Context: an optimization exercise on an open-source flow, tuned for small area. The choices shown serve that exercise and are no tape-out recipe. Only simulation tests tie the RTL to the original design; equivalence was not proved. Not every run is shown, and edits may drop behaviour that the tests do not exercise. No activity file was given, so power comes from the tool's default toggle rates.

==> design.v <==
module Carry_Look_Ahead_64bit(
	input	[63:0]	A, B,
	input		Cin,
	output	[63:0]	S,
	output		Cout
);
	wire	[7:1]	C;
Carry_Look_Ahead_8bit CLA1(.A(A[7:0]),   .B(B[7:0]),   .Cin(Cin), .S(S[7:0]),   .Cout(C1));
Carry_Look_Ahead_8bit CLA2(.A(A[15:8]),  .B(B[15:8]),  .Cin(C1),  .S(S[15:8]),  .Cout(C2));
Carry_Look_Ahead_8bit CLA3(.A(A[23:16]), .B(B[23:16]), .Cin(C2),  .S(S[23:16]), .Cout(C3));
Carry_Look_Ahead_8bit CLA4(.A(A[31:24]), .B(B[31:24]), .Cin(C3),  .S(S[31:24]), .Cout(C4));
Carry_Look_Ahead_8bit CLA5(.A(A[39:32]), .B(B[39:32]), .Cin(C4),  .S(S[39:32]), .Cout(C5));
Carry_Look_Ahead_8bit CLA6(.A(A[47:40]), .B(B[47:40]), .Cin(C5),  .S(S[47:40]), .Cout(C6));
Carry_Look_Ahead_8bit CLA7(.A(A[55:48]), .B(B[55:48]), .Cin(C6),  .S(S[55:48]), .Cout(C7));
Carry_Look_Ahead_8bit CLA8(.A(A[63:56]), .B(B[63:56]), .Cin(C7),  .S(S[63:56]), .Cout(Cout));
endmodule
module Carry_Look_Ahead_8bit(
	input	[7:0]	A, B,
	input		Cin,
	output	[7:0]	S,
	output		Cout
);
	wire	[7:0]	C;
	wire	[7:0]	P, G;
assign	P = A ^ B;  
assign	G = A & B;  
assign C[0] = Cin;
assign C[1] = G[0] | (P[0]&C[0]);
assign C[2] = G[1] | P[1]&G[0] | P[1]&P[0]&C[0];
assign C[3] = G[2] | P[2]&G[1] | P[2]&P[1]&G[0] | P[2]&P[1]&P[0]&C[0];
assign C[4] = G[3] | P[3]&G[2] | P[3]&P[2]&G[1] | P[3]&P[2]&P[1]&G[0] | P[3]&P[2]&P[1]&P[0]&C[0];
assign C[5] = G[4] | P[4]&G[3] | P[4]&P[3]&G[2] | P[4]&P[3]&P[2]&G[1] | P[4]&P[3]&P[2]&P[1]&G[0] | P[4]&P[3]&P[2]&P[1]&P[0]&C[0];
assign C[6] = G[5] | P[5]&G[4] | P[5]&P[4]&G[3] | P[5]&P[4]&P[3]&G[2] | P[5]&P[4]&P[3]&P[2]&G[1] | P[5]&P[4]&P[3]&P[2]&P[1]&G[0] | P[5]&P[4]&P[3]&P[2]&P[1]&P[0]&C[0];
assign C[7] = G[6] | P[6]&G[5] | P[6]&P[5]&G[4] | P[6]&P[5]&P[4]&G[3] | P[6]&P[5]&P[4]&P[3]&G[2] | P[6]&P[5]&P[4]&P[3]&P[2]&G[1] | P[6]&P[5]&P[4]&P[3]&P[2]&P[1]&G[0] | P[6]&P[5]&P[4]&P[3]&P[2]&P[1]&P[0]&C[0];
assign Cout = G[7] | P[7]&G[6] | P[7]&P[6]&G[5] | P[7]&P[6]&P[5]&G[4] | P[7]&P[6]&P[5]&P[4]&G[3] | P[7]&P[6]&P[5]&P[4]&P[3]&G[2] | P[7]&P[6]&P[5]&P[4]&P[3]&P[2]&G[1] | P[7]&P[6]&P[5]&P[4]&P[3]&P[2]&P[1]&G[0] | P[7]&P[6]&P[5]&P[4]&P[3]&P[2]&P[1]&P[0]&C[0];
assign S = P ^ C;
endmodule
module cla64_reg(
	input	wire		clk,
	input	wire	[63:0]	A,
	input	wire	[63:0]	B,
	input	wire		Cin,
	output	reg	[63:0]	S,
	output	reg		Cout
);
	reg	[63:0]	A_r, B_r;
	reg		Cin_r;
	wire	[63:0]	S_w;
	wire		Cout_w;
always @(posedge clk)
	{Cin_r, B_r, A_r} <= {Cin, B, A};
Carry_Look_Ahead_64bit u_cla(.A(A_r), .B(B_r), .Cin(Cin_r), .S(S_w), .Cout(Cout_w));
always @(posedge clk)
	{Cout, S} <= {Cout_w, S_w};
endmodule
==> run.sh <==
#!/bin/bash
# synth_recipe.tcl (not shown) runs the flow's synth.tcl, then flattens the netlist and writes it again
# the make line also repeats each setting of config.mk as NAME=value (left out here)
make -C /OpenROAD-flow-scripts/flow DESIGN_CONFIG=/design/flow/config.mk WORK_HOME=/design/flow/orfs CLKGATE_MAP_FILE= SYNTH_SCRIPT=/design/flow/synth_recipe.tcl finish
==> config.mk <==
export PLATFORM = sky130hd
export DESIGN_NAME = cla64_reg
export DESIGN_NICKNAME = cla64_reg
export VERILOG_FILES = /design/flow/design.v
export SDC_FILE = /design/flow/constraint.sdc
export NUM_CORES = 4
export LEC_CHECK = 0
export CAP_MARGIN = 20
export CORE_MARGIN = 2
export CORE_UTILIZATION = 40
export SLEW_MARGIN = 20
==> constraint.sdc <==
create_clock -name core_clock -period 3.0 [get_ports {clk}]
set_input_delay 0.6000 -clock core_clock [delete_from_list [all_inputs] [get_ports {clk}]]
set_output_delay 0.6000 -clock core_clock [all_outputs]
set_load 0.01 [all_outputs]
Fig. 1: run 1, full-chip view from the flow's report step
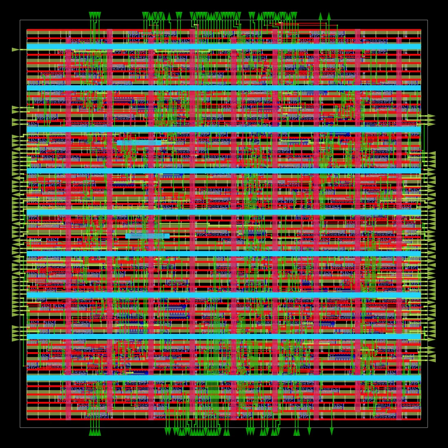
fin area: 9700 um^2
Final Core Density: 58.7%
Finished Layout Cells: 1,048

Fig. 2: run 1, port wiring
Scale: 4 px per um.
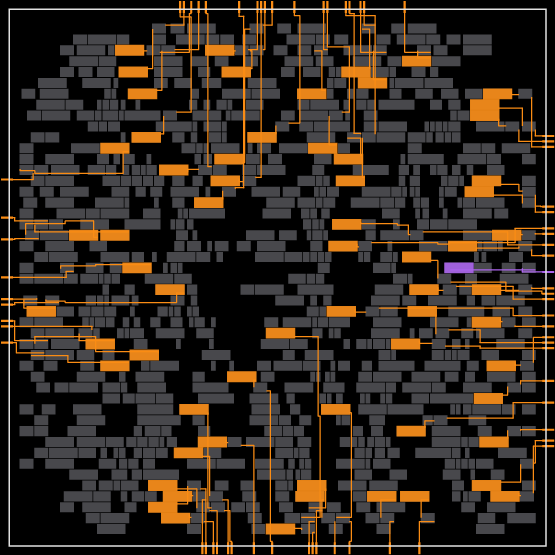
color	port	direction	end cells	buffers	wire
purple	Cin	input	1	1	27.4 um
orange	S	output	64	64	1,720 um
I/O Buffers: 194
I/O pins: 195

==> flow_summary.yaml, run 1 <==
outcome:
  status: "finished clean"
power:
  power-per-cell-area_nw_per_um2: 667
  p_leak_nw: 4.19
  ir_drop_mv: 0.375
yosys:
  synth_fa_ha_area_share_pct: 14.3
  ys.flop_type: "dfxtp_1"
  synth_top_family_by_area: "adder cells"
  synthMuxAreaShare_pct: 0
  yosysUniqueCellTypes: 48
  synth.avg_cell_area_um2: 11.4
  syn_area_um2: 6740
  ys_seq_area_share_pct: 57.6
  yosys.area_share.simple_pct: 9.17
  synth_edf_count: 0
  yosysWarnings: 8
  synth_xor_area_share_pct: 5.72
  async_flop_share_pct: 0
  netlist_instances: 589
  synth_nets: 791
  synth_compound_area_share_pct: 11.1
  ys_seq_elements: 194
placed_design:
  dp.cells: 1014
  placed_cell_area_um2: 9040
  dp_hpwl_mm: 11.6
  globalplace.congestion: 0.837
clocking:
  clock_latency_ns: 0.42
  cts_buffer_depth: 2
  h-tree-depth: 4
  clk_pin_slew_worst_paths_ns: 0.07
  cts_made_buffers: 17
  tritoncts: "done"
  cts-root-buf: "clkbuf_16"
  clkSinkCount: 194
critical_path:
  path_class: "flop to flop"
  critPathCaptureType: "flop"
  start_kind: "flop"
  required_ns: 3.31
  worstPathMaxFanout: 4
  crit_arrival_ns: 3.16
grt:
  use_met1_pct: 20.0
  grt-ovfl-total: 0
  track_usage_pct: 16.8
  grt_start_max_net_pins: 18
  grt_pass1_vias: 4864
  use_met3_pct: 5.63
  grt_pass1_wl_mm: 23.5
  grtUsageMet2_pct: 28.4
  antenna_found_initial: 3
  grt_most_used_layer: "met2"
timing:
  hold_ws_ns: 0.544
  finClkSkew_ns: 0.00806
  hold_viol: 0
  max_freq_ghz: 0.351
  worst_pin_slew_ns: 0.386
  rsz0062_at_grt: "no"
  max-slew-margin-rel_pct: 74.2
  drv_slew: 0
  final.min_clock_period_ns: 2.85
  setup_viol: 0
  period_share_pct: 95.0
job:
  drv_cap: 0
floorplan:
  coreArea_um2: 16500
  die_area_um2: 17900
  rows: 47
  start_util_pct: 40.8
finish:
  n_fill_cell: 1396
  multi_input_area_um2: 2780
  drive_gt1_share_pct: 7.26
  nets: 1016
  syn_to_final_growth_pct: 43.9
  regArea_um2: 3880
route:
  first_pass_iters: 4
  drtIter0Drc: 133
  vias: 4772
  drc: 0
  viasPerCell: 4.55
  ant_nets: 0
worst_hold_path:
  hold_path.class: "flop to flop"
Fig. 3: run 1, pin placement
Scale: 4 px per um. Pins as bars across the die edge, other pins in gray.
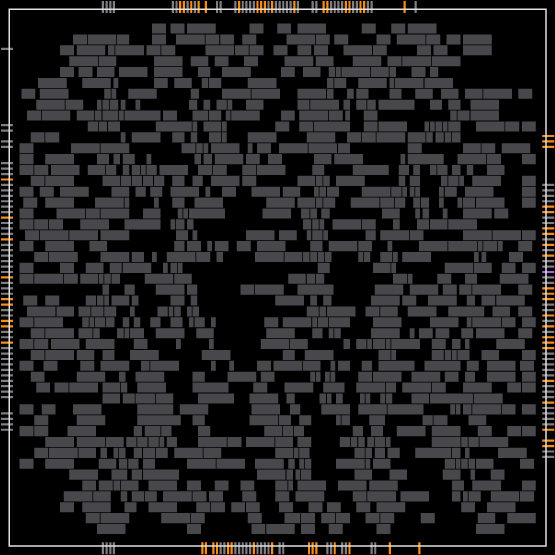
color	port	pins	direction	edge
orange	S	64	output	22 right, 18 top, 15 bottom, 9 left
purple	Cin	1	input	right
all pins by edge	53 right, 53 left, 51 top, 38 bottom
die height: 134 um
Die W: 134 um

Fig. 4: run 1, signal metal coverage by tile
Scale: 3 px per um. 27 x 27 tiles, from dark purple (low) to yellow (high), scaled to the fullest tile. Values are wire area over tile area, all layers added.
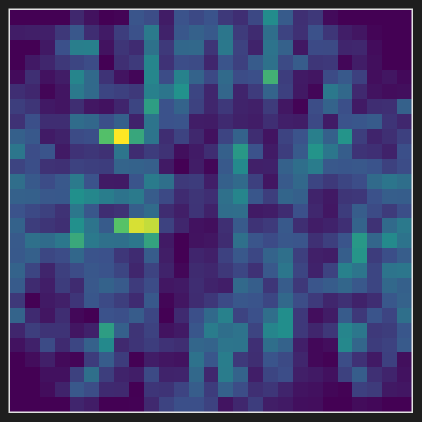
tiles over half the peak	2.3%
mean over tiles	0.13
nearly empty tiles	8.0%
Routed WL per cell: 14.0 um
Post-Route WL: 14.7 mm

run 1: where the power goes:
part / total (mW) / internal [mW] / leakage (nW) / switching [mW]
sequential: 2.95 / 2.86 / 1.64 / 0.0882
combinational: 1.27 / 0.741 / 2.27 / 0.532
clock: 2.25 / 1.27 / 0.283 / 0.986
total: 6.48 / 4.87 / 4.19 / 1.61
run 1: per-stage QoR:
stage	TNS, ns	power, mW	setup WS (ns)
3_5_place_dp	-0.00393	4.27	-0.00393
5_1_grt	0	6.78	0.000141
4_1_cts	0	6.54	0.0312
2_1_floorplan	0	3.58	0.286
3_3_place_gp	0	4.25	0.0277
6_report	0	6.48	0.150
run 1: registers in the layout (all words and copies together), names as in the netlist:
name and count:
Cin_r 1, S 64, B_r 64, A_r 64
Cout 1
run 1: placed cells by master, fill, tap and decap left out, types with 17 or more instances in the layout:
cell type	Yosys	layout
nor2_1	36	36
a21oi_1	38	35
clkbuf_16	0	17
clkdlybuf4s50_1	0	194
ha_1	64	63
xnor2_1	33	33
dfxtp_1	194	194
inv_1	39	39
nand2_1	25	25
a21o_1	18	18
run 1: path summary, 6_finish.rpt:
check | from | cells past startpoint | slack, ns | end
hold reg to reg | B_r[63] | 2 | 0.54 | Cout
hold / removal | B_r[63] | 2 | 0.54 | Cout
setup / recovery | A_r[36] | 11 | 0.15 | S[57]
setup reg to reg | A_r[36] | 11 | 0.15 | S[57]
run 1: cells by family after synthesis:
| family | count (synthesis) |
|---|---|
| AO/OA/AOI/OAI | 116 |
| XOR/XNOR | 44 |
| adder cells (fa/ha/maj) | 72 |
| buffers and inverters | 39 |
| flip-flops | 194 |
| AND/OR/NAND/NOR | 124 |
run 1: layer usage:
| metal | up-vias | share of wire [%] |
|---|---|---|
| met5 | - | 0.17 |
| met4 | 4 | 2.0 |
| met3 | 23 | 6.9 |
| met2 | 139 | 48 |
| met1 | 2128 | 43 |
| li1 | 2478 | - |
run 1: worst max-delay path, cell delays in order (launching register included):
cell      delay [ns]
dfxtp_1         0.31
ha_1            0.34
and3_4          0.22
and3_4          0.21
nor3b_1         0.31
buf_4           0.18
nand2_1         0.05
a311o_1         0.37
a21boi_2        0.18
nor2_1          0.07
fa_1            0.38
xnor2_1         0.13
run 1: timing repair:
action                                  CTS  global route
pin swaps                                 0             8
setup buffers                             0             1
endpoints found under the setup margin    2            15
gates resized for setup                   1            12
hold buffers                              0             0
endpoints found under the hold margin     0             0
cloned                                    0             0
run 1: cells in the mapped netlist (all sizes together), types with 2 or more instances:
master	n	area share, %
a211o	2	0.26
a211oi	4	0.45
a21boi	4	0.50
a21o	18	2.0
a21oi	39	3.0
a311o	2	0.30
a31oi	5	0.46
and2	2	0.19
and3	11	1.2
and4	2	0.26
dfxtp	194	58
fa	8	2.4
ha	64	12
inv	39	2.2
nand2	25	1.4
nand2b	3	0.28
nand3	17	1.3
nand4	3	0.28
nand4b	2	0.26
nor2	36	2.0
nor2b	8	0.74
nor3	10	0.74
o2111ai	2	0.26
o21a	10	1.1
o21ai	18	1.3
o21bai	3	0.33
o31ai	2	0.22
xnor2	33	4.3
xor2	11	1.4
run 1: cell type report:
cell class	count	area share, %
Sequential cell	194	40.0
Clock inverter	12	1.46
Antenna cell	1	0.0258
Clock buffer	20	4.60
Tap cell	220	2.84
Multi-Input combinational cell	356	28.6
Inverter	39	1.51
Timing Repair Buffer	206	20.9
## Run 2: files that changed since run 1, shown whole
removed: run.sh
==> design.v <==
module cla64_ci(
	input	wire	[63:0]	A,
	input	wire	[63:0]	B,
	input	wire		Cin,
	output	wire	[64:0]	Sum
);
	wire	[63:0]	p = A ^ B;
	wire	[63:0]	g = A & B;
	wire	[63:0]	h, pp, c;
	wire	[9:0]	C;
	assign C[0] = Cin;
	assign h[0] = 1'b0;
	assign pp[0] = 1'b1;
	assign h[1] = g[0];
	assign pp[1] = p[0];
	assign h[2] = g[1] | p[1] & h[1];
	assign pp[2] = p[1] & pp[1];
	assign h[3] = g[2] | p[2] & h[2];
	assign pp[3] = p[2] & pp[2];
	assign C[1] = g[3] | p[3] & h[3] | p[3] & pp[3] & C[0];
	assign c[0] = h[0] | pp[0] & C[0];
	assign c[1] = h[1] | pp[1] & C[0];
	assign c[2] = h[2] | pp[2] & C[0];
	assign c[3] = h[3] | pp[3] & C[0];
	assign h[4] = 1'b0;
	assign pp[4] = 1'b1;
	assign h[5] = g[4];
	assign pp[5] = p[4];
	assign h[6] = g[5] | p[5] & h[5];
	assign pp[6] = p[5] & pp[5];
	assign h[7] = g[6] | p[6] & h[6];
	assign pp[7] = p[6] & pp[6];
	assign h[8] = g[7] | p[7] & h[7];
	assign pp[8] = p[7] & pp[7];
	assign C[2] = g[8] | p[8] & h[8] | p[8] & pp[8] & C[1];
	assign c[4] = h[4] | pp[4] & C[1];
	assign c[5] = h[5] | pp[5] & C[1];
	assign c[6] = h[6] | pp[6] & C[1];
	assign c[7] = h[7] | pp[7] & C[1];
	assign c[8] = h[8] | pp[8] & C[1];
	assign h[9] = 1'b0;
	assign pp[9] = 1'b1;
	assign h[10] = g[9];
	assign pp[10] = p[9];
	assign h[11] = g[10] | p[10] & h[10];
	assign pp[11] = p[10] & pp[10];
	assign h[12] = g[11] | p[11] & h[11];
	assign pp[12] = p[11] & pp[11];
	assign h[13] = g[12] | p[12] & h[12];
	assign pp[13] = p[12] & pp[12];
	assign h[14] = g[13] | p[13] & h[13];
	assign pp[14] = p[13] & pp[13];
	assign C[3] = g[14] | p[14] & h[14] | p[14] & pp[14] & C[2];
	assign c[9] = h[9] | pp[9] & C[2];
	assign c[10] = h[10] | pp[10] & C[2];
	assign c[11] = h[11] | pp[11] & C[2];
	assign c[12] = h[12] | pp[12] & C[2];
	assign c[13] = h[13] | pp[13] & C[2];
	assign c[14] = h[14] | pp[14] & C[2];
	assign h[15] = 1'b0;
	assign pp[15] = 1'b1;
	assign h[16] = g[15];
	assign pp[16] = p[15];
	assign h[17] = g[16] | p[16] & h[16];
	assign pp[17] = p[16] & pp[16];
	assign h[18] = g[17] | p[17] & h[17];
	assign pp[18] = p[17] & pp[17];
	assign h[19] = g[18] | p[18] & h[18];
	assign pp[19] = p[18] & pp[18];
	assign h[20] = g[19] | p[19] & h[19];
	assign pp[20] = p[19] & pp[19];
	assign h[21] = g[20] | p[20] & h[20];
	assign pp[21] = p[20] & pp[20];
	assign C[4] = g[21] | p[21] & h[21] | p[21] & pp[21] & C[3];
	assign c[15] = h[15] | pp[15] & C[3];
	assign c[16] = h[16] | pp[16] & C[3];
	assign c[17] = h[17] | pp[17] & C[3];
	assign c[18] = h[18] | pp[18] & C[3];
	assign c[19] = h[19] | pp[19] & C[3];
	assign c[20] = h[20] | pp[20] & C[3];
	assign c[21] = h[21] | pp[21] & C[3];
	assign h[22] = 1'b0;
	assign pp[22] = 1'b1;
	assign h[23] = g[22];
	assign pp[23] = p[22];
	assign h[24] = g[23] | p[23] & h[23];
	assign pp[24] = p[23] & pp[23];
	assign h[25] = g[24] | p[24] & h[24];
	assign pp[25] = p[24] & pp[24];
	assign h[26] = g[25] | p[25] & h[25];
	assign pp[26] = p[25] & pp[25];
	assign h[27] = g[26] | p[26] & h[26];
	assign pp[27] = p[26] & pp[26];
	assign h[28] = g[27] | p[27] & h[27];
	assign pp[28] = p[27] & pp[27];
	assign h[29] = g[28] | p[28] & h[28];
	assign pp[29] = p[28] & pp[28];
	assign C[5] = g[29] | p[29] & h[29] | p[29] & pp[29] & C[4];
	assign c[22] = h[22] | pp[22] & C[4];
	assign c[23] = h[23] | pp[23] & C[4];
	assign c[24] = h[24] | pp[24] & C[4];
	assign c[25] = h[25] | pp[25] & C[4];
	assign c[26] = h[26] | pp[26] & C[4];
	assign c[27] = h[27] | pp[27] & C[4];
	assign c[28] = h[28] | pp[28] & C[4];
	assign c[29] = h[29] | pp[29] & C[4];
	assign h[30] = 1'b0;
	assign pp[30] = 1'b1;
	assign h[31] = g[30];
	assign pp[31] = p[30];
	assign h[32] = g[31] | p[31] & h[31];
	assign pp[32] = p[31] & pp[31];
	assign h[33] = g[32] | p[32] & h[32];
	assign pp[33] = p[32] & pp[32];
	assign h[34] = g[33] | p[33] & h[33];
	assign pp[34] = p[33] & pp[33];
	assign h[35] = g[34] | p[34] & h[34];
	assign pp[35] = p[34] & pp[34];
	assign h[36] = g[35] | p[35] & h[35];
	assign pp[36] = p[35] & pp[35];
	assign h[37] = g[36] | p[36] & h[36];
	assign pp[37] = p[36] & pp[36];
	assign h[38] = g[37] | p[37] & h[37];
	assign pp[38] = p[37] & pp[37];
	assign C[6] = g[38] | p[38] & h[38] | p[38] & pp[38] & C[5];
	assign c[30] = h[30] | pp[30] & C[5];
	assign c[31] = h[31] | pp[31] & C[5];
	assign c[32] = h[32] | pp[32] & C[5];
	assign c[33] = h[33] | pp[33] & C[5];
	assign c[34] = h[34] | pp[34] & C[5];
	assign c[35] = h[35] | pp[35] & C[5];
	assign c[36] = h[36] | pp[36] & C[5];
	assign c[37] = h[37] | pp[37] & C[5];
	assign c[38] = h[38] | pp[38] & C[5];
	assign h[39] = 1'b0;
	assign pp[39] = 1'b1;
	assign h[40] = g[39];
	assign pp[40] = p[39];
	assign h[41] = g[40] | p[40] & h[40];
	assign pp[41] = p[40] & pp[40];
	assign h[42] = g[41] | p[41] & h[41];
	assign pp[42] = p[41] & pp[41];
	assign h[43] = g[42] | p[42] & h[42];
	assign pp[43] = p[42] & pp[42];
	assign h[44] = g[43] | p[43] & h[43];
	assign pp[44] = p[43] & pp[43];
	assign h[45] = g[44] | p[44] & h[44];
	assign pp[45] = p[44] & pp[44];
	assign h[46] = g[45] | p[45] & h[45];
	assign pp[46] = p[45] & pp[45];
	assign h[47] = g[46] | p[46] & h[46];
	assign pp[47] = p[46] & pp[46];
	assign h[48] = g[47] | p[47] & h[47];
	assign pp[48] = p[47] & pp[47];
	assign C[7] = g[48] | p[48] & h[48] | p[48] & pp[48] & C[6];
	assign c[39] = h[39] | pp[39] & C[6];
	assign c[40] = h[40] | pp[40] & C[6];
	assign c[41] = h[41] | pp[41] & C[6];
	assign c[42] = h[42] | pp[42] & C[6];
	assign c[43] = h[43] | pp[43] & C[6];
	assign c[44] = h[44] | pp[44] & C[6];
	assign c[45] = h[45] | pp[45] & C[6];
	assign c[46] = h[46] | pp[46] & C[6];
	assign c[47] = h[47] | pp[47] & C[6];
	assign c[48] = h[48] | pp[48] & C[6];
	assign h[49] = 1'b0;
	assign pp[49] = 1'b1;
	assign h[50] = g[49];
	assign pp[50] = p[49];
	assign h[51] = g[50] | p[50] & h[50];
	assign pp[51] = p[50] & pp[50];
	assign h[52] = g[51] | p[51] & h[51];
	assign pp[52] = p[51] & pp[51];
	assign h[53] = g[52] | p[52] & h[52];
	assign pp[53] = p[52] & pp[52];
	assign h[54] = g[53] | p[53] & h[53];
	assign pp[54] = p[53] & pp[53];
	assign h[55] = g[54] | p[54] & h[54];
	assign pp[55] = p[54] & pp[54];
	assign h[56] = g[55] | p[55] & h[55];
	assign pp[56] = p[55] & pp[55];
	assign h[57] = g[56] | p[56] & h[56];
	assign pp[57] = p[56] & pp[56];
	assign h[58] = g[57] | p[57] & h[57];
	assign pp[58] = p[57] & pp[57];
	assign h[59] = g[58] | p[58] & h[58];
	assign pp[59] = p[58] & pp[58];
	assign C[8] = g[59] | p[59] & h[59] | p[59] & pp[59] & C[7];
	assign c[49] = h[49] | pp[49] & C[7];
	assign c[50] = h[50] | pp[50] & C[7];
	assign c[51] = h[51] | pp[51] & C[7];
	assign c[52] = h[52] | pp[52] & C[7];
	assign c[53] = h[53] | pp[53] & C[7];
	assign c[54] = h[54] | pp[54] & C[7];
	assign c[55] = h[55] | pp[55] & C[7];
	assign c[56] = h[56] | pp[56] & C[7];
	assign c[57] = h[57] | pp[57] & C[7];
	assign c[58] = h[58] | pp[58] & C[7];
	assign c[59] = h[59] | pp[59] & C[7];
	assign h[60] = 1'b0;
	assign pp[60] = 1'b1;
	assign h[61] = g[60];
	assign pp[61] = p[60];
	assign h[62] = g[61] | p[61] & h[61];
	assign pp[62] = p[61] & pp[61];
	assign h[63] = g[62] | p[62] & h[62];
	assign pp[63] = p[62] & pp[62];
	assign C[9] = g[63] | p[63] & h[63] | p[63] & pp[63] & C[8];
	assign c[60] = h[60] | pp[60] & C[8];
	assign c[61] = h[61] | pp[61] & C[8];
	assign c[62] = h[62] | pp[62] & C[8];
	assign c[63] = h[63] | pp[63] & C[8];
	assign Sum = {C[9], p ^ c};
endmodule
module cla64_reg(
	input	wire		clk,
	input	wire	[63:0]	A,
	input	wire	[63:0]	B,
	input	wire		Cin,
	output	reg	[63:0]	S,
	output	reg		Cout
);
	wire	[64:0]	sum;
	reg	[64:0]	sum_r;
cla64_ci u_add(.A(A), .B(B), .Cin(Cin), .Sum(sum));
always @(posedge clk) begin
	sum_r <= sum;
	{Cout, S} <= sum_r;
end
endmodule
==> flow/run.sh <==
#!/bin/bash
# Standard ORFS layout (standard.sh), with the port buffers made
# from the smallest buffer instead of the default choice.
set -euo pipefail
export BUFFER_PORTS_ARGS="-buffer_cell sky130_fd_sc_hd__buf_1"
bash standard.sh > flow_make.log 2>&1
==> standard.sh <==
#!/bin/bash
# synth_recipe.tcl (not shown) runs the flow's synth.tcl, then flattens the netlist and writes it again
# the make line also repeats each setting of config.mk as NAME=value (left out here)
make -C /OpenROAD-flow-scripts/flow DESIGN_CONFIG=/design/flow/config.mk WORK_HOME=/design/flow/orfs CLKGATE_MAP_FILE= SYNTH_SCRIPT=/design/flow/synth_recipe.tcl "${@:-finish}"
==> config.mk <==
export PLATFORM = sky130hd
export DESIGN_NAME = cla64_reg
export DESIGN_NICKNAME = cla64_reg
export VERILOG_FILES = /design/flow/design.v
export SDC_FILE = /design/flow/constraint.sdc
export NUM_CORES = 4
export LEC_CHECK = 0
export ABC_AREA = 1
export CAP_MARGIN = 20
export CORE_MARGIN = 2
export CORE_UTILIZATION = 40
export SLEW_MARGIN = 20
==> run 2 against run 1 <==
Against the previous run:
- still clean on timing, DRC and antenna
- largest power group is now clock
- register-to-register slack better by 2.4 ns
- total power down 18%
- count of clock-buffer cells in the layout stayed put
==> flow_summary.yaml, run 2 <==
clocking:
  clk_pin_slew_worst_paths_ns: 0.05
  cts_made_buffers: 17
  ctsHoldBuffers: 0
  cts_buffer_depth: 2
  cts_resized: 0
  clkSinkCount: 130
  tritoncts: "done"
  cts-root-buf: "clkbuf_16"
  postCtsSetupRepairBufs: 0
  h-tree-depth: 4
  clock_latency_ns: 0.41
route:
  drc: 0
  drt-total-wl_mm: 11.1
  first_pass_iters: 6
  viasPerCell: 4.38
  ant_nets: 0
  drtIter0Drc: 166
job:
  drv_cap: 0
floorplan:
  io_pins: 195
  start_util_pct: 41.0
  rows: 42
  coreArea_um2: 13200
  die_w_um: 121
placed_design:
  dp.cells: 947
  globalplace.congestion: 0.916
  numPortBuffers: 194
  dp_hpwl_mm: 9.00
finish:
  drive_gt1_share_pct: 9.35
  n_fill_cell: 1265
  nets: 993
  final_cell_mix: "194 x buf_1, 130 x dfxtp_1, 98 x nand2_1"
  largest_register: "sum_r"
  multi_input_area_um2: 2500
  final_common_cell: "buf_1"
  regArea_um2: 2600
  final_util_pct: 54.0
  finalNonFillerCells: 978
  largest_reg_flops: 65
  n_antenna_cell: 0
critical_path:
  reg2reg_slack_ns: 2.59
  required_ns: 3.30
  worstPathMaxFanout: 2
  r2r-start: "sum_r[2]"
  worst_r2r_endpoint: "S[2]"
  slowest_stage: "fa_1"
  critPathCaptureType: "flop"
  start_kind: "input port"
  crit_arrival_ns: 2.92
  crit_end: "sum_r[61]"
  reg2reg_depth: 0
  crit_path_max_incr_delay_ns: 0.38
  worstPathCellList: "buf_1 -> ha_1 -> a21oi_1 -> o21bai_1 -> nand2_1 -> nand2_1 -> nand2_1 -> nand2_1 -> a21oi_1 -> o21bai_1 -> a21oi_1 -> nand2_4 -> nand2_4 -> nand2_8 -> nand2_4 -> nand2_4 -> fa_1 -> xor2_1"
  path_class: "input port to flop"
  cp-startpoint: "A[31]"
yosys:
  yosysWarnings: 1
  ys_seq_area_share_pct: 47.9
  async_flop_share_pct: 0
  synth_edf_count: 0
  yosysTopAreaCellShare_pct: 47.9
  synth_nets: 763
  yosysUniqueCellTypes: 27
  yosysMostFrequentCell: "dfxtp_1"
  synth_area_leaders: "dfxtp_1 48%, ha_1 15%, nand2_1 6.8%, inv_1 6.1%, xor2_1 4.0%"
  synth_common_cells: "130 x dfxtp_1, 98 x nand2_1, 88 x inv_1"
  syn_area_um2: 5440
  ys.flop_type: "dfxtp_1"
  ys_seq_elements: 130
  synth_top_cell_by_area: "dfxtp_1"
  synth.avg_cell_area_um2: 9.71
  netlist_instances: 560
timing:
  worst_pin_slew_ns: 0.357
  rsz0062_at_grt: "no"
  max_freq_ghz: 0.382
  hold_viol: 0
  max-slew-margin-rel_pct: 76.0
  setup-tns-final_ns: 0
  period_share_pct: 87.2
  drv_slew: 0
  final.min_clock_period_ns: 2.62
  finClkSkew_ns: 0.00877
  setup_viol: 0
grt:
  grt-ovfl-total: 0
  grt_start_max_net_pins: 17
  grt_pass1_vias: 4229
  antenna_found_initial: 0
  grt_pass1_wl_mm: 18.0
power:
  power-per-cell-area_nw_per_um2: 744
  p_leak_nw: 3.42
  ir_drop_mv: 0.320
outcome:
  status: "finished clean"
worst_hold_path:
  hold_path.class: "flop to flop"
==> run 2: changes by cell type after synthesis, moves of 6 or more <==
cell / change
nor2_1: -21
nand2_2: +16
a21o_1: -17
xor2_1: +14
nor2b_1: -8
dfxtp_1: -64
o21a_1: -9
and3_1: -8
nand2_1: +73
xnor2_1: -11
inv_1: +49
nor3_1: -6
o21ai_0: -8
==> run 2: cell families after synthesis <==
group                    synth area share (%)
AO/OA/AOI/OAI                            6.24
AND/OR/NAND/NOR                          14.2
buffers and inverters                    6.08
adder cells (fa/ha/maj)                  18.0
XOR/XNOR                                 7.57
flip-flops                               47.9
==> run 2: report_power, final <==
part	internal [mW]	switching, mW	leakage, nW
Sequential	2.11	0.0890	1.10
Combinational	0.377	0.528	2.00
Clock	1.51	0.711	0.319
==> run 2: layout make-up <==
cell class                 instances  area share, %
clock buffer                      20           6.39
clock inverter                    11           2.57
inverter                          88           4.62
multi-input combinational        342           35.0
sequential                       130           36.4
tap                              176           3.08
timing repair buffer             211           12.0
==> run 2: per-layer routing <==
metal	part of all wire [%]	GRT usage (%)	vias to the layer above
met5	0	0	-
met4	3.0	9.67	0
met3	6.8	4.43	26
met2	47	26.2	141
met1	43	18.0	1881
li1	-	-	2237
==> run 2: worst min path at each step <==
stage | cells after the start | startpoint | slack (ns) | endpoint
global placement | 0 | sum_r[32] | 0.31 | S[32]
finish | 0 | sum_r[49] | 0.32 | S[49]
global route | 0 | sum_r[47] | 0.33 | S[47]
CTS | 0 | sum_r[60] | 0.32 | S[60]
detailed placement | 0 | sum_r[64] | 0.31 | Cout
floorplan | 0 | sum_r[64] | 0.31 | Cout
==> run 2: worst max-delay path, delay by kind of cell <==
family,cells,cell delay [ns]
AO/OA/AOI/OAI,5,0.82
XOR/XNOR,1,0.15
adder cells (fa/ha/maj),2,0.67
buffers and inverters,1,0.07
AND/OR/NAND/NOR,9,0.57
==> run 2: metrics by stage <==
stage,setup WS (ns),area (um^2),power (mW),hold slack (ns)
2_1_floorplan,0.205,5440,2.78,0.310
3_3_place_gp,0.0360,6510,3.13,0.310
3_5_place_dp,-0.0134,6510,3.15,0.312
4_1_cts,0.393,7150,5.40,0.325
5_1_grt,0.187,7150,5.62,0.328
6_report,0.383,7150,5.32,0.324
Fig. 5: run 2, sizing map
Scale: 4 px per um.
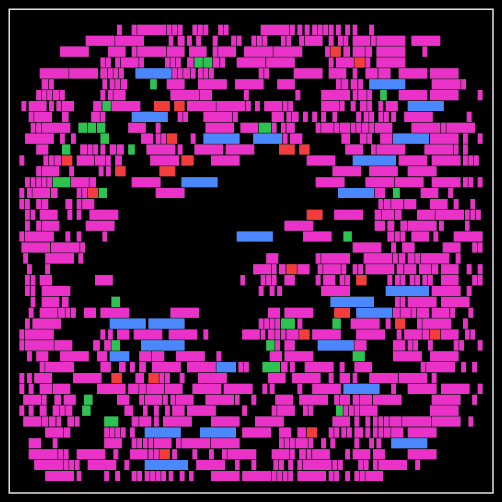
color	size	cells	share
red	x3 and x4	23	2.9%
magenta	x1 and smaller	727	91%
green	x2	27	3.4%
blue	x6 and larger	25	3.1%
nonclk buf count: 211
Layout area overhead: 31.6%

Fig. 6: run 2, full-chip view from the flow's report step
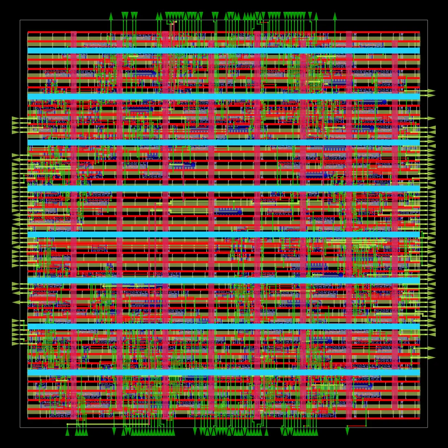
die height: 121 um
fin area: 7150 um^2
die area: 14,500 um^2

Fig. 7: run 2, routing view
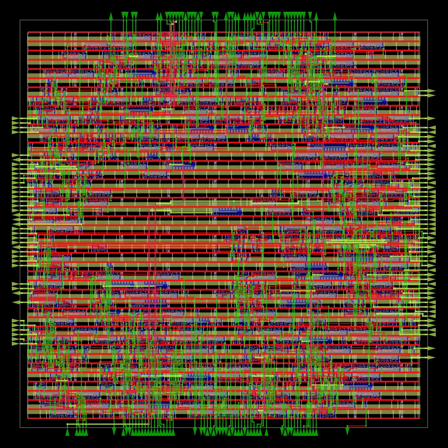
met2 WL: 5.25 mm
top sig layer: met4
GRT Resource Usage Total: 15.8%
Routed WL per cell: 11.3 um
via count: 4,285

==> inputs of run 3 (changes only) <==
==> flow/run.sh (replaced) <==
#!/bin/bash
# Standard ORFS layout (standard.sh), with the port buffers made
# from the smallest buffer, and a clock tree of small clock buffers
# without dummy loads.
set -euo pipefail
export BUFFER_PORTS_ARGS="-buffer_cell sky130_fd_sc_hd__buf_1"
export CTS_ARGS="-sink_clustering_enable -repair_clock_nets -buf_list sky130_fd_sc_hd__clkbuf_4 -dont_use_dummy_load"
bash standard.sh > flow_make.log 2>&1
--- a/config.mk
+++ b/config.mk
@@ -10,3 +10,4 @@
 export CORE_MARGIN = 2
-export CORE_UTILIZATION = 40
+export CORE_UTILIZATION = 60
+export GPL_TIMING_DRIVEN = 0
 export SLEW_MARGIN = 20
==> run 3 against run 2 <==
Against the previous run:
- hold slack got worse by 0.014 ns
- global-route usage increased by 5.6 points
- sequential share of layout area increased by 4.1 points
- highest routed layer unchanged
- core utilization increased by 19 points
- non-clock buffer count decreased by 17
- sequential power about the same
- via count decreased by 0.63%
- clock power decreased by 67%
==> flow_summary.yaml, run 3 <==
floorplan:
  die_area_um2: 9840
  start_util_pct: 62.0
  coreArea_um2: 8760
  rows: 34
critical_path:
  critPathCaptureType: "flop"
  reg2reg_slack_ns: 2.58
  reg2reg_depth: 0
  required_ns: 3.38
  start_kind: "input port"
  crit_arrival_ns: 3.10
  worstPathMaxFanout: 7
  cp_top_family: "compound AO/OA/AOI/OAI gates"
  r2r-start: "sum_r[9]"
  worstPathCellList: "buf_1 -> ha_1 -> a21oi_1 -> o21bai_1 -> nand2_1 -> nand2_1 -> nand2_1 -> nand2_1 -> a21oi_1 -> o21bai_1 -> a21oi_1 -> nand2_4 -> nand2_4 -> nand2_8 -> nand2_4 -> nand2_4 -> fa_1 -> xor2_1"
  slowest_stage: "fa_1"
  crit_path_max_incr_delay_ns: 0.38
  worst_r2r_endpoint: "S[9]"
timing:
  finClkSkew_ns: 0.0227
  max-slew-margin-rel_pct: 75.9
  drv_slew: 0
  period_share_pct: 90.9
  rsz0062_at_grt: "no"
  worst_pin_slew_ns: 0.359
  hold_ws_ns: 0.310
  hold_viol: 0
  max_freq_ghz: 0.367
  setup_viol: 0
yosys:
  synth_common_cells: "130 x dfxtp_1, 98 x nand2_1, 88 x inv_1"
  yosysMostFrequentCell: "dfxtp_1"
  synth_edf_count: 0
  synth_nets: 763
  yosysUniqueCellTypes: 27
  netlist_instances: 560
  ys_seq_area_share_pct: 47.9
  yosysWarnings: 1
  synth_area_leaders: "dfxtp_1 48%, ha_1 15%, nand2_1 6.8%, inv_1 6.1%, xor2_1 4.0%"
  synth_top_cell_by_area: "dfxtp_1"
  synth.avg_cell_area_um2: 9.71
clocking:
  clkSinkCount: 130
  cts_made_buffers: 17
  clk_pin_slew_worst_paths_ns: 0.09
  tritoncts: "done"
  ctsHoldBuffers: 0
  cts_buffer_depth: 2
  postCtsSetupRepairBufs: 0
  h-tree-depth: 4
  cts-root-buf: "clkbuf_4"
  cts_resized: 0
finish:
  largest_register: "sum_r"
  final_cell_mix: "194 x buf_1, 130 x dfxtp_1, 98 x nand2_1"
  drive_gt1_share_pct: 5.84
  largest_reg_flops: 65
  finalNonFillerCells: 879
  syn_to_final_growth_pct: 18.2
  final_common_cell: "buf_1"
  nets: 976
route:
  viasPerCell: 4.84
  drtIter0Drc: 78
  first_pass_iters: 4
  drc: 0
  vias: 4258
worst_hold_path:
  hold_path.class: "flop to flop"
  hold_start: "sum_r[39]"
  min_to: "S[39]"
  whs_path_depth: 0
grt:
  grt-ovfl-total: 0
  grt_pass1_wl_mm: 16.8
  grt_pass1_vias: 4198
  antenna_found_initial: 0
placed_design:
  dp_hpwl_mm: 8.59
  globalplace.congestion: 0.838
  numPortBuffers: 194
  dp.cells: 862
job:
  drv_cap: 0
power:
  power-per-cell-area_nw_per_um2: 593
  p_leak_nw: 3.09
  ir_drop_mv: 0.308
outcome:
  status: "finished clean"
## run 3: cell counts after synthesis
No cell type changed its count.
## run 3: layout make-up
cell class	instances	area [um^2]
multi-input combinational	342	2500
inverter	88	330
tap	108	135
fill	719	2340
clock buffer	17	128
sequential	130	2600
timing repair buffer	194	728
## run 3: kinds of logic (layout without fill, tap and decap cells)
family,after synthesis,in the layout,share of synthesized area [%]
xor+xnor,47,47,7.57
buf+inv,88,299,6.08
flops,130,130,47.9
fa+ha+maj,73,73,18.0
compound gates,59,59,6.24
simple gates,163,163,14.2
## run 3: power breakdown
group / switching, mW / internal, mW
sequential: 0.0889 / 2.11
combinational: 0.521 / 0.349
clock: 0.483 / 0.259
total: 1.09 / 2.72
## run 3: how the worst max path moves through the flow
stage	start	to	slack (ns)	cells past startpoint
floorplan	A[1]	sum_r[61]	0.21	23
global placement	A[10]	sum_r[61]	-0.11	20
detailed placement	A[7]	sum_r[61]	-0.21	20
CTS	A[7]	sum_r[61]	0.32	20
global route	A[7]	sum_r[61]	0.07	20
finish	A[31]	sum_r[61]	0.27	18
## run 3: stage by stage
step / setup TNS [ns] / cell area [um^2] / total power, mW / util (%) / setup slack [ns]
2_1_floorplan: 0 / 5440 / 2.78 / - / 0.205
6_report: 0 / 6430 / 3.81 / 73.3 / 0.272
3_5_place_dp: -0.421 / 6300 / 3.11 / 71.9 / -0.214
4_1_cts: 0 / 6430 / 3.86 / 73.3 / 0.323
5_1_grt: 0 / 6430 / 4.06 / 73.3 / 0.0748
3_3_place_gp: -0.126 / 6300 / 3.07 / 71.9 / -0.106
## run 3: metal layers
metal	share of wire (%)	GRT usage [%]	vias to the layer above
li1	-	-	2184
met4	2.7	9.69	0
met3	7.8	6.61	30
met1	39	22.6	1876
met2	50	39.0	168
met5	0	0	-
Fig. 8: run 3, signal metal coverage by tile
Scale: 4 px per um. 20 x 20 tiles, from dark purple (low) to yellow (high), scaled to the fullest tile. Values are wire area over tile area, all layers added.
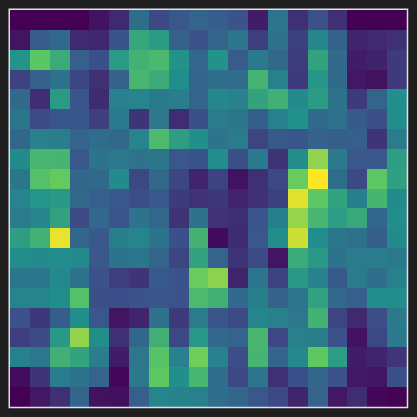
nearly empty tiles	2.5%
mean over tiles	0.17
densest ninth of the die	middle right
fullest tile	0.49
tiles over half the peak	18%
Post-Route WL: 10.3 mm
Routed WL per cell: 11.7 um
GRT Resource Usage Total: 21.4%

Fig. 9: run 3, port wiring
Scale: 6 px per um.
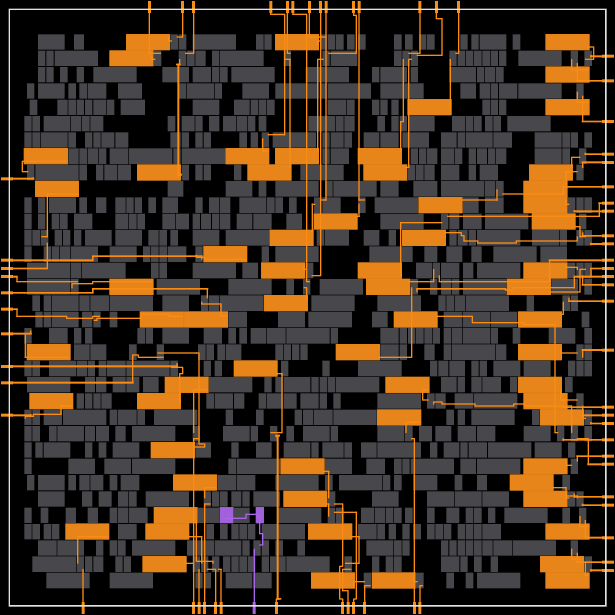
color	port	direction	end cells	buffers	wire
orange	S	output	64	64	1,360 um
purple	Cin	input	2	1	21.6 um

Fig. 10: run 3, pin placement
Scale: 4 px per um. Pins as bars across the die edge, other pins in gray.
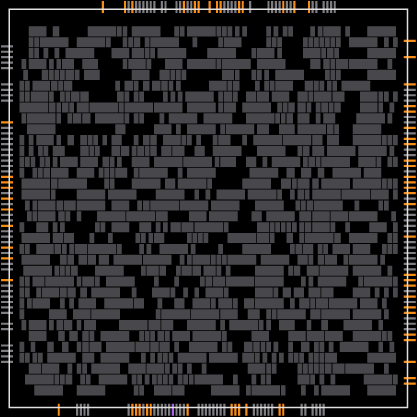
color	port	pins	direction	edge
purple	Cin	1	input	bottom
orange	S	64	output	27 right, 14 top, 13 bottom, 10 left
all pins by edge	53 right, 50 left, 48 bottom, 44 top
Die W: 99.2 um
die height: 99.2 um

--- run 4 (changed files replaced; the others as in run 3) ---
==> design.v <==
module Carry_Look_Ahead_64bit(
	input	wire	[63:0]	A, B,
	input	wire		Cin,
	output	wire	[63:0]	S,
	output	wire		Cout
);
	wire	p0;
	wire	g0;
	wire	cn1;
	wire	pn1;
	wire	gn1;
	wire	c2;
	wire	p2;
	wire	g2;
	wire	cn3;
	wire	pn3;
	wire	gn3;
	wire	c4;
	wire	Cx1;
	wire	Cy1;
	wire	pn4;
	wire	gn4;
	wire	c5;
	wire	pn5;
	wire	gn5;
	wire	h1_2;
	wire	pp1_2;
	wire	cn6;
	wire	p6;
	wire	g6;
	wire	hn1_3;
	wire	ppn1_3;
	wire	c7;
	wire	pn7;
	wire	gn7;
	wire	h1_4;
	wire	pp1_4;
	wire	bc1n;
	wire	Cx2;
	wire	Cy2;
	wire	pn8;
	wire	gn8;
	wire	c9;
	wire	pn9;
	wire	gn9;
	wire	h2_2;
	wire	pp2_2;
	wire	cn10;
	wire	p10;
	wire	g10;
	wire	hn2_3;
	wire	ppn2_3;
	wire	c11;
	wire	pn11;
	wire	gn11;
	wire	h2_4;
	wire	pp2_4;
	wire	cn12;
	wire	p12;
	wire	g12;
	wire	hn2_5;
	wire	ppn2_5;
	wire	bc2;
	wire	Cx3;
	wire	Cy3;
	wire	pn13;
	wire	gn13;
	wire	c14;
	wire	pn14;
	wire	gn14;
	wire	h3_2;
	wire	pp3_2;
	wire	cn15;
	wire	p15;
	wire	g15;
	wire	hn3_3;
	wire	ppn3_3;
	wire	c16;
	wire	pn16;
	wire	gn16;
	wire	h3_4;
	wire	pp3_4;
	wire	cn17;
	wire	p17;
	wire	g17;
	wire	hn3_5;
	wire	ppn3_5;
	wire	c18;
	wire	pn18;
	wire	gn18;
	wire	h3_6;
	wire	pp3_6;
	wire	bc3n;
	wire	Cx4;
	wire	Cy4;
	wire	pn19;
	wire	gn19;
	wire	c20;
	wire	pn20;
	wire	gn20;
	wire	h4_2;
	wire	pp4_2;
	wire	cn21;
	wire	p21;
	wire	g21;
	wire	hn4_3;
	wire	ppn4_3;
	wire	c22;
	wire	pn22;
	wire	gn22;
	wire	h4_4;
	wire	pp4_4;
	wire	cn23;
	wire	p23;
	wire	g23;
	wire	hn4_5;
	wire	ppn4_5;
	wire	c24;
	wire	pn24;
	wire	gn24;
	wire	h4_6;
	wire	pp4_6;
	wire	cn25;
	wire	p25;
	wire	g25;
	wire	hn4_7;
	wire	ppn4_7;
	wire	bc4;
	wire	Cx5;
	wire	Cy5;
	wire	pn26;
	wire	gn26;
	wire	c27;
	wire	pn27;
	wire	gn27;
	wire	h5_2;
	wire	pp5_2;
	wire	cn28;
	wire	p28;
	wire	g28;
	wire	hn5_3;
	wire	ppn5_3;
	wire	c29;
	wire	pn29;
	wire	gn29;
	wire	h5_4;
	wire	pp5_4;
	wire	cn30;
	wire	p30;
	wire	g30;
	wire	hn5_5;
	wire	ppn5_5;
	wire	c31;
	wire	pn31;
	wire	gn31;
	wire	h5_6;
	wire	pp5_6;
	wire	cn32;
	wire	p32;
	wire	g32;
	wire	hn5_7;
	wire	ppn5_7;
	wire	c33;
	wire	pn33;
	wire	gn33;
	wire	h5_8;
	wire	pp5_8;
	wire	bc5n;
	wire	Cx6;
	wire	Cy6;
	wire	pn34;
	wire	gn34;
	wire	c35;
	wire	pn35;
	wire	gn35;
	wire	h6_2;
	wire	pp6_2;
	wire	cn36;
	wire	p36;
	wire	g36;
	wire	hn6_3;
	wire	ppn6_3;
	wire	c37;
	wire	pn37;
	wire	gn37;
	wire	h6_4;
	wire	pp6_4;
	wire	cn38;
	wire	p38;
	wire	g38;
	wire	hn6_5;
	wire	ppn6_5;
	wire	c39;
	wire	pn39;
	wire	gn39;
	wire	h6_6;
	wire	pp6_6;
	wire	cn40;
	wire	p40;
	wire	g40;
	wire	hn6_7;
	wire	ppn6_7;
	wire	c41;
	wire	pn41;
	wire	gn41;
	wire	h6_8;
	wire	pp6_8;
	wire	cn42;
	wire	p42;
	wire	g42;
	wire	hn6_9;
	wire	ppn6_9;
	wire	bc6;
	wire	Cx7;
	wire	Cy7;
	wire	pn43;
	wire	gn43;
	wire	c44;
	wire	pn44;
	wire	gn44;
	wire	h7_2;
	wire	pp7_2;
	wire	cn45;
	wire	p45;
	wire	g45;
	wire	hn7_3;
	wire	ppn7_3;
	wire	c46;
	wire	pn46;
	wire	gn46;
	wire	h7_4;
	wire	pp7_4;
	wire	cn47;
	wire	p47;
	wire	g47;
	wire	hn7_5;
	wire	ppn7_5;
	wire	c48;
	wire	pn48;
	wire	gn48;
	wire	h7_6;
	wire	pp7_6;
	wire	cn49;
	wire	p49;
	wire	g49;
	wire	hn7_7;
	wire	ppn7_7;
	wire	c50;
	wire	pn50;
	wire	gn50;
	wire	h7_8;
	wire	pp7_8;
	wire	cn51;
	wire	p51;
	wire	g51;
	wire	hn7_9;
	wire	ppn7_9;
	wire	c52;
	wire	pn52;
	wire	gn52;
	wire	h7_10;
	wire	pp7_10;
	wire	bc7n;
	wire	Cx8;
	wire	Cy8;
	wire	pn53;
	wire	gn53;
	wire	c54;
	wire	pn54;
	wire	gn54;
	wire	h8_2;
	wire	pp8_2;
	wire	cn55;
	wire	p55;
	wire	g55;
	wire	hn8_3;
	wire	ppn8_3;
	wire	c56;
	wire	pn56;
	wire	gn56;
	wire	h8_4;
	wire	pp8_4;
	wire	cn57;
	wire	p57;
	wire	g57;
	wire	hn8_5;
	wire	ppn8_5;
	wire	c58;
	wire	pn58;
	wire	gn58;
	wire	h8_6;
	wire	pp8_6;
	wire	cn59;
	wire	p59;
	wire	g59;
	wire	hn8_7;
	wire	ppn8_7;
	wire	c60;
	wire	pn60;
	wire	gn60;
	wire	h8_8;
	wire	pp8_8;
	wire	cn61;
	wire	p61;
	wire	g61;
	wire	hn8_9;
	wire	ppn8_9;
	wire	c62;
	wire	pn62;
	wire	gn62;
	wire	h8_10;
	wire	pp8_10;
	wire	cn63;
	wire	p63;
	wire	g63;
	wire	hn8_11;
	wire	ppn8_11;
	wire	bc8;
	ha_pg u1(.a(A[0]), .b(B[0]), .p(p0), .g(g0));
	xor2 u2(.a(p0), .b(Cin), .y(S[0]));
	aoi21 u3(.a1(p0), .a2(Cin), .b1(g0), .y(cn1));
	xnor2 u4(.a(A[1]), .b(B[1]), .y(pn1));
	nand2 u5(.a(A[1]), .b(B[1]), .y(gn1));
	xor2 u6(.a(pn1), .b(cn1), .y(S[1]));
	oai21 u7(.a1(pn1), .a2(cn1), .b1(gn1), .y(c2));
	ha_pg u8(.a(A[2]), .b(B[2]), .p(p2), .g(g2));
	xor2 u9(.a(p2), .b(c2), .y(S[2]));
	aoi21 u10(.a1(p2), .a2(c2), .b1(g2), .y(cn3));
	xnor2 u11(.a(A[3]), .b(B[3]), .y(pn3));
	nand2 u12(.a(A[3]), .b(B[3]), .y(gn3));
	xor2 u13(.a(pn3), .b(cn3), .y(S[3]));
	oai21 u14(.a1(pn3), .a2(cn3), .b1(gn3), .y(c4));
	inv u15(.a(c4), .y(Cx1));
	inv u16(.a(Cx1), .y(Cy1));
	xnor2 u17(.a(A[4]), .b(B[4]), .y(pn4));
	nand2 u18(.a(A[4]), .b(B[4]), .y(gn4));
	xnor2 u19(.a(pn4), .b(Cy1), .y(S[4]));
	oai21 u20(.a1(pn4), .a2(Cx1), .b1(gn4), .y(c5));
	xnor2 u21(.a(A[5]), .b(B[5]), .y(pn5));
	nand2 u22(.a(A[5]), .b(B[5]), .y(gn5));
	xnor2 u23(.a(pn5), .b(c5), .y(S[5]));
	oai21 u24(.a1(pn5), .a2(gn4), .b1(gn5), .y(h1_2));
	nor2 u25(.a(pn4), .b(pn5), .y(pp1_2));
	aoi21 u26(.a1(pp1_2), .a2(Cy1), .b1(h1_2), .y(cn6));
	ha_pg u27(.a(A[6]), .b(B[6]), .p(p6), .g(g6));
	xnor2 u28(.a(p6), .b(cn6), .y(S[6]));
	aoi21 u29(.a1(p6), .a2(h1_2), .b1(g6), .y(hn1_3));
	nand2 u30(.a(pp1_2), .b(p6), .y(ppn1_3));
	oai21 u31(.a1(ppn1_3), .a2(Cx1), .b1(hn1_3), .y(c7));
	xnor2 u32(.a(A[7]), .b(B[7]), .y(pn7));
	nand2 u33(.a(A[7]), .b(B[7]), .y(gn7));
	xnor2 u34(.a(pn7), .b(c7), .y(S[7]));
	oai21 u35(.a1(pn7), .a2(hn1_3), .b1(gn7), .y(h1_4));
	nor2 u36(.a(ppn1_3), .b(pn7), .y(pp1_4));
	aoi21 u37(.a1(pp1_4), .a2(c4), .b1(h1_4), .y(bc1n));
	inv u38(.a(bc1n), .y(Cx2));
	inv u39(.a(Cx2), .y(Cy2));
	xnor2 u40(.a(A[8]), .b(B[8]), .y(pn8));
	nand2 u41(.a(A[8]), .b(B[8]), .y(gn8));
	xnor2 u42(.a(pn8), .b(Cx2), .y(S[8]));
	oai21 u43(.a1(pn8), .a2(Cy2), .b1(gn8), .y(c9));
	xnor2 u44(.a(A[9]), .b(B[9]), .y(pn9));
	nand2 u45(.a(A[9]), .b(B[9]), .y(gn9));
	xnor2 u46(.a(pn9), .b(c9), .y(S[9]));
	oai21 u47(.a1(pn9), .a2(gn8), .b1(gn9), .y(h2_2));
	nor2 u48(.a(pn8), .b(pn9), .y(pp2_2));
	aoi21 u49(.a1(pp2_2), .a2(Cx2), .b1(h2_2), .y(cn10));
	ha_pg u50(.a(A[10]), .b(B[10]), .p(p10), .g(g10));
	xnor2 u51(.a(p10), .b(cn10), .y(S[10]));
	aoi21 u52(.a1(p10), .a2(h2_2), .b1(g10), .y(hn2_3));
	nand2 u53(.a(pp2_2), .b(p10), .y(ppn2_3));
	oai21 u54(.a1(ppn2_3), .a2(Cy2), .b1(hn2_3), .y(c11));
	xnor2 u55(.a(A[11]), .b(B[11]), .y(pn11));
	nand2 u56(.a(A[11]), .b(B[11]), .y(gn11));
	xnor2 u57(.a(pn11), .b(c11), .y(S[11]));
	oai21 u58(.a1(pn11), .a2(hn2_3), .b1(gn11), .y(h2_4));
	nor2 u59(.a(ppn2_3), .b(pn11), .y(pp2_4));
	aoi21 u60(.a1(pp2_4), .a2(Cx2), .b1(h2_4), .y(cn12));
	ha_pg u61(.a(A[12]), .b(B[12]), .p(p12), .g(g12));
	xnor2 u62(.a(p12), .b(cn12), .y(S[12]));
	aoi21 u63(.a1(p12), .a2(h2_4), .b1(g12), .y(hn2_5));
	nand2 u64(.a(pp2_4), .b(p12), .y(ppn2_5));
	oai21 u65(.a1(ppn2_5), .a2(bc1n), .b1(hn2_5), .y(bc2));
	inv u66(.a(bc2), .y(Cx3));
	inv u67(.a(Cx3), .y(Cy3));
	xnor2 u68(.a(A[13]), .b(B[13]), .y(pn13));
	nand2 u69(.a(A[13]), .b(B[13]), .y(gn13));
	xnor2 u70(.a(pn13), .b(Cy3), .y(S[13]));
	oai21 u71(.a1(pn13), .a2(Cx3), .b1(gn13), .y(c14));
	xnor2 u72(.a(A[14]), .b(B[14]), .y(pn14));
	nand2 u73(.a(A[14]), .b(B[14]), .y(gn14));
	xnor2 u74(.a(pn14), .b(c14), .y(S[14]));
	oai21 u75(.a1(pn14), .a2(gn13), .b1(gn14), .y(h3_2));
	nor2 u76(.a(pn13), .b(pn14), .y(pp3_2));
	aoi21 u77(.a1(pp3_2), .a2(Cy3), .b1(h3_2), .y(cn15));
	ha_pg u78(.a(A[15]), .b(B[15]), .p(p15), .g(g15));
	xnor2 u79(.a(p15), .b(cn15), .y(S[15]));
	aoi21 u80(.a1(p15), .a2(h3_2), .b1(g15), .y(hn3_3));
	nand2 u81(.a(pp3_2), .b(p15), .y(ppn3_3));
	oai21 u82(.a1(ppn3_3), .a2(Cx3), .b1(hn3_3), .y(c16));
	xnor2 u83(.a(A[16]), .b(B[16]), .y(pn16));
	nand2 u84(.a(A[16]), .b(B[16]), .y(gn16));
	xnor2 u85(.a(pn16), .b(c16), .y(S[16]));
	oai21 u86(.a1(pn16), .a2(hn3_3), .b1(gn16), .y(h3_4));
	nor2 u87(.a(ppn3_3), .b(pn16), .y(pp3_4));
	aoi21 u88(.a1(pp3_4), .a2(Cy3), .b1(h3_4), .y(cn17));
	ha_pg u89(.a(A[17]), .b(B[17]), .p(p17), .g(g17));
	xnor2 u90(.a(p17), .b(cn17), .y(S[17]));
	aoi21 u91(.a1(p17), .a2(h3_4), .b1(g17), .y(hn3_5));
	nand2 u92(.a(pp3_4), .b(p17), .y(ppn3_5));
	oai21 u93(.a1(ppn3_5), .a2(Cx3), .b1(hn3_5), .y(c18));
	xnor2 u94(.a(A[18]), .b(B[18]), .y(pn18));
	nand2 u95(.a(A[18]), .b(B[18]), .y(gn18));
	xnor2 u96(.a(pn18), .b(c18), .y(S[18]));
	oai21 u97(.a1(pn18), .a2(hn3_5), .b1(gn18), .y(h3_6));
	nor2 u98(.a(ppn3_5), .b(pn18), .y(pp3_6));
	aoi21 u99(.a1(pp3_6), .a2(bc2), .b1(h3_6), .y(bc3n));
	inv u100(.a(bc3n), .y(Cx4));
	inv u101(.a(Cx4), .y(Cy4));
	xnor2 u102(.a(A[19]), .b(B[19]), .y(pn19));
	nand2 u103(.a(A[19]), .b(B[19]), .y(gn19));
	xnor2 u104(.a(pn19), .b(Cx4), .y(S[19]));
	oai21 u105(.a1(pn19), .a2(Cy4), .b1(gn19), .y(c20));
	xnor2 u106(.a(A[20]), .b(B[20]), .y(pn20));
	nand2 u107(.a(A[20]), .b(B[20]), .y(gn20));
	xnor2 u108(.a(pn20), .b(c20), .y(S[20]));
	oai21 u109(.a1(pn20), .a2(gn19), .b1(gn20), .y(h4_2));
	nor2 u110(.a(pn19), .b(pn20), .y(pp4_2));
	aoi21 u111(.a1(pp4_2), .a2(Cx4), .b1(h4_2), .y(cn21));
	ha_pg u112(.a(A[21]), .b(B[21]), .p(p21), .g(g21));
	xnor2 u113(.a(p21), .b(cn21), .y(S[21]));
	aoi21 u114(.a1(p21), .a2(h4_2), .b1(g21), .y(hn4_3));
	nand2 u115(.a(pp4_2), .b(p21), .y(ppn4_3));
	oai21 u116(.a1(ppn4_3), .a2(Cy4), .b1(hn4_3), .y(c22));
	xnor2 u117(.a(A[22]), .b(B[22]), .y(pn22));
	nand2 u118(.a(A[22]), .b(B[22]), .y(gn22));
	xnor2 u119(.a(pn22), .b(c22), .y(S[22]));
	oai21 u120(.a1(pn22), .a2(hn4_3), .b1(gn22), .y(h4_4));
	nor2 u121(.a(ppn4_3), .b(pn22), .y(pp4_4));
	aoi21 u122(.a1(pp4_4), .a2(Cx4), .b1(h4_4), .y(cn23));
	ha_pg u123(.a(A[23]), .b(B[23]), .p(p23), .g(g23));
	xnor2 u124(.a(p23), .b(cn23), .y(S[23]));
	aoi21 u125(.a1(p23), .a2(h4_4), .b1(g23), .y(hn4_5));
	nand2 u126(.a(pp4_4), .b(p23), .y(ppn4_5));
	oai21 u127(.a1(ppn4_5), .a2(Cy4), .b1(hn4_5), .y(c24));
	xnor2 u128(.a(A[24]), .b(B[24]), .y(pn24));
	nand2 u129(.a(A[24]), .b(B[24]), .y(gn24));
	xnor2 u130(.a(pn24), .b(c24), .y(S[24]));
	oai21 u131(.a1(pn24), .a2(hn4_5), .b1(gn24), .y(h4_6));
	nor2 u132(.a(ppn4_5), .b(pn24), .y(pp4_6));
	aoi21 u133(.a1(pp4_6), .a2(Cx4), .b1(h4_6), .y(cn25));
	ha_pg u134(.a(A[25]), .b(B[25]), .p(p25), .g(g25));
	xnor2 u135(.a(p25), .b(cn25), .y(S[25]));
	aoi21 u136(.a1(p25), .a2(h4_6), .b1(g25), .y(hn4_7));
	nand2 u137(.a(pp4_6), .b(p25), .y(ppn4_7));
	oai21 u138(.a1(ppn4_7), .a2(bc3n), .b1(hn4_7), .y(bc4));
	inv u139(.a(bc4), .y(Cx5));
	inv u140(.a(Cx5), .y(Cy5));
	xnor2 u141(.a(A[26]), .b(B[26]), .y(pn26));
	nand2 u142(.a(A[26]), .b(B[26]), .y(gn26));
	xnor2 u143(.a(pn26), .b(Cy5), .y(S[26]));
	oai21 u144(.a1(pn26), .a2(Cx5), .b1(gn26), .y(c27));
	xnor2 u145(.a(A[27]), .b(B[27]), .y(pn27));
	nand2 u146(.a(A[27]), .b(B[27]), .y(gn27));
	xnor2 u147(.a(pn27), .b(c27), .y(S[27]));
	oai21 u148(.a1(pn27), .a2(gn26), .b1(gn27), .y(h5_2));
	nor2 u149(.a(pn26), .b(pn27), .y(pp5_2));
	aoi21 u150(.a1(pp5_2), .a2(Cy5), .b1(h5_2), .y(cn28));
	ha_pg u151(.a(A[28]), .b(B[28]), .p(p28), .g(g28));
	xnor2 u152(.a(p28), .b(cn28), .y(S[28]));
	aoi21 u153(.a1(p28), .a2(h5_2), .b1(g28), .y(hn5_3));
	nand2 u154(.a(pp5_2), .b(p28), .y(ppn5_3));
	oai21 u155(.a1(ppn5_3), .a2(Cx5), .b1(hn5_3), .y(c29));
	xnor2 u156(.a(A[29]), .b(B[29]), .y(pn29));
	nand2 u157(.a(A[29]), .b(B[29]), .y(gn29));
	xnor2 u158(.a(pn29), .b(c29), .y(S[29]));
	oai21 u159(.a1(pn29), .a2(hn5_3), .b1(gn29), .y(h5_4));
	nor2 u160(.a(ppn5_3), .b(pn29), .y(pp5_4));
	aoi21 u161(.a1(pp5_4), .a2(Cy5), .b1(h5_4), .y(cn30));
	ha_pg u162(.a(A[30]), .b(B[30]), .p(p30), .g(g30));
	xnor2 u163(.a(p30), .b(cn30), .y(S[30]));
	aoi21 u164(.a1(p30), .a2(h5_4), .b1(g30), .y(hn5_5));
	nand2 u165(.a(pp5_4), .b(p30), .y(ppn5_5));
	oai21 u166(.a1(ppn5_5), .a2(Cx5), .b1(hn5_5), .y(c31));
	xnor2 u167(.a(A[31]), .b(B[31]), .y(pn31));
	nand2 u168(.a(A[31]), .b(B[31]), .y(gn31));
	xnor2 u169(.a(pn31), .b(c31), .y(S[31]));
	oai21 u170(.a1(pn31), .a2(hn5_5), .b1(gn31), .y(h5_6));
	nor2 u171(.a(ppn5_5), .b(pn31), .y(pp5_6));
	aoi21 u172(.a1(pp5_6), .a2(Cy5), .b1(h5_6), .y(cn32));
	ha_pg u173(.a(A[32]), .b(B[32]), .p(p32), .g(g32));
	xnor2 u174(.a(p32), .b(cn32), .y(S[32]));
	aoi21 u175(.a1(p32), .a2(h5_6), .b1(g32), .y(hn5_7));
	nand2 u176(.a(pp5_6), .b(p32), .y(ppn5_7));
	oai21 u177(.a1(ppn5_7), .a2(Cx5), .b1(hn5_7), .y(c33));
	xnor2 u178(.a(A[33]), .b(B[33]), .y(pn33));
	nand2 u179(.a(A[33]), .b(B[33]), .y(gn33));
	xnor2 u180(.a(pn33), .b(c33), .y(S[33]));
	oai21 u181(.a1(pn33), .a2(hn5_7), .b1(gn33), .y(h5_8));
	nor2 u182(.a(ppn5_7), .b(pn33), .y(pp5_8));
	aoi21 u183(.a1(pp5_8), .a2(bc4), .b1(h5_8), .y(bc5n));
	inv u184(.a(bc5n), .y(Cx6));
	inv u185(.a(Cx6), .y(Cy6));
	xnor2 u186(.a(A[34]), .b(B[34]), .y(pn34));
	nand2 u187(.a(A[34]), .b(B[34]), .y(gn34));
	xnor2 u188(.a(pn34), .b(Cx6), .y(S[34]));
	oai21 u189(.a1(pn34), .a2(Cy6), .b1(gn34), .y(c35));
	xnor2 u190(.a(A[35]), .b(B[35]), .y(pn35));
	nand2 u191(.a(A[35]), .b(B[35]), .y(gn35));
	xnor2 u192(.a(pn35), .b(c35), .y(S[35]));
	oai21 u193(.a1(pn35), .a2(gn34), .b1(gn35), .y(h6_2));
	nor2 u194(.a(pn34), .b(pn35), .y(pp6_2));
	aoi21 u195(.a1(pp6_2), .a2(Cx6), .b1(h6_2), .y(cn36));
	ha_pg u196(.a(A[36]), .b(B[36]), .p(p36), .g(g36));
	xnor2 u197(.a(p36), .b(cn36), .y(S[36]));
	aoi21 u198(.a1(p36), .a2(h6_2), .b1(g36), .y(hn6_3));
	nand2 u199(.a(pp6_2), .b(p36), .y(ppn6_3));
	oai21 u200(.a1(ppn6_3), .a2(Cy6), .b1(hn6_3), .y(c37));
	xnor2 u201(.a(A[37]), .b(B[37]), .y(pn37));
	nand2 u202(.a(A[37]), .b(B[37]), .y(gn37));
	xnor2 u203(.a(pn37), .b(c37), .y(S[37]));
	oai21 u204(.a1(pn37), .a2(hn6_3), .b1(gn37), .y(h6_4));
	nor2 u205(.a(ppn6_3), .b(pn37), .y(pp6_4));
	aoi21 u206(.a1(pp6_4), .a2(Cx6), .b1(h6_4), .y(cn38));
	ha_pg u207(.a(A[38]), .b(B[38]), .p(p38), .g(g38));
	xnor2 u208(.a(p38), .b(cn38), .y(S[38]));
	aoi21 u209(.a1(p38), .a2(h6_4), .b1(g38), .y(hn6_5));
	nand2 u210(.a(pp6_4), .b(p38), .y(ppn6_5));
	oai21 u211(.a1(ppn6_5), .a2(Cy6), .b1(hn6_5), .y(c39));
	xnor2 u212(.a(A[39]), .b(B[39]), .y(pn39));
	nand2 u213(.a(A[39]), .b(B[39]), .y(gn39));
	xnor2 u214(.a(pn39), .b(c39), .y(S[39]));
	oai21 u215(.a1(pn39), .a2(hn6_5), .b1(gn39), .y(h6_6));
	nor2 u216(.a(ppn6_5), .b(pn39), .y(pp6_6));
	aoi21 u217(.a1(pp6_6), .a2(Cx6), .b1(h6_6), .y(cn40));
	ha_pg u218(.a(A[40]), .b(B[40]), .p(p40), .g(g40));
	xnor2 u219(.a(p40), .b(cn40), .y(S[40]));
	aoi21 u220(.a1(p40), .a2(h6_6), .b1(g40), .y(hn6_7));
	nand2 u221(.a(pp6_6), .b(p40), .y(ppn6_7));
	oai21 u222(.a1(ppn6_7), .a2(Cy6), .b1(hn6_7), .y(c41));
	xnor2 u223(.a(A[41]), .b(B[41]), .y(pn41));
	nand2 u224(.a(A[41]), .b(B[41]), .y(gn41));
	xnor2 u225(.a(pn41), .b(c41), .y(S[41]));
	oai21 u226(.a1(pn41), .a2(hn6_7), .b1(gn41), .y(h6_8));
	nor2 u227(.a(ppn6_7), .b(pn41), .y(pp6_8));
	aoi21 u228(.a1(pp6_8), .a2(Cx6), .b1(h6_8), .y(cn42));
	ha_pg u229(.a(A[42]), .b(B[42]), .p(p42), .g(g42));
	xnor2 u230(.a(p42), .b(cn42), .y(S[42]));
	aoi21 u231(.a1(p42), .a2(h6_8), .b1(g42), .y(hn6_9));
	nand2 u232(.a(pp6_8), .b(p42), .y(ppn6_9));
	oai21 u233(.a1(ppn6_9), .a2(bc5n), .b1(hn6_9), .y(bc6));
	inv u234(.a(bc6), .y(Cx7));
	inv u235(.a(Cx7), .y(Cy7));
	xnor2 u236(.a(A[43]), .b(B[43]), .y(pn43));
	nand2 u237(.a(A[43]), .b(B[43]), .y(gn43));
	xnor2 u238(.a(pn43), .b(Cy7), .y(S[43]));
	oai21 u239(.a1(pn43), .a2(Cx7), .b1(gn43), .y(c44));
	xnor2 u240(.a(A[44]), .b(B[44]), .y(pn44));
	nand2 u241(.a(A[44]), .b(B[44]), .y(gn44));
	xnor2 u242(.a(pn44), .b(c44), .y(S[44]));
	oai21 u243(.a1(pn44), .a2(gn43), .b1(gn44), .y(h7_2));
	nor2 u244(.a(pn43), .b(pn44), .y(pp7_2));
	aoi21 u245(.a1(pp7_2), .a2(Cy7), .b1(h7_2), .y(cn45));
	ha_pg u246(.a(A[45]), .b(B[45]), .p(p45), .g(g45));
	xnor2 u247(.a(p45), .b(cn45), .y(S[45]));
	aoi21 u248(.a1(p45), .a2(h7_2), .b1(g45), .y(hn7_3));
	nand2 u249(.a(pp7_2), .b(p45), .y(ppn7_3));
	oai21 u250(.a1(ppn7_3), .a2(Cx7), .b1(hn7_3), .y(c46));
	xnor2 u251(.a(A[46]), .b(B[46]), .y(pn46));
	nand2 u252(.a(A[46]), .b(B[46]), .y(gn46));
	xnor2 u253(.a(pn46), .b(c46), .y(S[46]));
	oai21 u254(.a1(pn46), .a2(hn7_3), .b1(gn46), .y(h7_4));
	nor2 u255(.a(ppn7_3), .b(pn46), .y(pp7_4));
	aoi21 u256(.a1(pp7_4), .a2(Cy7), .b1(h7_4), .y(cn47));
	ha_pg u257(.a(A[47]), .b(B[47]), .p(p47), .g(g47));
	xnor2 u258(.a(p47), .b(cn47), .y(S[47]));
	aoi21 u259(.a1(p47), .a2(h7_4), .b1(g47), .y(hn7_5));
	nand2 u260(.a(pp7_4), .b(p47), .y(ppn7_5));
	oai21 u261(.a1(ppn7_5), .a2(Cx7), .b1(hn7_5), .y(c48));
	xnor2 u262(.a(A[48]), .b(B[48]), .y(pn48));
	nand2 u263(.a(A[48]), .b(B[48]), .y(gn48));
	xnor2 u264(.a(pn48), .b(c48), .y(S[48]));
	oai21 u265(.a1(pn48), .a2(hn7_5), .b1(gn48), .y(h7_6));
	nor2 u266(.a(ppn7_5), .b(pn48), .y(pp7_6));
	aoi21 u267(.a1(pp7_6), .a2(Cy7), .b1(h7_6), .y(cn49));
	ha_pg u268(.a(A[49]), .b(B[49]), .p(p49), .g(g49));
	xnor2 u269(.a(p49), .b(cn49), .y(S[49]));
	aoi21 u270(.a1(p49), .a2(h7_6), .b1(g49), .y(hn7_7));
	nand2 u271(.a(pp7_6), .b(p49), .y(ppn7_7));
	oai21 u272(.a1(ppn7_7), .a2(Cx7), .b1(hn7_7), .y(c50));
	xnor2 u273(.a(A[50]), .b(B[50]), .y(pn50));
	nand2 u274(.a(A[50]), .b(B[50]), .y(gn50));
	xnor2 u275(.a(pn50), .b(c50), .y(S[50]));
	oai21 u276(.a1(pn50), .a2(hn7_7), .b1(gn50), .y(h7_8));
	nor2 u277(.a(ppn7_7), .b(pn50), .y(pp7_8));
	aoi21 u278(.a1(pp7_8), .a2(Cy7), .b1(h7_8), .y(cn51));
	ha_pg u279(.a(A[51]), .b(B[51]), .p(p51), .g(g51));
	xnor2 u280(.a(p51), .b(cn51), .y(S[51]));
	aoi21 u281(.a1(p51), .a2(h7_8), .b1(g51), .y(hn7_9));
	nand2 u282(.a(pp7_8), .b(p51), .y(ppn7_9));
	oai21 u283(.a1(ppn7_9), .a2(Cx7), .b1(hn7_9), .y(c52));
	xnor2 u284(.a(A[52]), .b(B[52]), .y(pn52));
	nand2 u285(.a(A[52]), .b(B[52]), .y(gn52));
	xnor2 u286(.a(pn52), .b(c52), .y(S[52]));
	oai21 u287(.a1(pn52), .a2(hn7_9), .b1(gn52), .y(h7_10));
	nor2 u288(.a(ppn7_9), .b(pn52), .y(pp7_10));
	aoi21 u289(.a1(pp7_10), .a2(bc6), .b1(h7_10), .y(bc7n));
	inv u290(.a(bc7n), .y(Cx8));
	inv u291(.a(Cx8), .y(Cy8));
	xnor2 u292(.a(A[53]), .b(B[53]), .y(pn53));
	nand2 u293(.a(A[53]), .b(B[53]), .y(gn53));
	xnor2 u294(.a(pn53), .b(Cx8), .y(S[53]));
	oai21 u295(.a1(pn53), .a2(Cy8), .b1(gn53), .y(c54));
	xnor2 u296(.a(A[54]), .b(B[54]), .y(pn54));
	nand2 u297(.a(A[54]), .b(B[54]), .y(gn54));
	xnor2 u298(.a(pn54), .b(c54), .y(S[54]));
	oai21 u299(.a1(pn54), .a2(gn53), .b1(gn54), .y(h8_2));
	nor2 u300(.a(pn53), .b(pn54), .y(pp8_2));
	aoi21 u301(.a1(pp8_2), .a2(Cx8), .b1(h8_2), .y(cn55));
	ha_pg u302(.a(A[55]), .b(B[55]), .p(p55), .g(g55));
	xnor2 u303(.a(p55), .b(cn55), .y(S[55]));
	aoi21 u304(.a1(p55), .a2(h8_2), .b1(g55), .y(hn8_3));
	nand2 u305(.a(pp8_2), .b(p55), .y(ppn8_3));
	oai21 u306(.a1(ppn8_3), .a2(Cy8), .b1(hn8_3), .y(c56));
	xnor2 u307(.a(A[56]), .b(B[56]), .y(pn56));
	nand2 u308(.a(A[56]), .b(B[56]), .y(gn56));
	xnor2 u309(.a(pn56), .b(c56), .y(S[56]));
	oai21 u310(.a1(pn56), .a2(hn8_3), .b1(gn56), .y(h8_4));
	nor2 u311(.a(ppn8_3), .b(pn56), .y(pp8_4));
	aoi21 u312(.a1(pp8_4), .a2(Cx8), .b1(h8_4), .y(cn57));
	ha_pg u313(.a(A[57]), .b(B[57]), .p(p57), .g(g57));
	xnor2 u314(.a(p57), .b(cn57), .y(S[57]));
	aoi21 u315(.a1(p57), .a2(h8_4), .b1(g57), .y(hn8_5));
	nand2 u316(.a(pp8_4), .b(p57), .y(ppn8_5));
	oai21 u317(.a1(ppn8_5), .a2(Cy8), .b1(hn8_5), .y(c58));
	xnor2 u318(.a(A[58]), .b(B[58]), .y(pn58));
	nand2 u319(.a(A[58]), .b(B[58]), .y(gn58));
	xnor2 u320(.a(pn58), .b(c58), .y(S[58]));
	oai21 u321(.a1(pn58), .a2(hn8_5), .b1(gn58), .y(h8_6));
	nor2 u322(.a(ppn8_5), .b(pn58), .y(pp8_6));
	aoi21 u323(.a1(pp8_6), .a2(Cx8), .b1(h8_6), .y(cn59));
	ha_pg u324(.a(A[59]), .b(B[59]), .p(p59), .g(g59));
	xnor2 u325(.a(p59), .b(cn59), .y(S[59]));
	aoi21 u326(.a1(p59), .a2(h8_6), .b1(g59), .y(hn8_7));
	nand2 u327(.a(pp8_6), .b(p59), .y(ppn8_7));
	oai21 u328(.a1(ppn8_7), .a2(Cy8), .b1(hn8_7), .y(c60));
	xnor2 u329(.a(A[60]), .b(B[60]), .y(pn60));
	nand2 u330(.a(A[60]), .b(B[60]), .y(gn60));
	xnor2 u331(.a(pn60), .b(c60), .y(S[60]));
	oai21 u332(.a1(pn60), .a2(hn8_7), .b1(gn60), .y(h8_8));
	nor2 u333(.a(ppn8_7), .b(pn60), .y(pp8_8));
	aoi21 u334(.a1(pp8_8), .a2(Cx8), .b1(h8_8), .y(cn61));
	ha_pg u335(.a(A[61]), .b(B[61]), .p(p61), .g(g61));
	xnor2 u336(.a(p61), .b(cn61), .y(S[61]));
	aoi21 u337(.a1(p61), .a2(h8_8), .b1(g61), .y(hn8_9));
	nand2 u338(.a(pp8_8), .b(p61), .y(ppn8_9));
	oai21 u339(.a1(ppn8_9), .a2(Cy8), .b1(hn8_9), .y(c62));
	xnor2 u340(.a(A[62]), .b(B[62]), .y(pn62));
	nand2 u341(.a(A[62]), .b(B[62]), .y(gn62));
	xnor2 u342(.a(pn62), .b(c62), .y(S[62]));
	oai21 u343(.a1(pn62), .a2(hn8_9), .b1(gn62), .y(h8_10));
	nor2 u344(.a(ppn8_9), .b(pn62), .y(pp8_10));
	aoi21 u345(.a1(pp8_10), .a2(Cx8), .b1(h8_10), .y(cn63));
	ha_pg u346(.a(A[63]), .b(B[63]), .p(p63), .g(g63));
	xnor2 u347(.a(p63), .b(cn63), .y(S[63]));
	aoi21 u348(.a1(p63), .a2(h8_10), .b1(g63), .y(hn8_11));
	nand2 u349(.a(pp8_10), .b(p63), .y(ppn8_11));
	oai21 u350(.a1(ppn8_11), .a2(bc7n), .b1(hn8_11), .y(bc8));
	assign Cout = bc8;
endmodule
module ha_pg(input wire a, input wire b, output wire p, output wire g);
	assign p = a ^ b;
	assign g = a & b;
endmodule
module xor2(input wire a, input wire b, output wire y);
	assign y = a ^ b;
endmodule
module xnor2(input wire a, input wire b, output wire y);
	assign y = ~(a ^ b);
endmodule
module nand2(input wire a, input wire b, output wire y);
	assign y = ~(a & b);
endmodule
module nor2(input wire a, input wire b, output wire y);
	assign y = ~(a | b);
endmodule
module inv(input wire a, output wire y);
	assign y = ~a;
endmodule
module aoi21(input wire a1, input wire a2, input wire b1, output wire y);
	assign y = ~(a1 & a2 | b1);
endmodule
module oai21(input wire a1, input wire a2, input wire b1, output wire y);
	assign y = ~((a1 | a2) & b1);
endmodule
module cla64_reg(
	input	wire		clk,
	input	wire	[63:0]	A,
	input	wire	[63:0]	B,
	input	wire		Cin,
	output	reg	[63:0]	S,
	output	reg		Cout
);
	wire	[64:0]	sum;
	reg	[64:0]	sum_r;
Carry_Look_Ahead_64bit u_add(.A(A), .B(B), .Cin(Cin), .S(sum[63:0]), .Cout(sum[64]));
always @(posedge clk) begin
	sum_r <= sum;
	{Cout, S} <= sum_r;
end
endmodule
==> flow/run.sh <==
#!/bin/bash
# Standard ORFS layout (standard.sh) with three changes that only
# affect how the layout is built:
#  - port buffers use the smallest buffer cell,
#  - the clock tree uses small clock buffers and no dummy loads,
#  - after global routing, cells on paths with slack are downsized
#    (ORFS's power recovery step).
set -euo pipefail
export BUFFER_PORTS_ARGS="-buffer_cell sky130_fd_sc_hd__buf_1"
export CTS_ARGS="-sink_clustering_enable -repair_clock_nets -buf_list sky130_fd_sc_hd__clkbuf_4 -sink_clustering_size 16 -dont_use_dummy_load"
export RECOVER_POWER=100
bash standard.sh > flow_make.log 2>&1
==> config.mk <==
export PLATFORM = sky130hd
export DESIGN_NAME = cla64_reg
export DESIGN_NICKNAME = cla64_reg
export VERILOG_FILES = /design/flow/design.v
export SDC_FILE = /design/flow/constraint.sdc
export NUM_CORES = 4
export LEC_CHECK = 0
export ABC_CLOCK_PERIOD_IN_PS = 3000
export CAP_MARGIN = 20
export CORE_MARGIN = 2
export CORE_UTILIZATION = 60
export GPL_TIMING_DRIVEN = 0
export SLEW_MARGIN = 20
export SYNTH_HIERARCHICAL = 1
export SYNTH_MINIMUM_KEEP_SIZE = 0
==> run 4 against run 3 <==
Against the previous run:
- still clean on timing, DRC and antenna
- non-clock buffer count stayed put
- die area is 7.6% lower
- hold slack better by 0.0010 ns
- via count is 11% lower
- maximum frequency is 0.45% lower
==> flow_summary.yaml, run 4 <==
outcome:
  status: "finished clean"
yosys:
  yosysTopAreaCellShare_pct: 52.0
  syn_area_um2: 5000
  synth_nets: 636
  synth.avg_cell_area_um2: 10.4
  synth_edf_count: 0
  yosysUniqueCellTypes: 9
  ys_seq_elements: 130
  yosysWarnings: 7
  netlist_instances: 480
  synth_top_cell_by_area: "dfxtp_1"
  ys_seq_area_share_pct: 52.0
  synth_common_cells: "130 x dfxtp_1, 98 x xnor2_1, 62 x nand2_1, 62 x o21ai_1, 54 x a21oi_2"
timing:
  hold_ws_ns: 0.311
  final.min_clock_period_ns: 2.74
  setup-tns-final_ns: 0
  period_share_pct: 91.4
  max-slew-margin-rel_pct: 75.5
  hold_viol: 0
  setup_viol: 0
  rsz0062_at_grt: "no"
  finClkSkew_ns: 0.0178
grt:
  grt_pass1_vias: 3575
  track_usage_pct: 20.4
  grt_start_max_net_pins: 17
  antenna_found_initial: 0
  grt-ovfl-total: 0
clocking:
  clock_latency_ns: 0.49
  cts_made_buffers: 17
  clkSinkCount: 130
  clk_pin_slew_worst_paths_ns: 0.08
  tritoncts: "done"
  cts_buffer_depth: 2
critical_path:
  cpMostUsedCell: "a21oi_2"
  required_ns: 3.35
  cp_top_family: "compound AO/OA/AOI/OAI gates"
  worstPathMaxFanout: 7
  crit_arrival_ns: 3.09
  path_class: "input port to flop"
  worstPathCellList: "buf_1 -> ha_1 -> a21oi_2 -> o21ai_1 -> a21oi_2 -> o21ai_2 -> a21oi_2 -> o21ai_2 -> a21oi_2 -> o21ai_2 -> a21oi_2 -> o21ai_2 -> a21oi_2 -> inv_2 -> inv_2 -> o21ai_0 -> xnor2_1"
  crit_path_max_incr_delay_ns: 0.33
  slowest_stage: "ha_1"
  cp-startpoint: "A[0]"
  reg2reg_depth: 0
  path_buf_inv: 3
finish:
  finalNonFillerCells: 796
  drive_gt1_share_pct: 7.96
  largest_register: "sum_r"
  final_cell_mix: "194 x buf_1, 130 x dfxtp_1, 98 x xnor2_1"
  largest_reg_flops: 65
  nets: 849
  final_util_pct: 72.8
  n_fill_cell: 658
worst_hold_path:
  whs_path_depth: 0
  hold_start: "sum_r[29]"
  hold_path.class: "flop to flop"
floorplan:
  start_util_pct: 61.5
  die_area_um2: 9080
  coreArea_um2: 8130
route:
  drc: 0
  viasPerCell: 4.78
  first_pass_iters: 4
  drtIter0Drc: 63
power:
  power.internal_mw: 2.74
  power.switching_mw: 1.06
  ir_drop_mv: 0.242
  p_sw_share_pct: 27.8
  sequentialPowerShare_pct: 58.1
placed_design:
  globalplace.congestion: 0.772
  pre_cts_ws_ns: -0.540
-- run 4: worst paths after layout --
check | to | slack (ns)
worst max-delay path | sum_r[60] | 0.26
worst min register to register | S[29] | 0.31
worst min-delay path | S[29] | 0.31
worst max register to register | S[36] | 2.60
-- run 4: logic make-up after synthesis --
group	Yosys count	synth area share (%)
simple gates	90	6.75
buf+inv	16	1.20
xor+xnor	102	17.9
flops	130	52.0
fa+ha+maj	26	6.50
compound gates	116	15.7
-- run 4: layout make-up --
class | instances | area [um^2] | area share (%)
sequential | 130 | 2600 | 43.9
multi-input combinational | 334 | 2270 | 38.4
timing repair buffer | 194 | 728 | 12.3
tap | 105 | 131 | 2.22
clock buffer | 17 | 128 | 2.16
inverter | 16 | 60.1 | 1.01
-- run 4: timing repair --
| action | CTS | global route |
|---|---|---|
| endpoints found under the hold margin | 0 | 0 |
| gates cloned | 0 | 0 |
| hold buffers | 0 | 0 |
| setup endpoints to repair | 2 | 10 |
| pin swaps | 0 | 0 |
| resized for setup | 1 | 4 |
-- run 4: modules after synthesis, one instance, submodules excluded, excerpt --
module / cells / flip-flops and latches
cla64_reg: 130 / 130
ha_pg: 1 / 0
oai21: 1 / 0
aoi21: 1 / 0
nor2: 1 / 0
xnor2: 1 / 0
nand2: 1 / 0
inv: 1 / 0
xor2: 1 / 0
-- run 4: per-layer routing --
layer | up-vias | global-route usage (%) | part of all wire (%)
li1 | 2009 | - | -
met1 | 1656 | 20.0 | 38
met2 | 135 | 36.5 | 51
met3 | 8 | 10.4 | 10
met4 | 0 | 7.85 | 1.0
met5 | - | 0 | 0
-- run 4: per-stage QoR --
stage / total power [mW] / cell area (um^2)
after floorplan: 2.83 / 5000
after global placement: 3.12 / 5860
after detailed placement: 3.16 / 5860
after CTS: 3.88 / 5990
after global routing: 4.05 / 5920
final: 3.80 / 5920
-- run 4: power by group through the flow --
| stage | Sequential, mW | Combinational (mW) | Clock (mW) |
|---|---|---|---|
| floorplan | 2.34 | 0.489 | 0 |
| global placement | 2.23 | 0.881 | 0 |
| detailed placement | 2.25 | 0.904 | 0 |
| CTS | 2.21 | 0.908 | 0.760 |
| global route | 2.25 | 0.975 | 0.823 |
| finish | 2.21 | 0.874 | 0.718 |
Fig. 11: run 4, sizing map
Scale: 4 px per um.
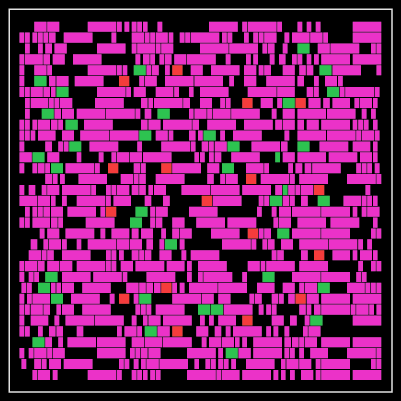
color	size	cells	share
magenta	x1 and smaller	636	92%
red	x3 and x4	17	2.5%
green	x2	38	5.5%
nonclk buf count: 194
fin area: 5920 um^2
Layout area overhead: 18.4%
setup ws final: 0.259 ns

Fig. 12: run 4, port wiring
Scale: 6 px per um.
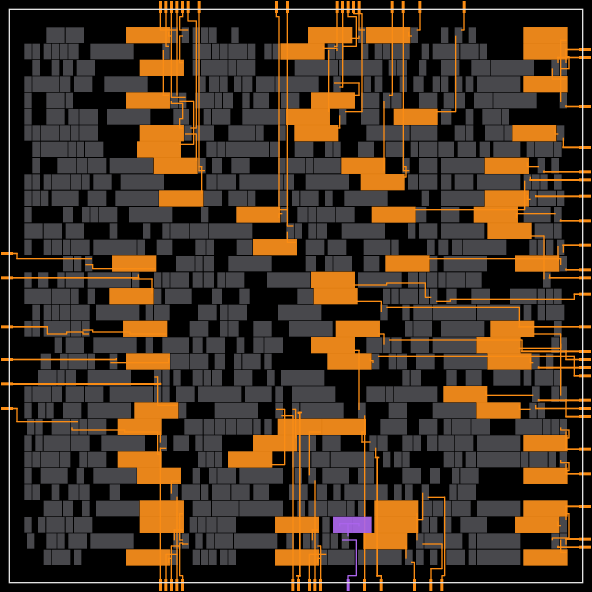
color	port	direction	end cells	buffers	wire
orange	S	output	64	64	1,250 um
purple	Cin	input	2	1	16.2 um

Fig. 13: run 4, routing view
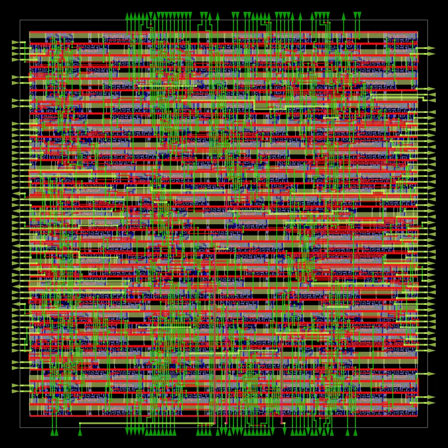
Routed WL per cell: 11.3 um
met3 wire len: 915 um
via count: 3,808
met2 WL: 4.61 mm

==> inputs of run 5 (changes only) <==
--- a/flow/run.sh
+++ b/flow/run.sh
@@ -9,3 +9,3 @@
 export BUFFER_PORTS_ARGS="-buffer_cell sky130_fd_sc_hd__buf_1"
-export CTS_ARGS="-sink_clustering_enable -repair_clock_nets -buf_list sky130_fd_sc_hd__clkbuf_4 -sink_clustering_size 16 -dont_use_dummy_load"
+export CTS_ARGS="-sink_clustering_enable -repair_clock_nets -buf_list sky130_fd_sc_hd__clkbuf_4 -dont_use_dummy_load"
 export RECOVER_POWER=100
==> run 5 against run 4 <==
Against the previous run:
- sequential share of layout area is the same
- worst setup slack did not move
- hold slack unchanged
- flip-flop and latch count stayed put
==> flow_summary.yaml, run 5 <==
clocking:
  clk_pin_slew_worst_paths_ns: 0.08
  postCtsSetupRepairBufs: 0
  cts_made_buffers: 17
  h-tree-depth: 4
  clock_latency_ns: 0.49
  clkSinkCount: 130
  cts_buffer_depth: 2
  tritoncts: "done"
  cts-root-buf: "clkbuf_4"
yosys:
  ys_seq_area_share_pct: 52.0
  async_flop_share_pct: 0
  synth_nets: 636
  yosysWarnings: 7
  ys.flop_type: "dfxtp_1"
  synth_area_leaders: "dfxtp_1 52%, xnor2_1 17%, a21oi_2 9.5%, ha_1 6.5%, o21ai_1 6.2%"
  yosysMostFrequentCell: "dfxtp_1"
  yosysTopAreaCellShare_pct: 52.0
  synth_common_cells: "130 x dfxtp_1, 98 x xnor2_1, 62 x nand2_1, 62 x o21ai_1, 54 x a21oi_2"
  synth.avg_cell_area_um2: 10.4
  netlist_instances: 480
  synth_edf_count: 0
  yosysUniqueCellTypes: 9
  synth_top_cell_by_area: "dfxtp_1"
  ys_seq_elements: 130
  syn_area_um2: 5000
grt:
  grt_pass1_vias: 3575
  grt-ovfl-total: 0
  grt_start_max_net_pins: 17
  grt_pass1_wl_mm: 14.2
  antenna_found_initial: 0
power:
  power.internal_mw: 2.74
  power.switching_mw: 1.06
  sequentialPowerShare_pct: 58.1
  p_sw_share_pct: 27.8
  clkPwrFrac_pct: 18.9
  ir_drop_mv: 0.242
  power-per-cell-area_nw_per_um2: 641
  power_frac_comb_pct: 23.0
  p_leak_nw: 2.24
timing:
  max_freq_ghz: 0.365
  worst_pin_slew_ns: 0.365
  drv_slew: 0
  hold_viol: 0
  hold_ws_ns: 0.311
  period_share_pct: 91.4
  rsz0062_at_grt: "no"
  max-slew-margin-rel_pct: 75.5
  setup_viol: 0
  finClkSkew_ns: 0.0178
  final.min_clock_period_ns: 2.74
route:
  first_pass_iters: 4
  ant_nets: 0
  drtIter0Drc: 63
  routedWlPerCell_um: 11.3
  drc: 0
  wl_met3_um: 915
  m1WireLength_mm: 3.41
  wl_met2_mm: 4.61
  top_layer: "met4"
  vias: 3808
  viasPerCell: 4.78
finish:
  largest_reg_flops: 65
  final_common_cell: "buf_1"
  n_antenna_cell: 0
  drive_gt1_share_pct: 7.96
  syn_to_final_growth_pct: 18.4
  finalNonFillerCells: 796
  nets: 849
  largest_register: "sum_r"
  final_cell_mix: "194 x buf_1, 130 x dfxtp_1, 98 x xnor2_1"
  n_fill_cell: 658
critical_path:
  required_ns: 3.35
  critPathCaptureType: "flop"
  path_class: "input port to flop"
  crit_arrival_ns: 3.09
  worstPathMaxFanout: 7
  start_kind: "input port"
outcome:
  status: "finished clean"
placed_design:
  numPortBuffers: 194
  dp.cells: 779
  dp_hpwl_mm: 7.62
  globalplace.congestion: 0.772
job:
  drv_cap: 0
floorplan:
  io_pins: 195
  start_util_pct: 61.5
  coreArea_um2: 8130
worst_hold_path:
  hold_path.class: "flop to flop"
-- run 5: cell counts in the layout (fill, tap and decap cells not counted) --
Identical to the previous run, type by type.
-- run 5: kinds of logic after synthesis --
kind of cell             count (synthesis)  synth area share (%)
AO/OA/AOI/OAI                          116                  15.7
XOR/XNOR                               102                  17.9
adder cells (fa/ha/maj)                 26                  6.50
buffers and inverters                   16                  1.20
flip-flops                             130                  52.0
AND/OR/NAND/NOR                         90                  6.75
-- run 5: stage by stage --
stage / TNS, ns / utilization (%) / power (mW) / worst slack (ns) / area (um^2)
2_1_floorplan: 0 / - / 2.83 / 0.0935 / 5000
3_3_place_gp: -7.51 / 72.1 / 3.12 / -0.466 / 5860
3_5_place_dp: -9.02 / 72.1 / 3.16 / -0.540 / 5860
4_1_cts: 0 / 73.7 / 3.88 / 0.0647 / 5990
5_1_grt: 0 / 72.8 / 4.05 / 0.0469 / 5920
6_report: 0 / 72.8 / 3.80 / 0.259 / 5920
-- run 5: worst paths after layout --
path	cells after the start	from	to	slack [ns]
max	17	A[0]	sum_r[60]	0.26
min	0	sum_r[29]	S[29]	0.31
max reg2reg	0	sum_r[36]	S[36]	2.60
min reg2reg	0	sum_r[29]	S[29]	0.31
-- run 5: power by group through the flow --
stage / clock network [mW] / logic (mW) / registers [mW]
CTS: 0.760 / 0.908 / 2.21
detailed placement: 0 / 0.904 / 2.25
global placement: 0 / 0.881 / 2.23
floorplan: 0 / 0.489 / 2.34
finish: 0.718 / 0.874 / 2.21
global route: 0.823 / 0.975 / 2.25
-- run 5: timing repair --
action,in CTS,in global routing
setup endpoints to repair,2,10
gates resized for setup,1,4
hold buffers,0,0
-- run 5: cell type report --
| class | count | area [um^2] | area share (%) |
|---|---|---|---|
| Tap cell | 105 | 131 | 2.22 |
| Timing Repair Buffer | 194 | 728 | 12.3 |
| Inverter | 16 | 60.1 | 1.01 |
| Multi-Input combinational cell | 334 | 2270 | 38.4 |
| Sequential cell | 130 | 2600 | 43.9 |
| Clock buffer | 17 | 128 | 2.16 |
-- run 5: Yosys stat by module, one instance, submodules excluded, a selection --
module,copies in the design,cells inside
nor2,28,1
ha_pg,26,1
xor2,4,1
oai21,62,1
xnor2,98,1
inv,16,1
aoi21,54,1
-- run 5: worst max-delay path, cell delays in order --
cell and delay, ns:
buf_1 0.08, ha_1 0.33, a21oi_2 0.19, o21ai_1 0.13, a21oi_2 0.19, o21ai_2 0.10
a21oi_2 0.20, o21ai_2 0.11, a21oi_2 0.16, o21ai_2 0.09, a21oi_2 0.19, o21ai_2 0.10
a21oi_2 0.15, inv_2 0.11, inv_2 0.11, o21ai_0 0.11, xnor2_1 0.13
-- run 5: layer usage --
layer,vias to the layer above,global-route usage [%]
met5,-,0
met4,0,7.85
met3,8,10.4
met2,135,36.5
met1,1656,20.0
li1,2009,-
Fig. 14: run 5, signal metal coverage by tile
Scale: 4 px per um. 19 x 19 tiles, from dark purple (low) to yellow (high), scaled to the fullest tile. Values are wire area over tile area, all layers added.
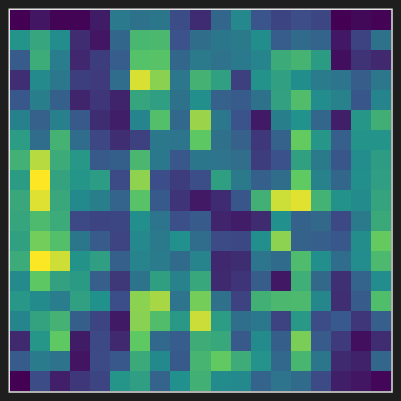
tiles over half the peak	31%
nearly empty tiles	1.9%
mean over tiles	0.17
emptiest ninth of the die	upper left
GRT Resource Usage Total: 20.4%
Post-Route WL: 9.03 mm

Fig. 15: run 5, full-chip view from the flow's report step
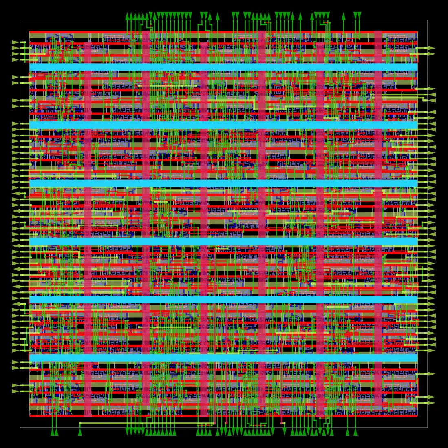
die height: 95.3 um
die area: 9080 um^2
row count: 33

Fig. 16: run 5, pin placement
Scale: 4 px per um. Pins as bars across the die edge, other pins in gray.
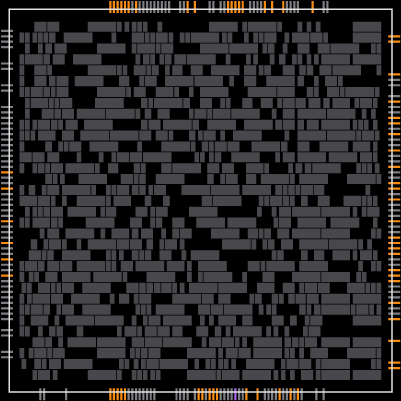
color	port	pins	direction	edge
purple	Cin	1	input	bottom
orange	S	64	output	25 right, 18 top, 15 bottom, 6 left
all pins by edge	52 left, 50 right, 49 bottom, 44 top
Die W: 95.3 um

what the ideal ports hide:
Ports are ideal in the flow. The routed layouts listed here were re-timed in OpenROAD. Step 1 assumes that a clkbuf_16 drives the clock port and a buf_2 every other input. Step 2, shift: input delay + t, output delay - t, t = (earliest + latest rising clock arrival at the registers) / 2. This alone moves slack from input paths to output paths. Slacks: ideal / step 1 / step 2; pairs: ideal / step 1.
run | shift t [ns] | setup WS [ns] | cell pins on the clock port's net
run 1 | 0.465 | 0.150 / 0.150 / 0.150 | 1
run 2 | 0.446 | 0.383 / 0.399 / -0.046 | 1
run 3 | 0.500 | 0.272 / 0.278 / -0.222 | 1
run 4 | 0.495 | 0.259 / 0.263 / -0.233 | 1
run 5 | 0.495 | 0.259 / 0.263 / -0.233 | 1
Met with ideal ports but missed after step 2: setup timing in run 2, run 3, run 4 and run 5. For run 3, which loses most, drivers alone change the setup slack by +0.006 ns; drivers and shift together by -0.494 ns.
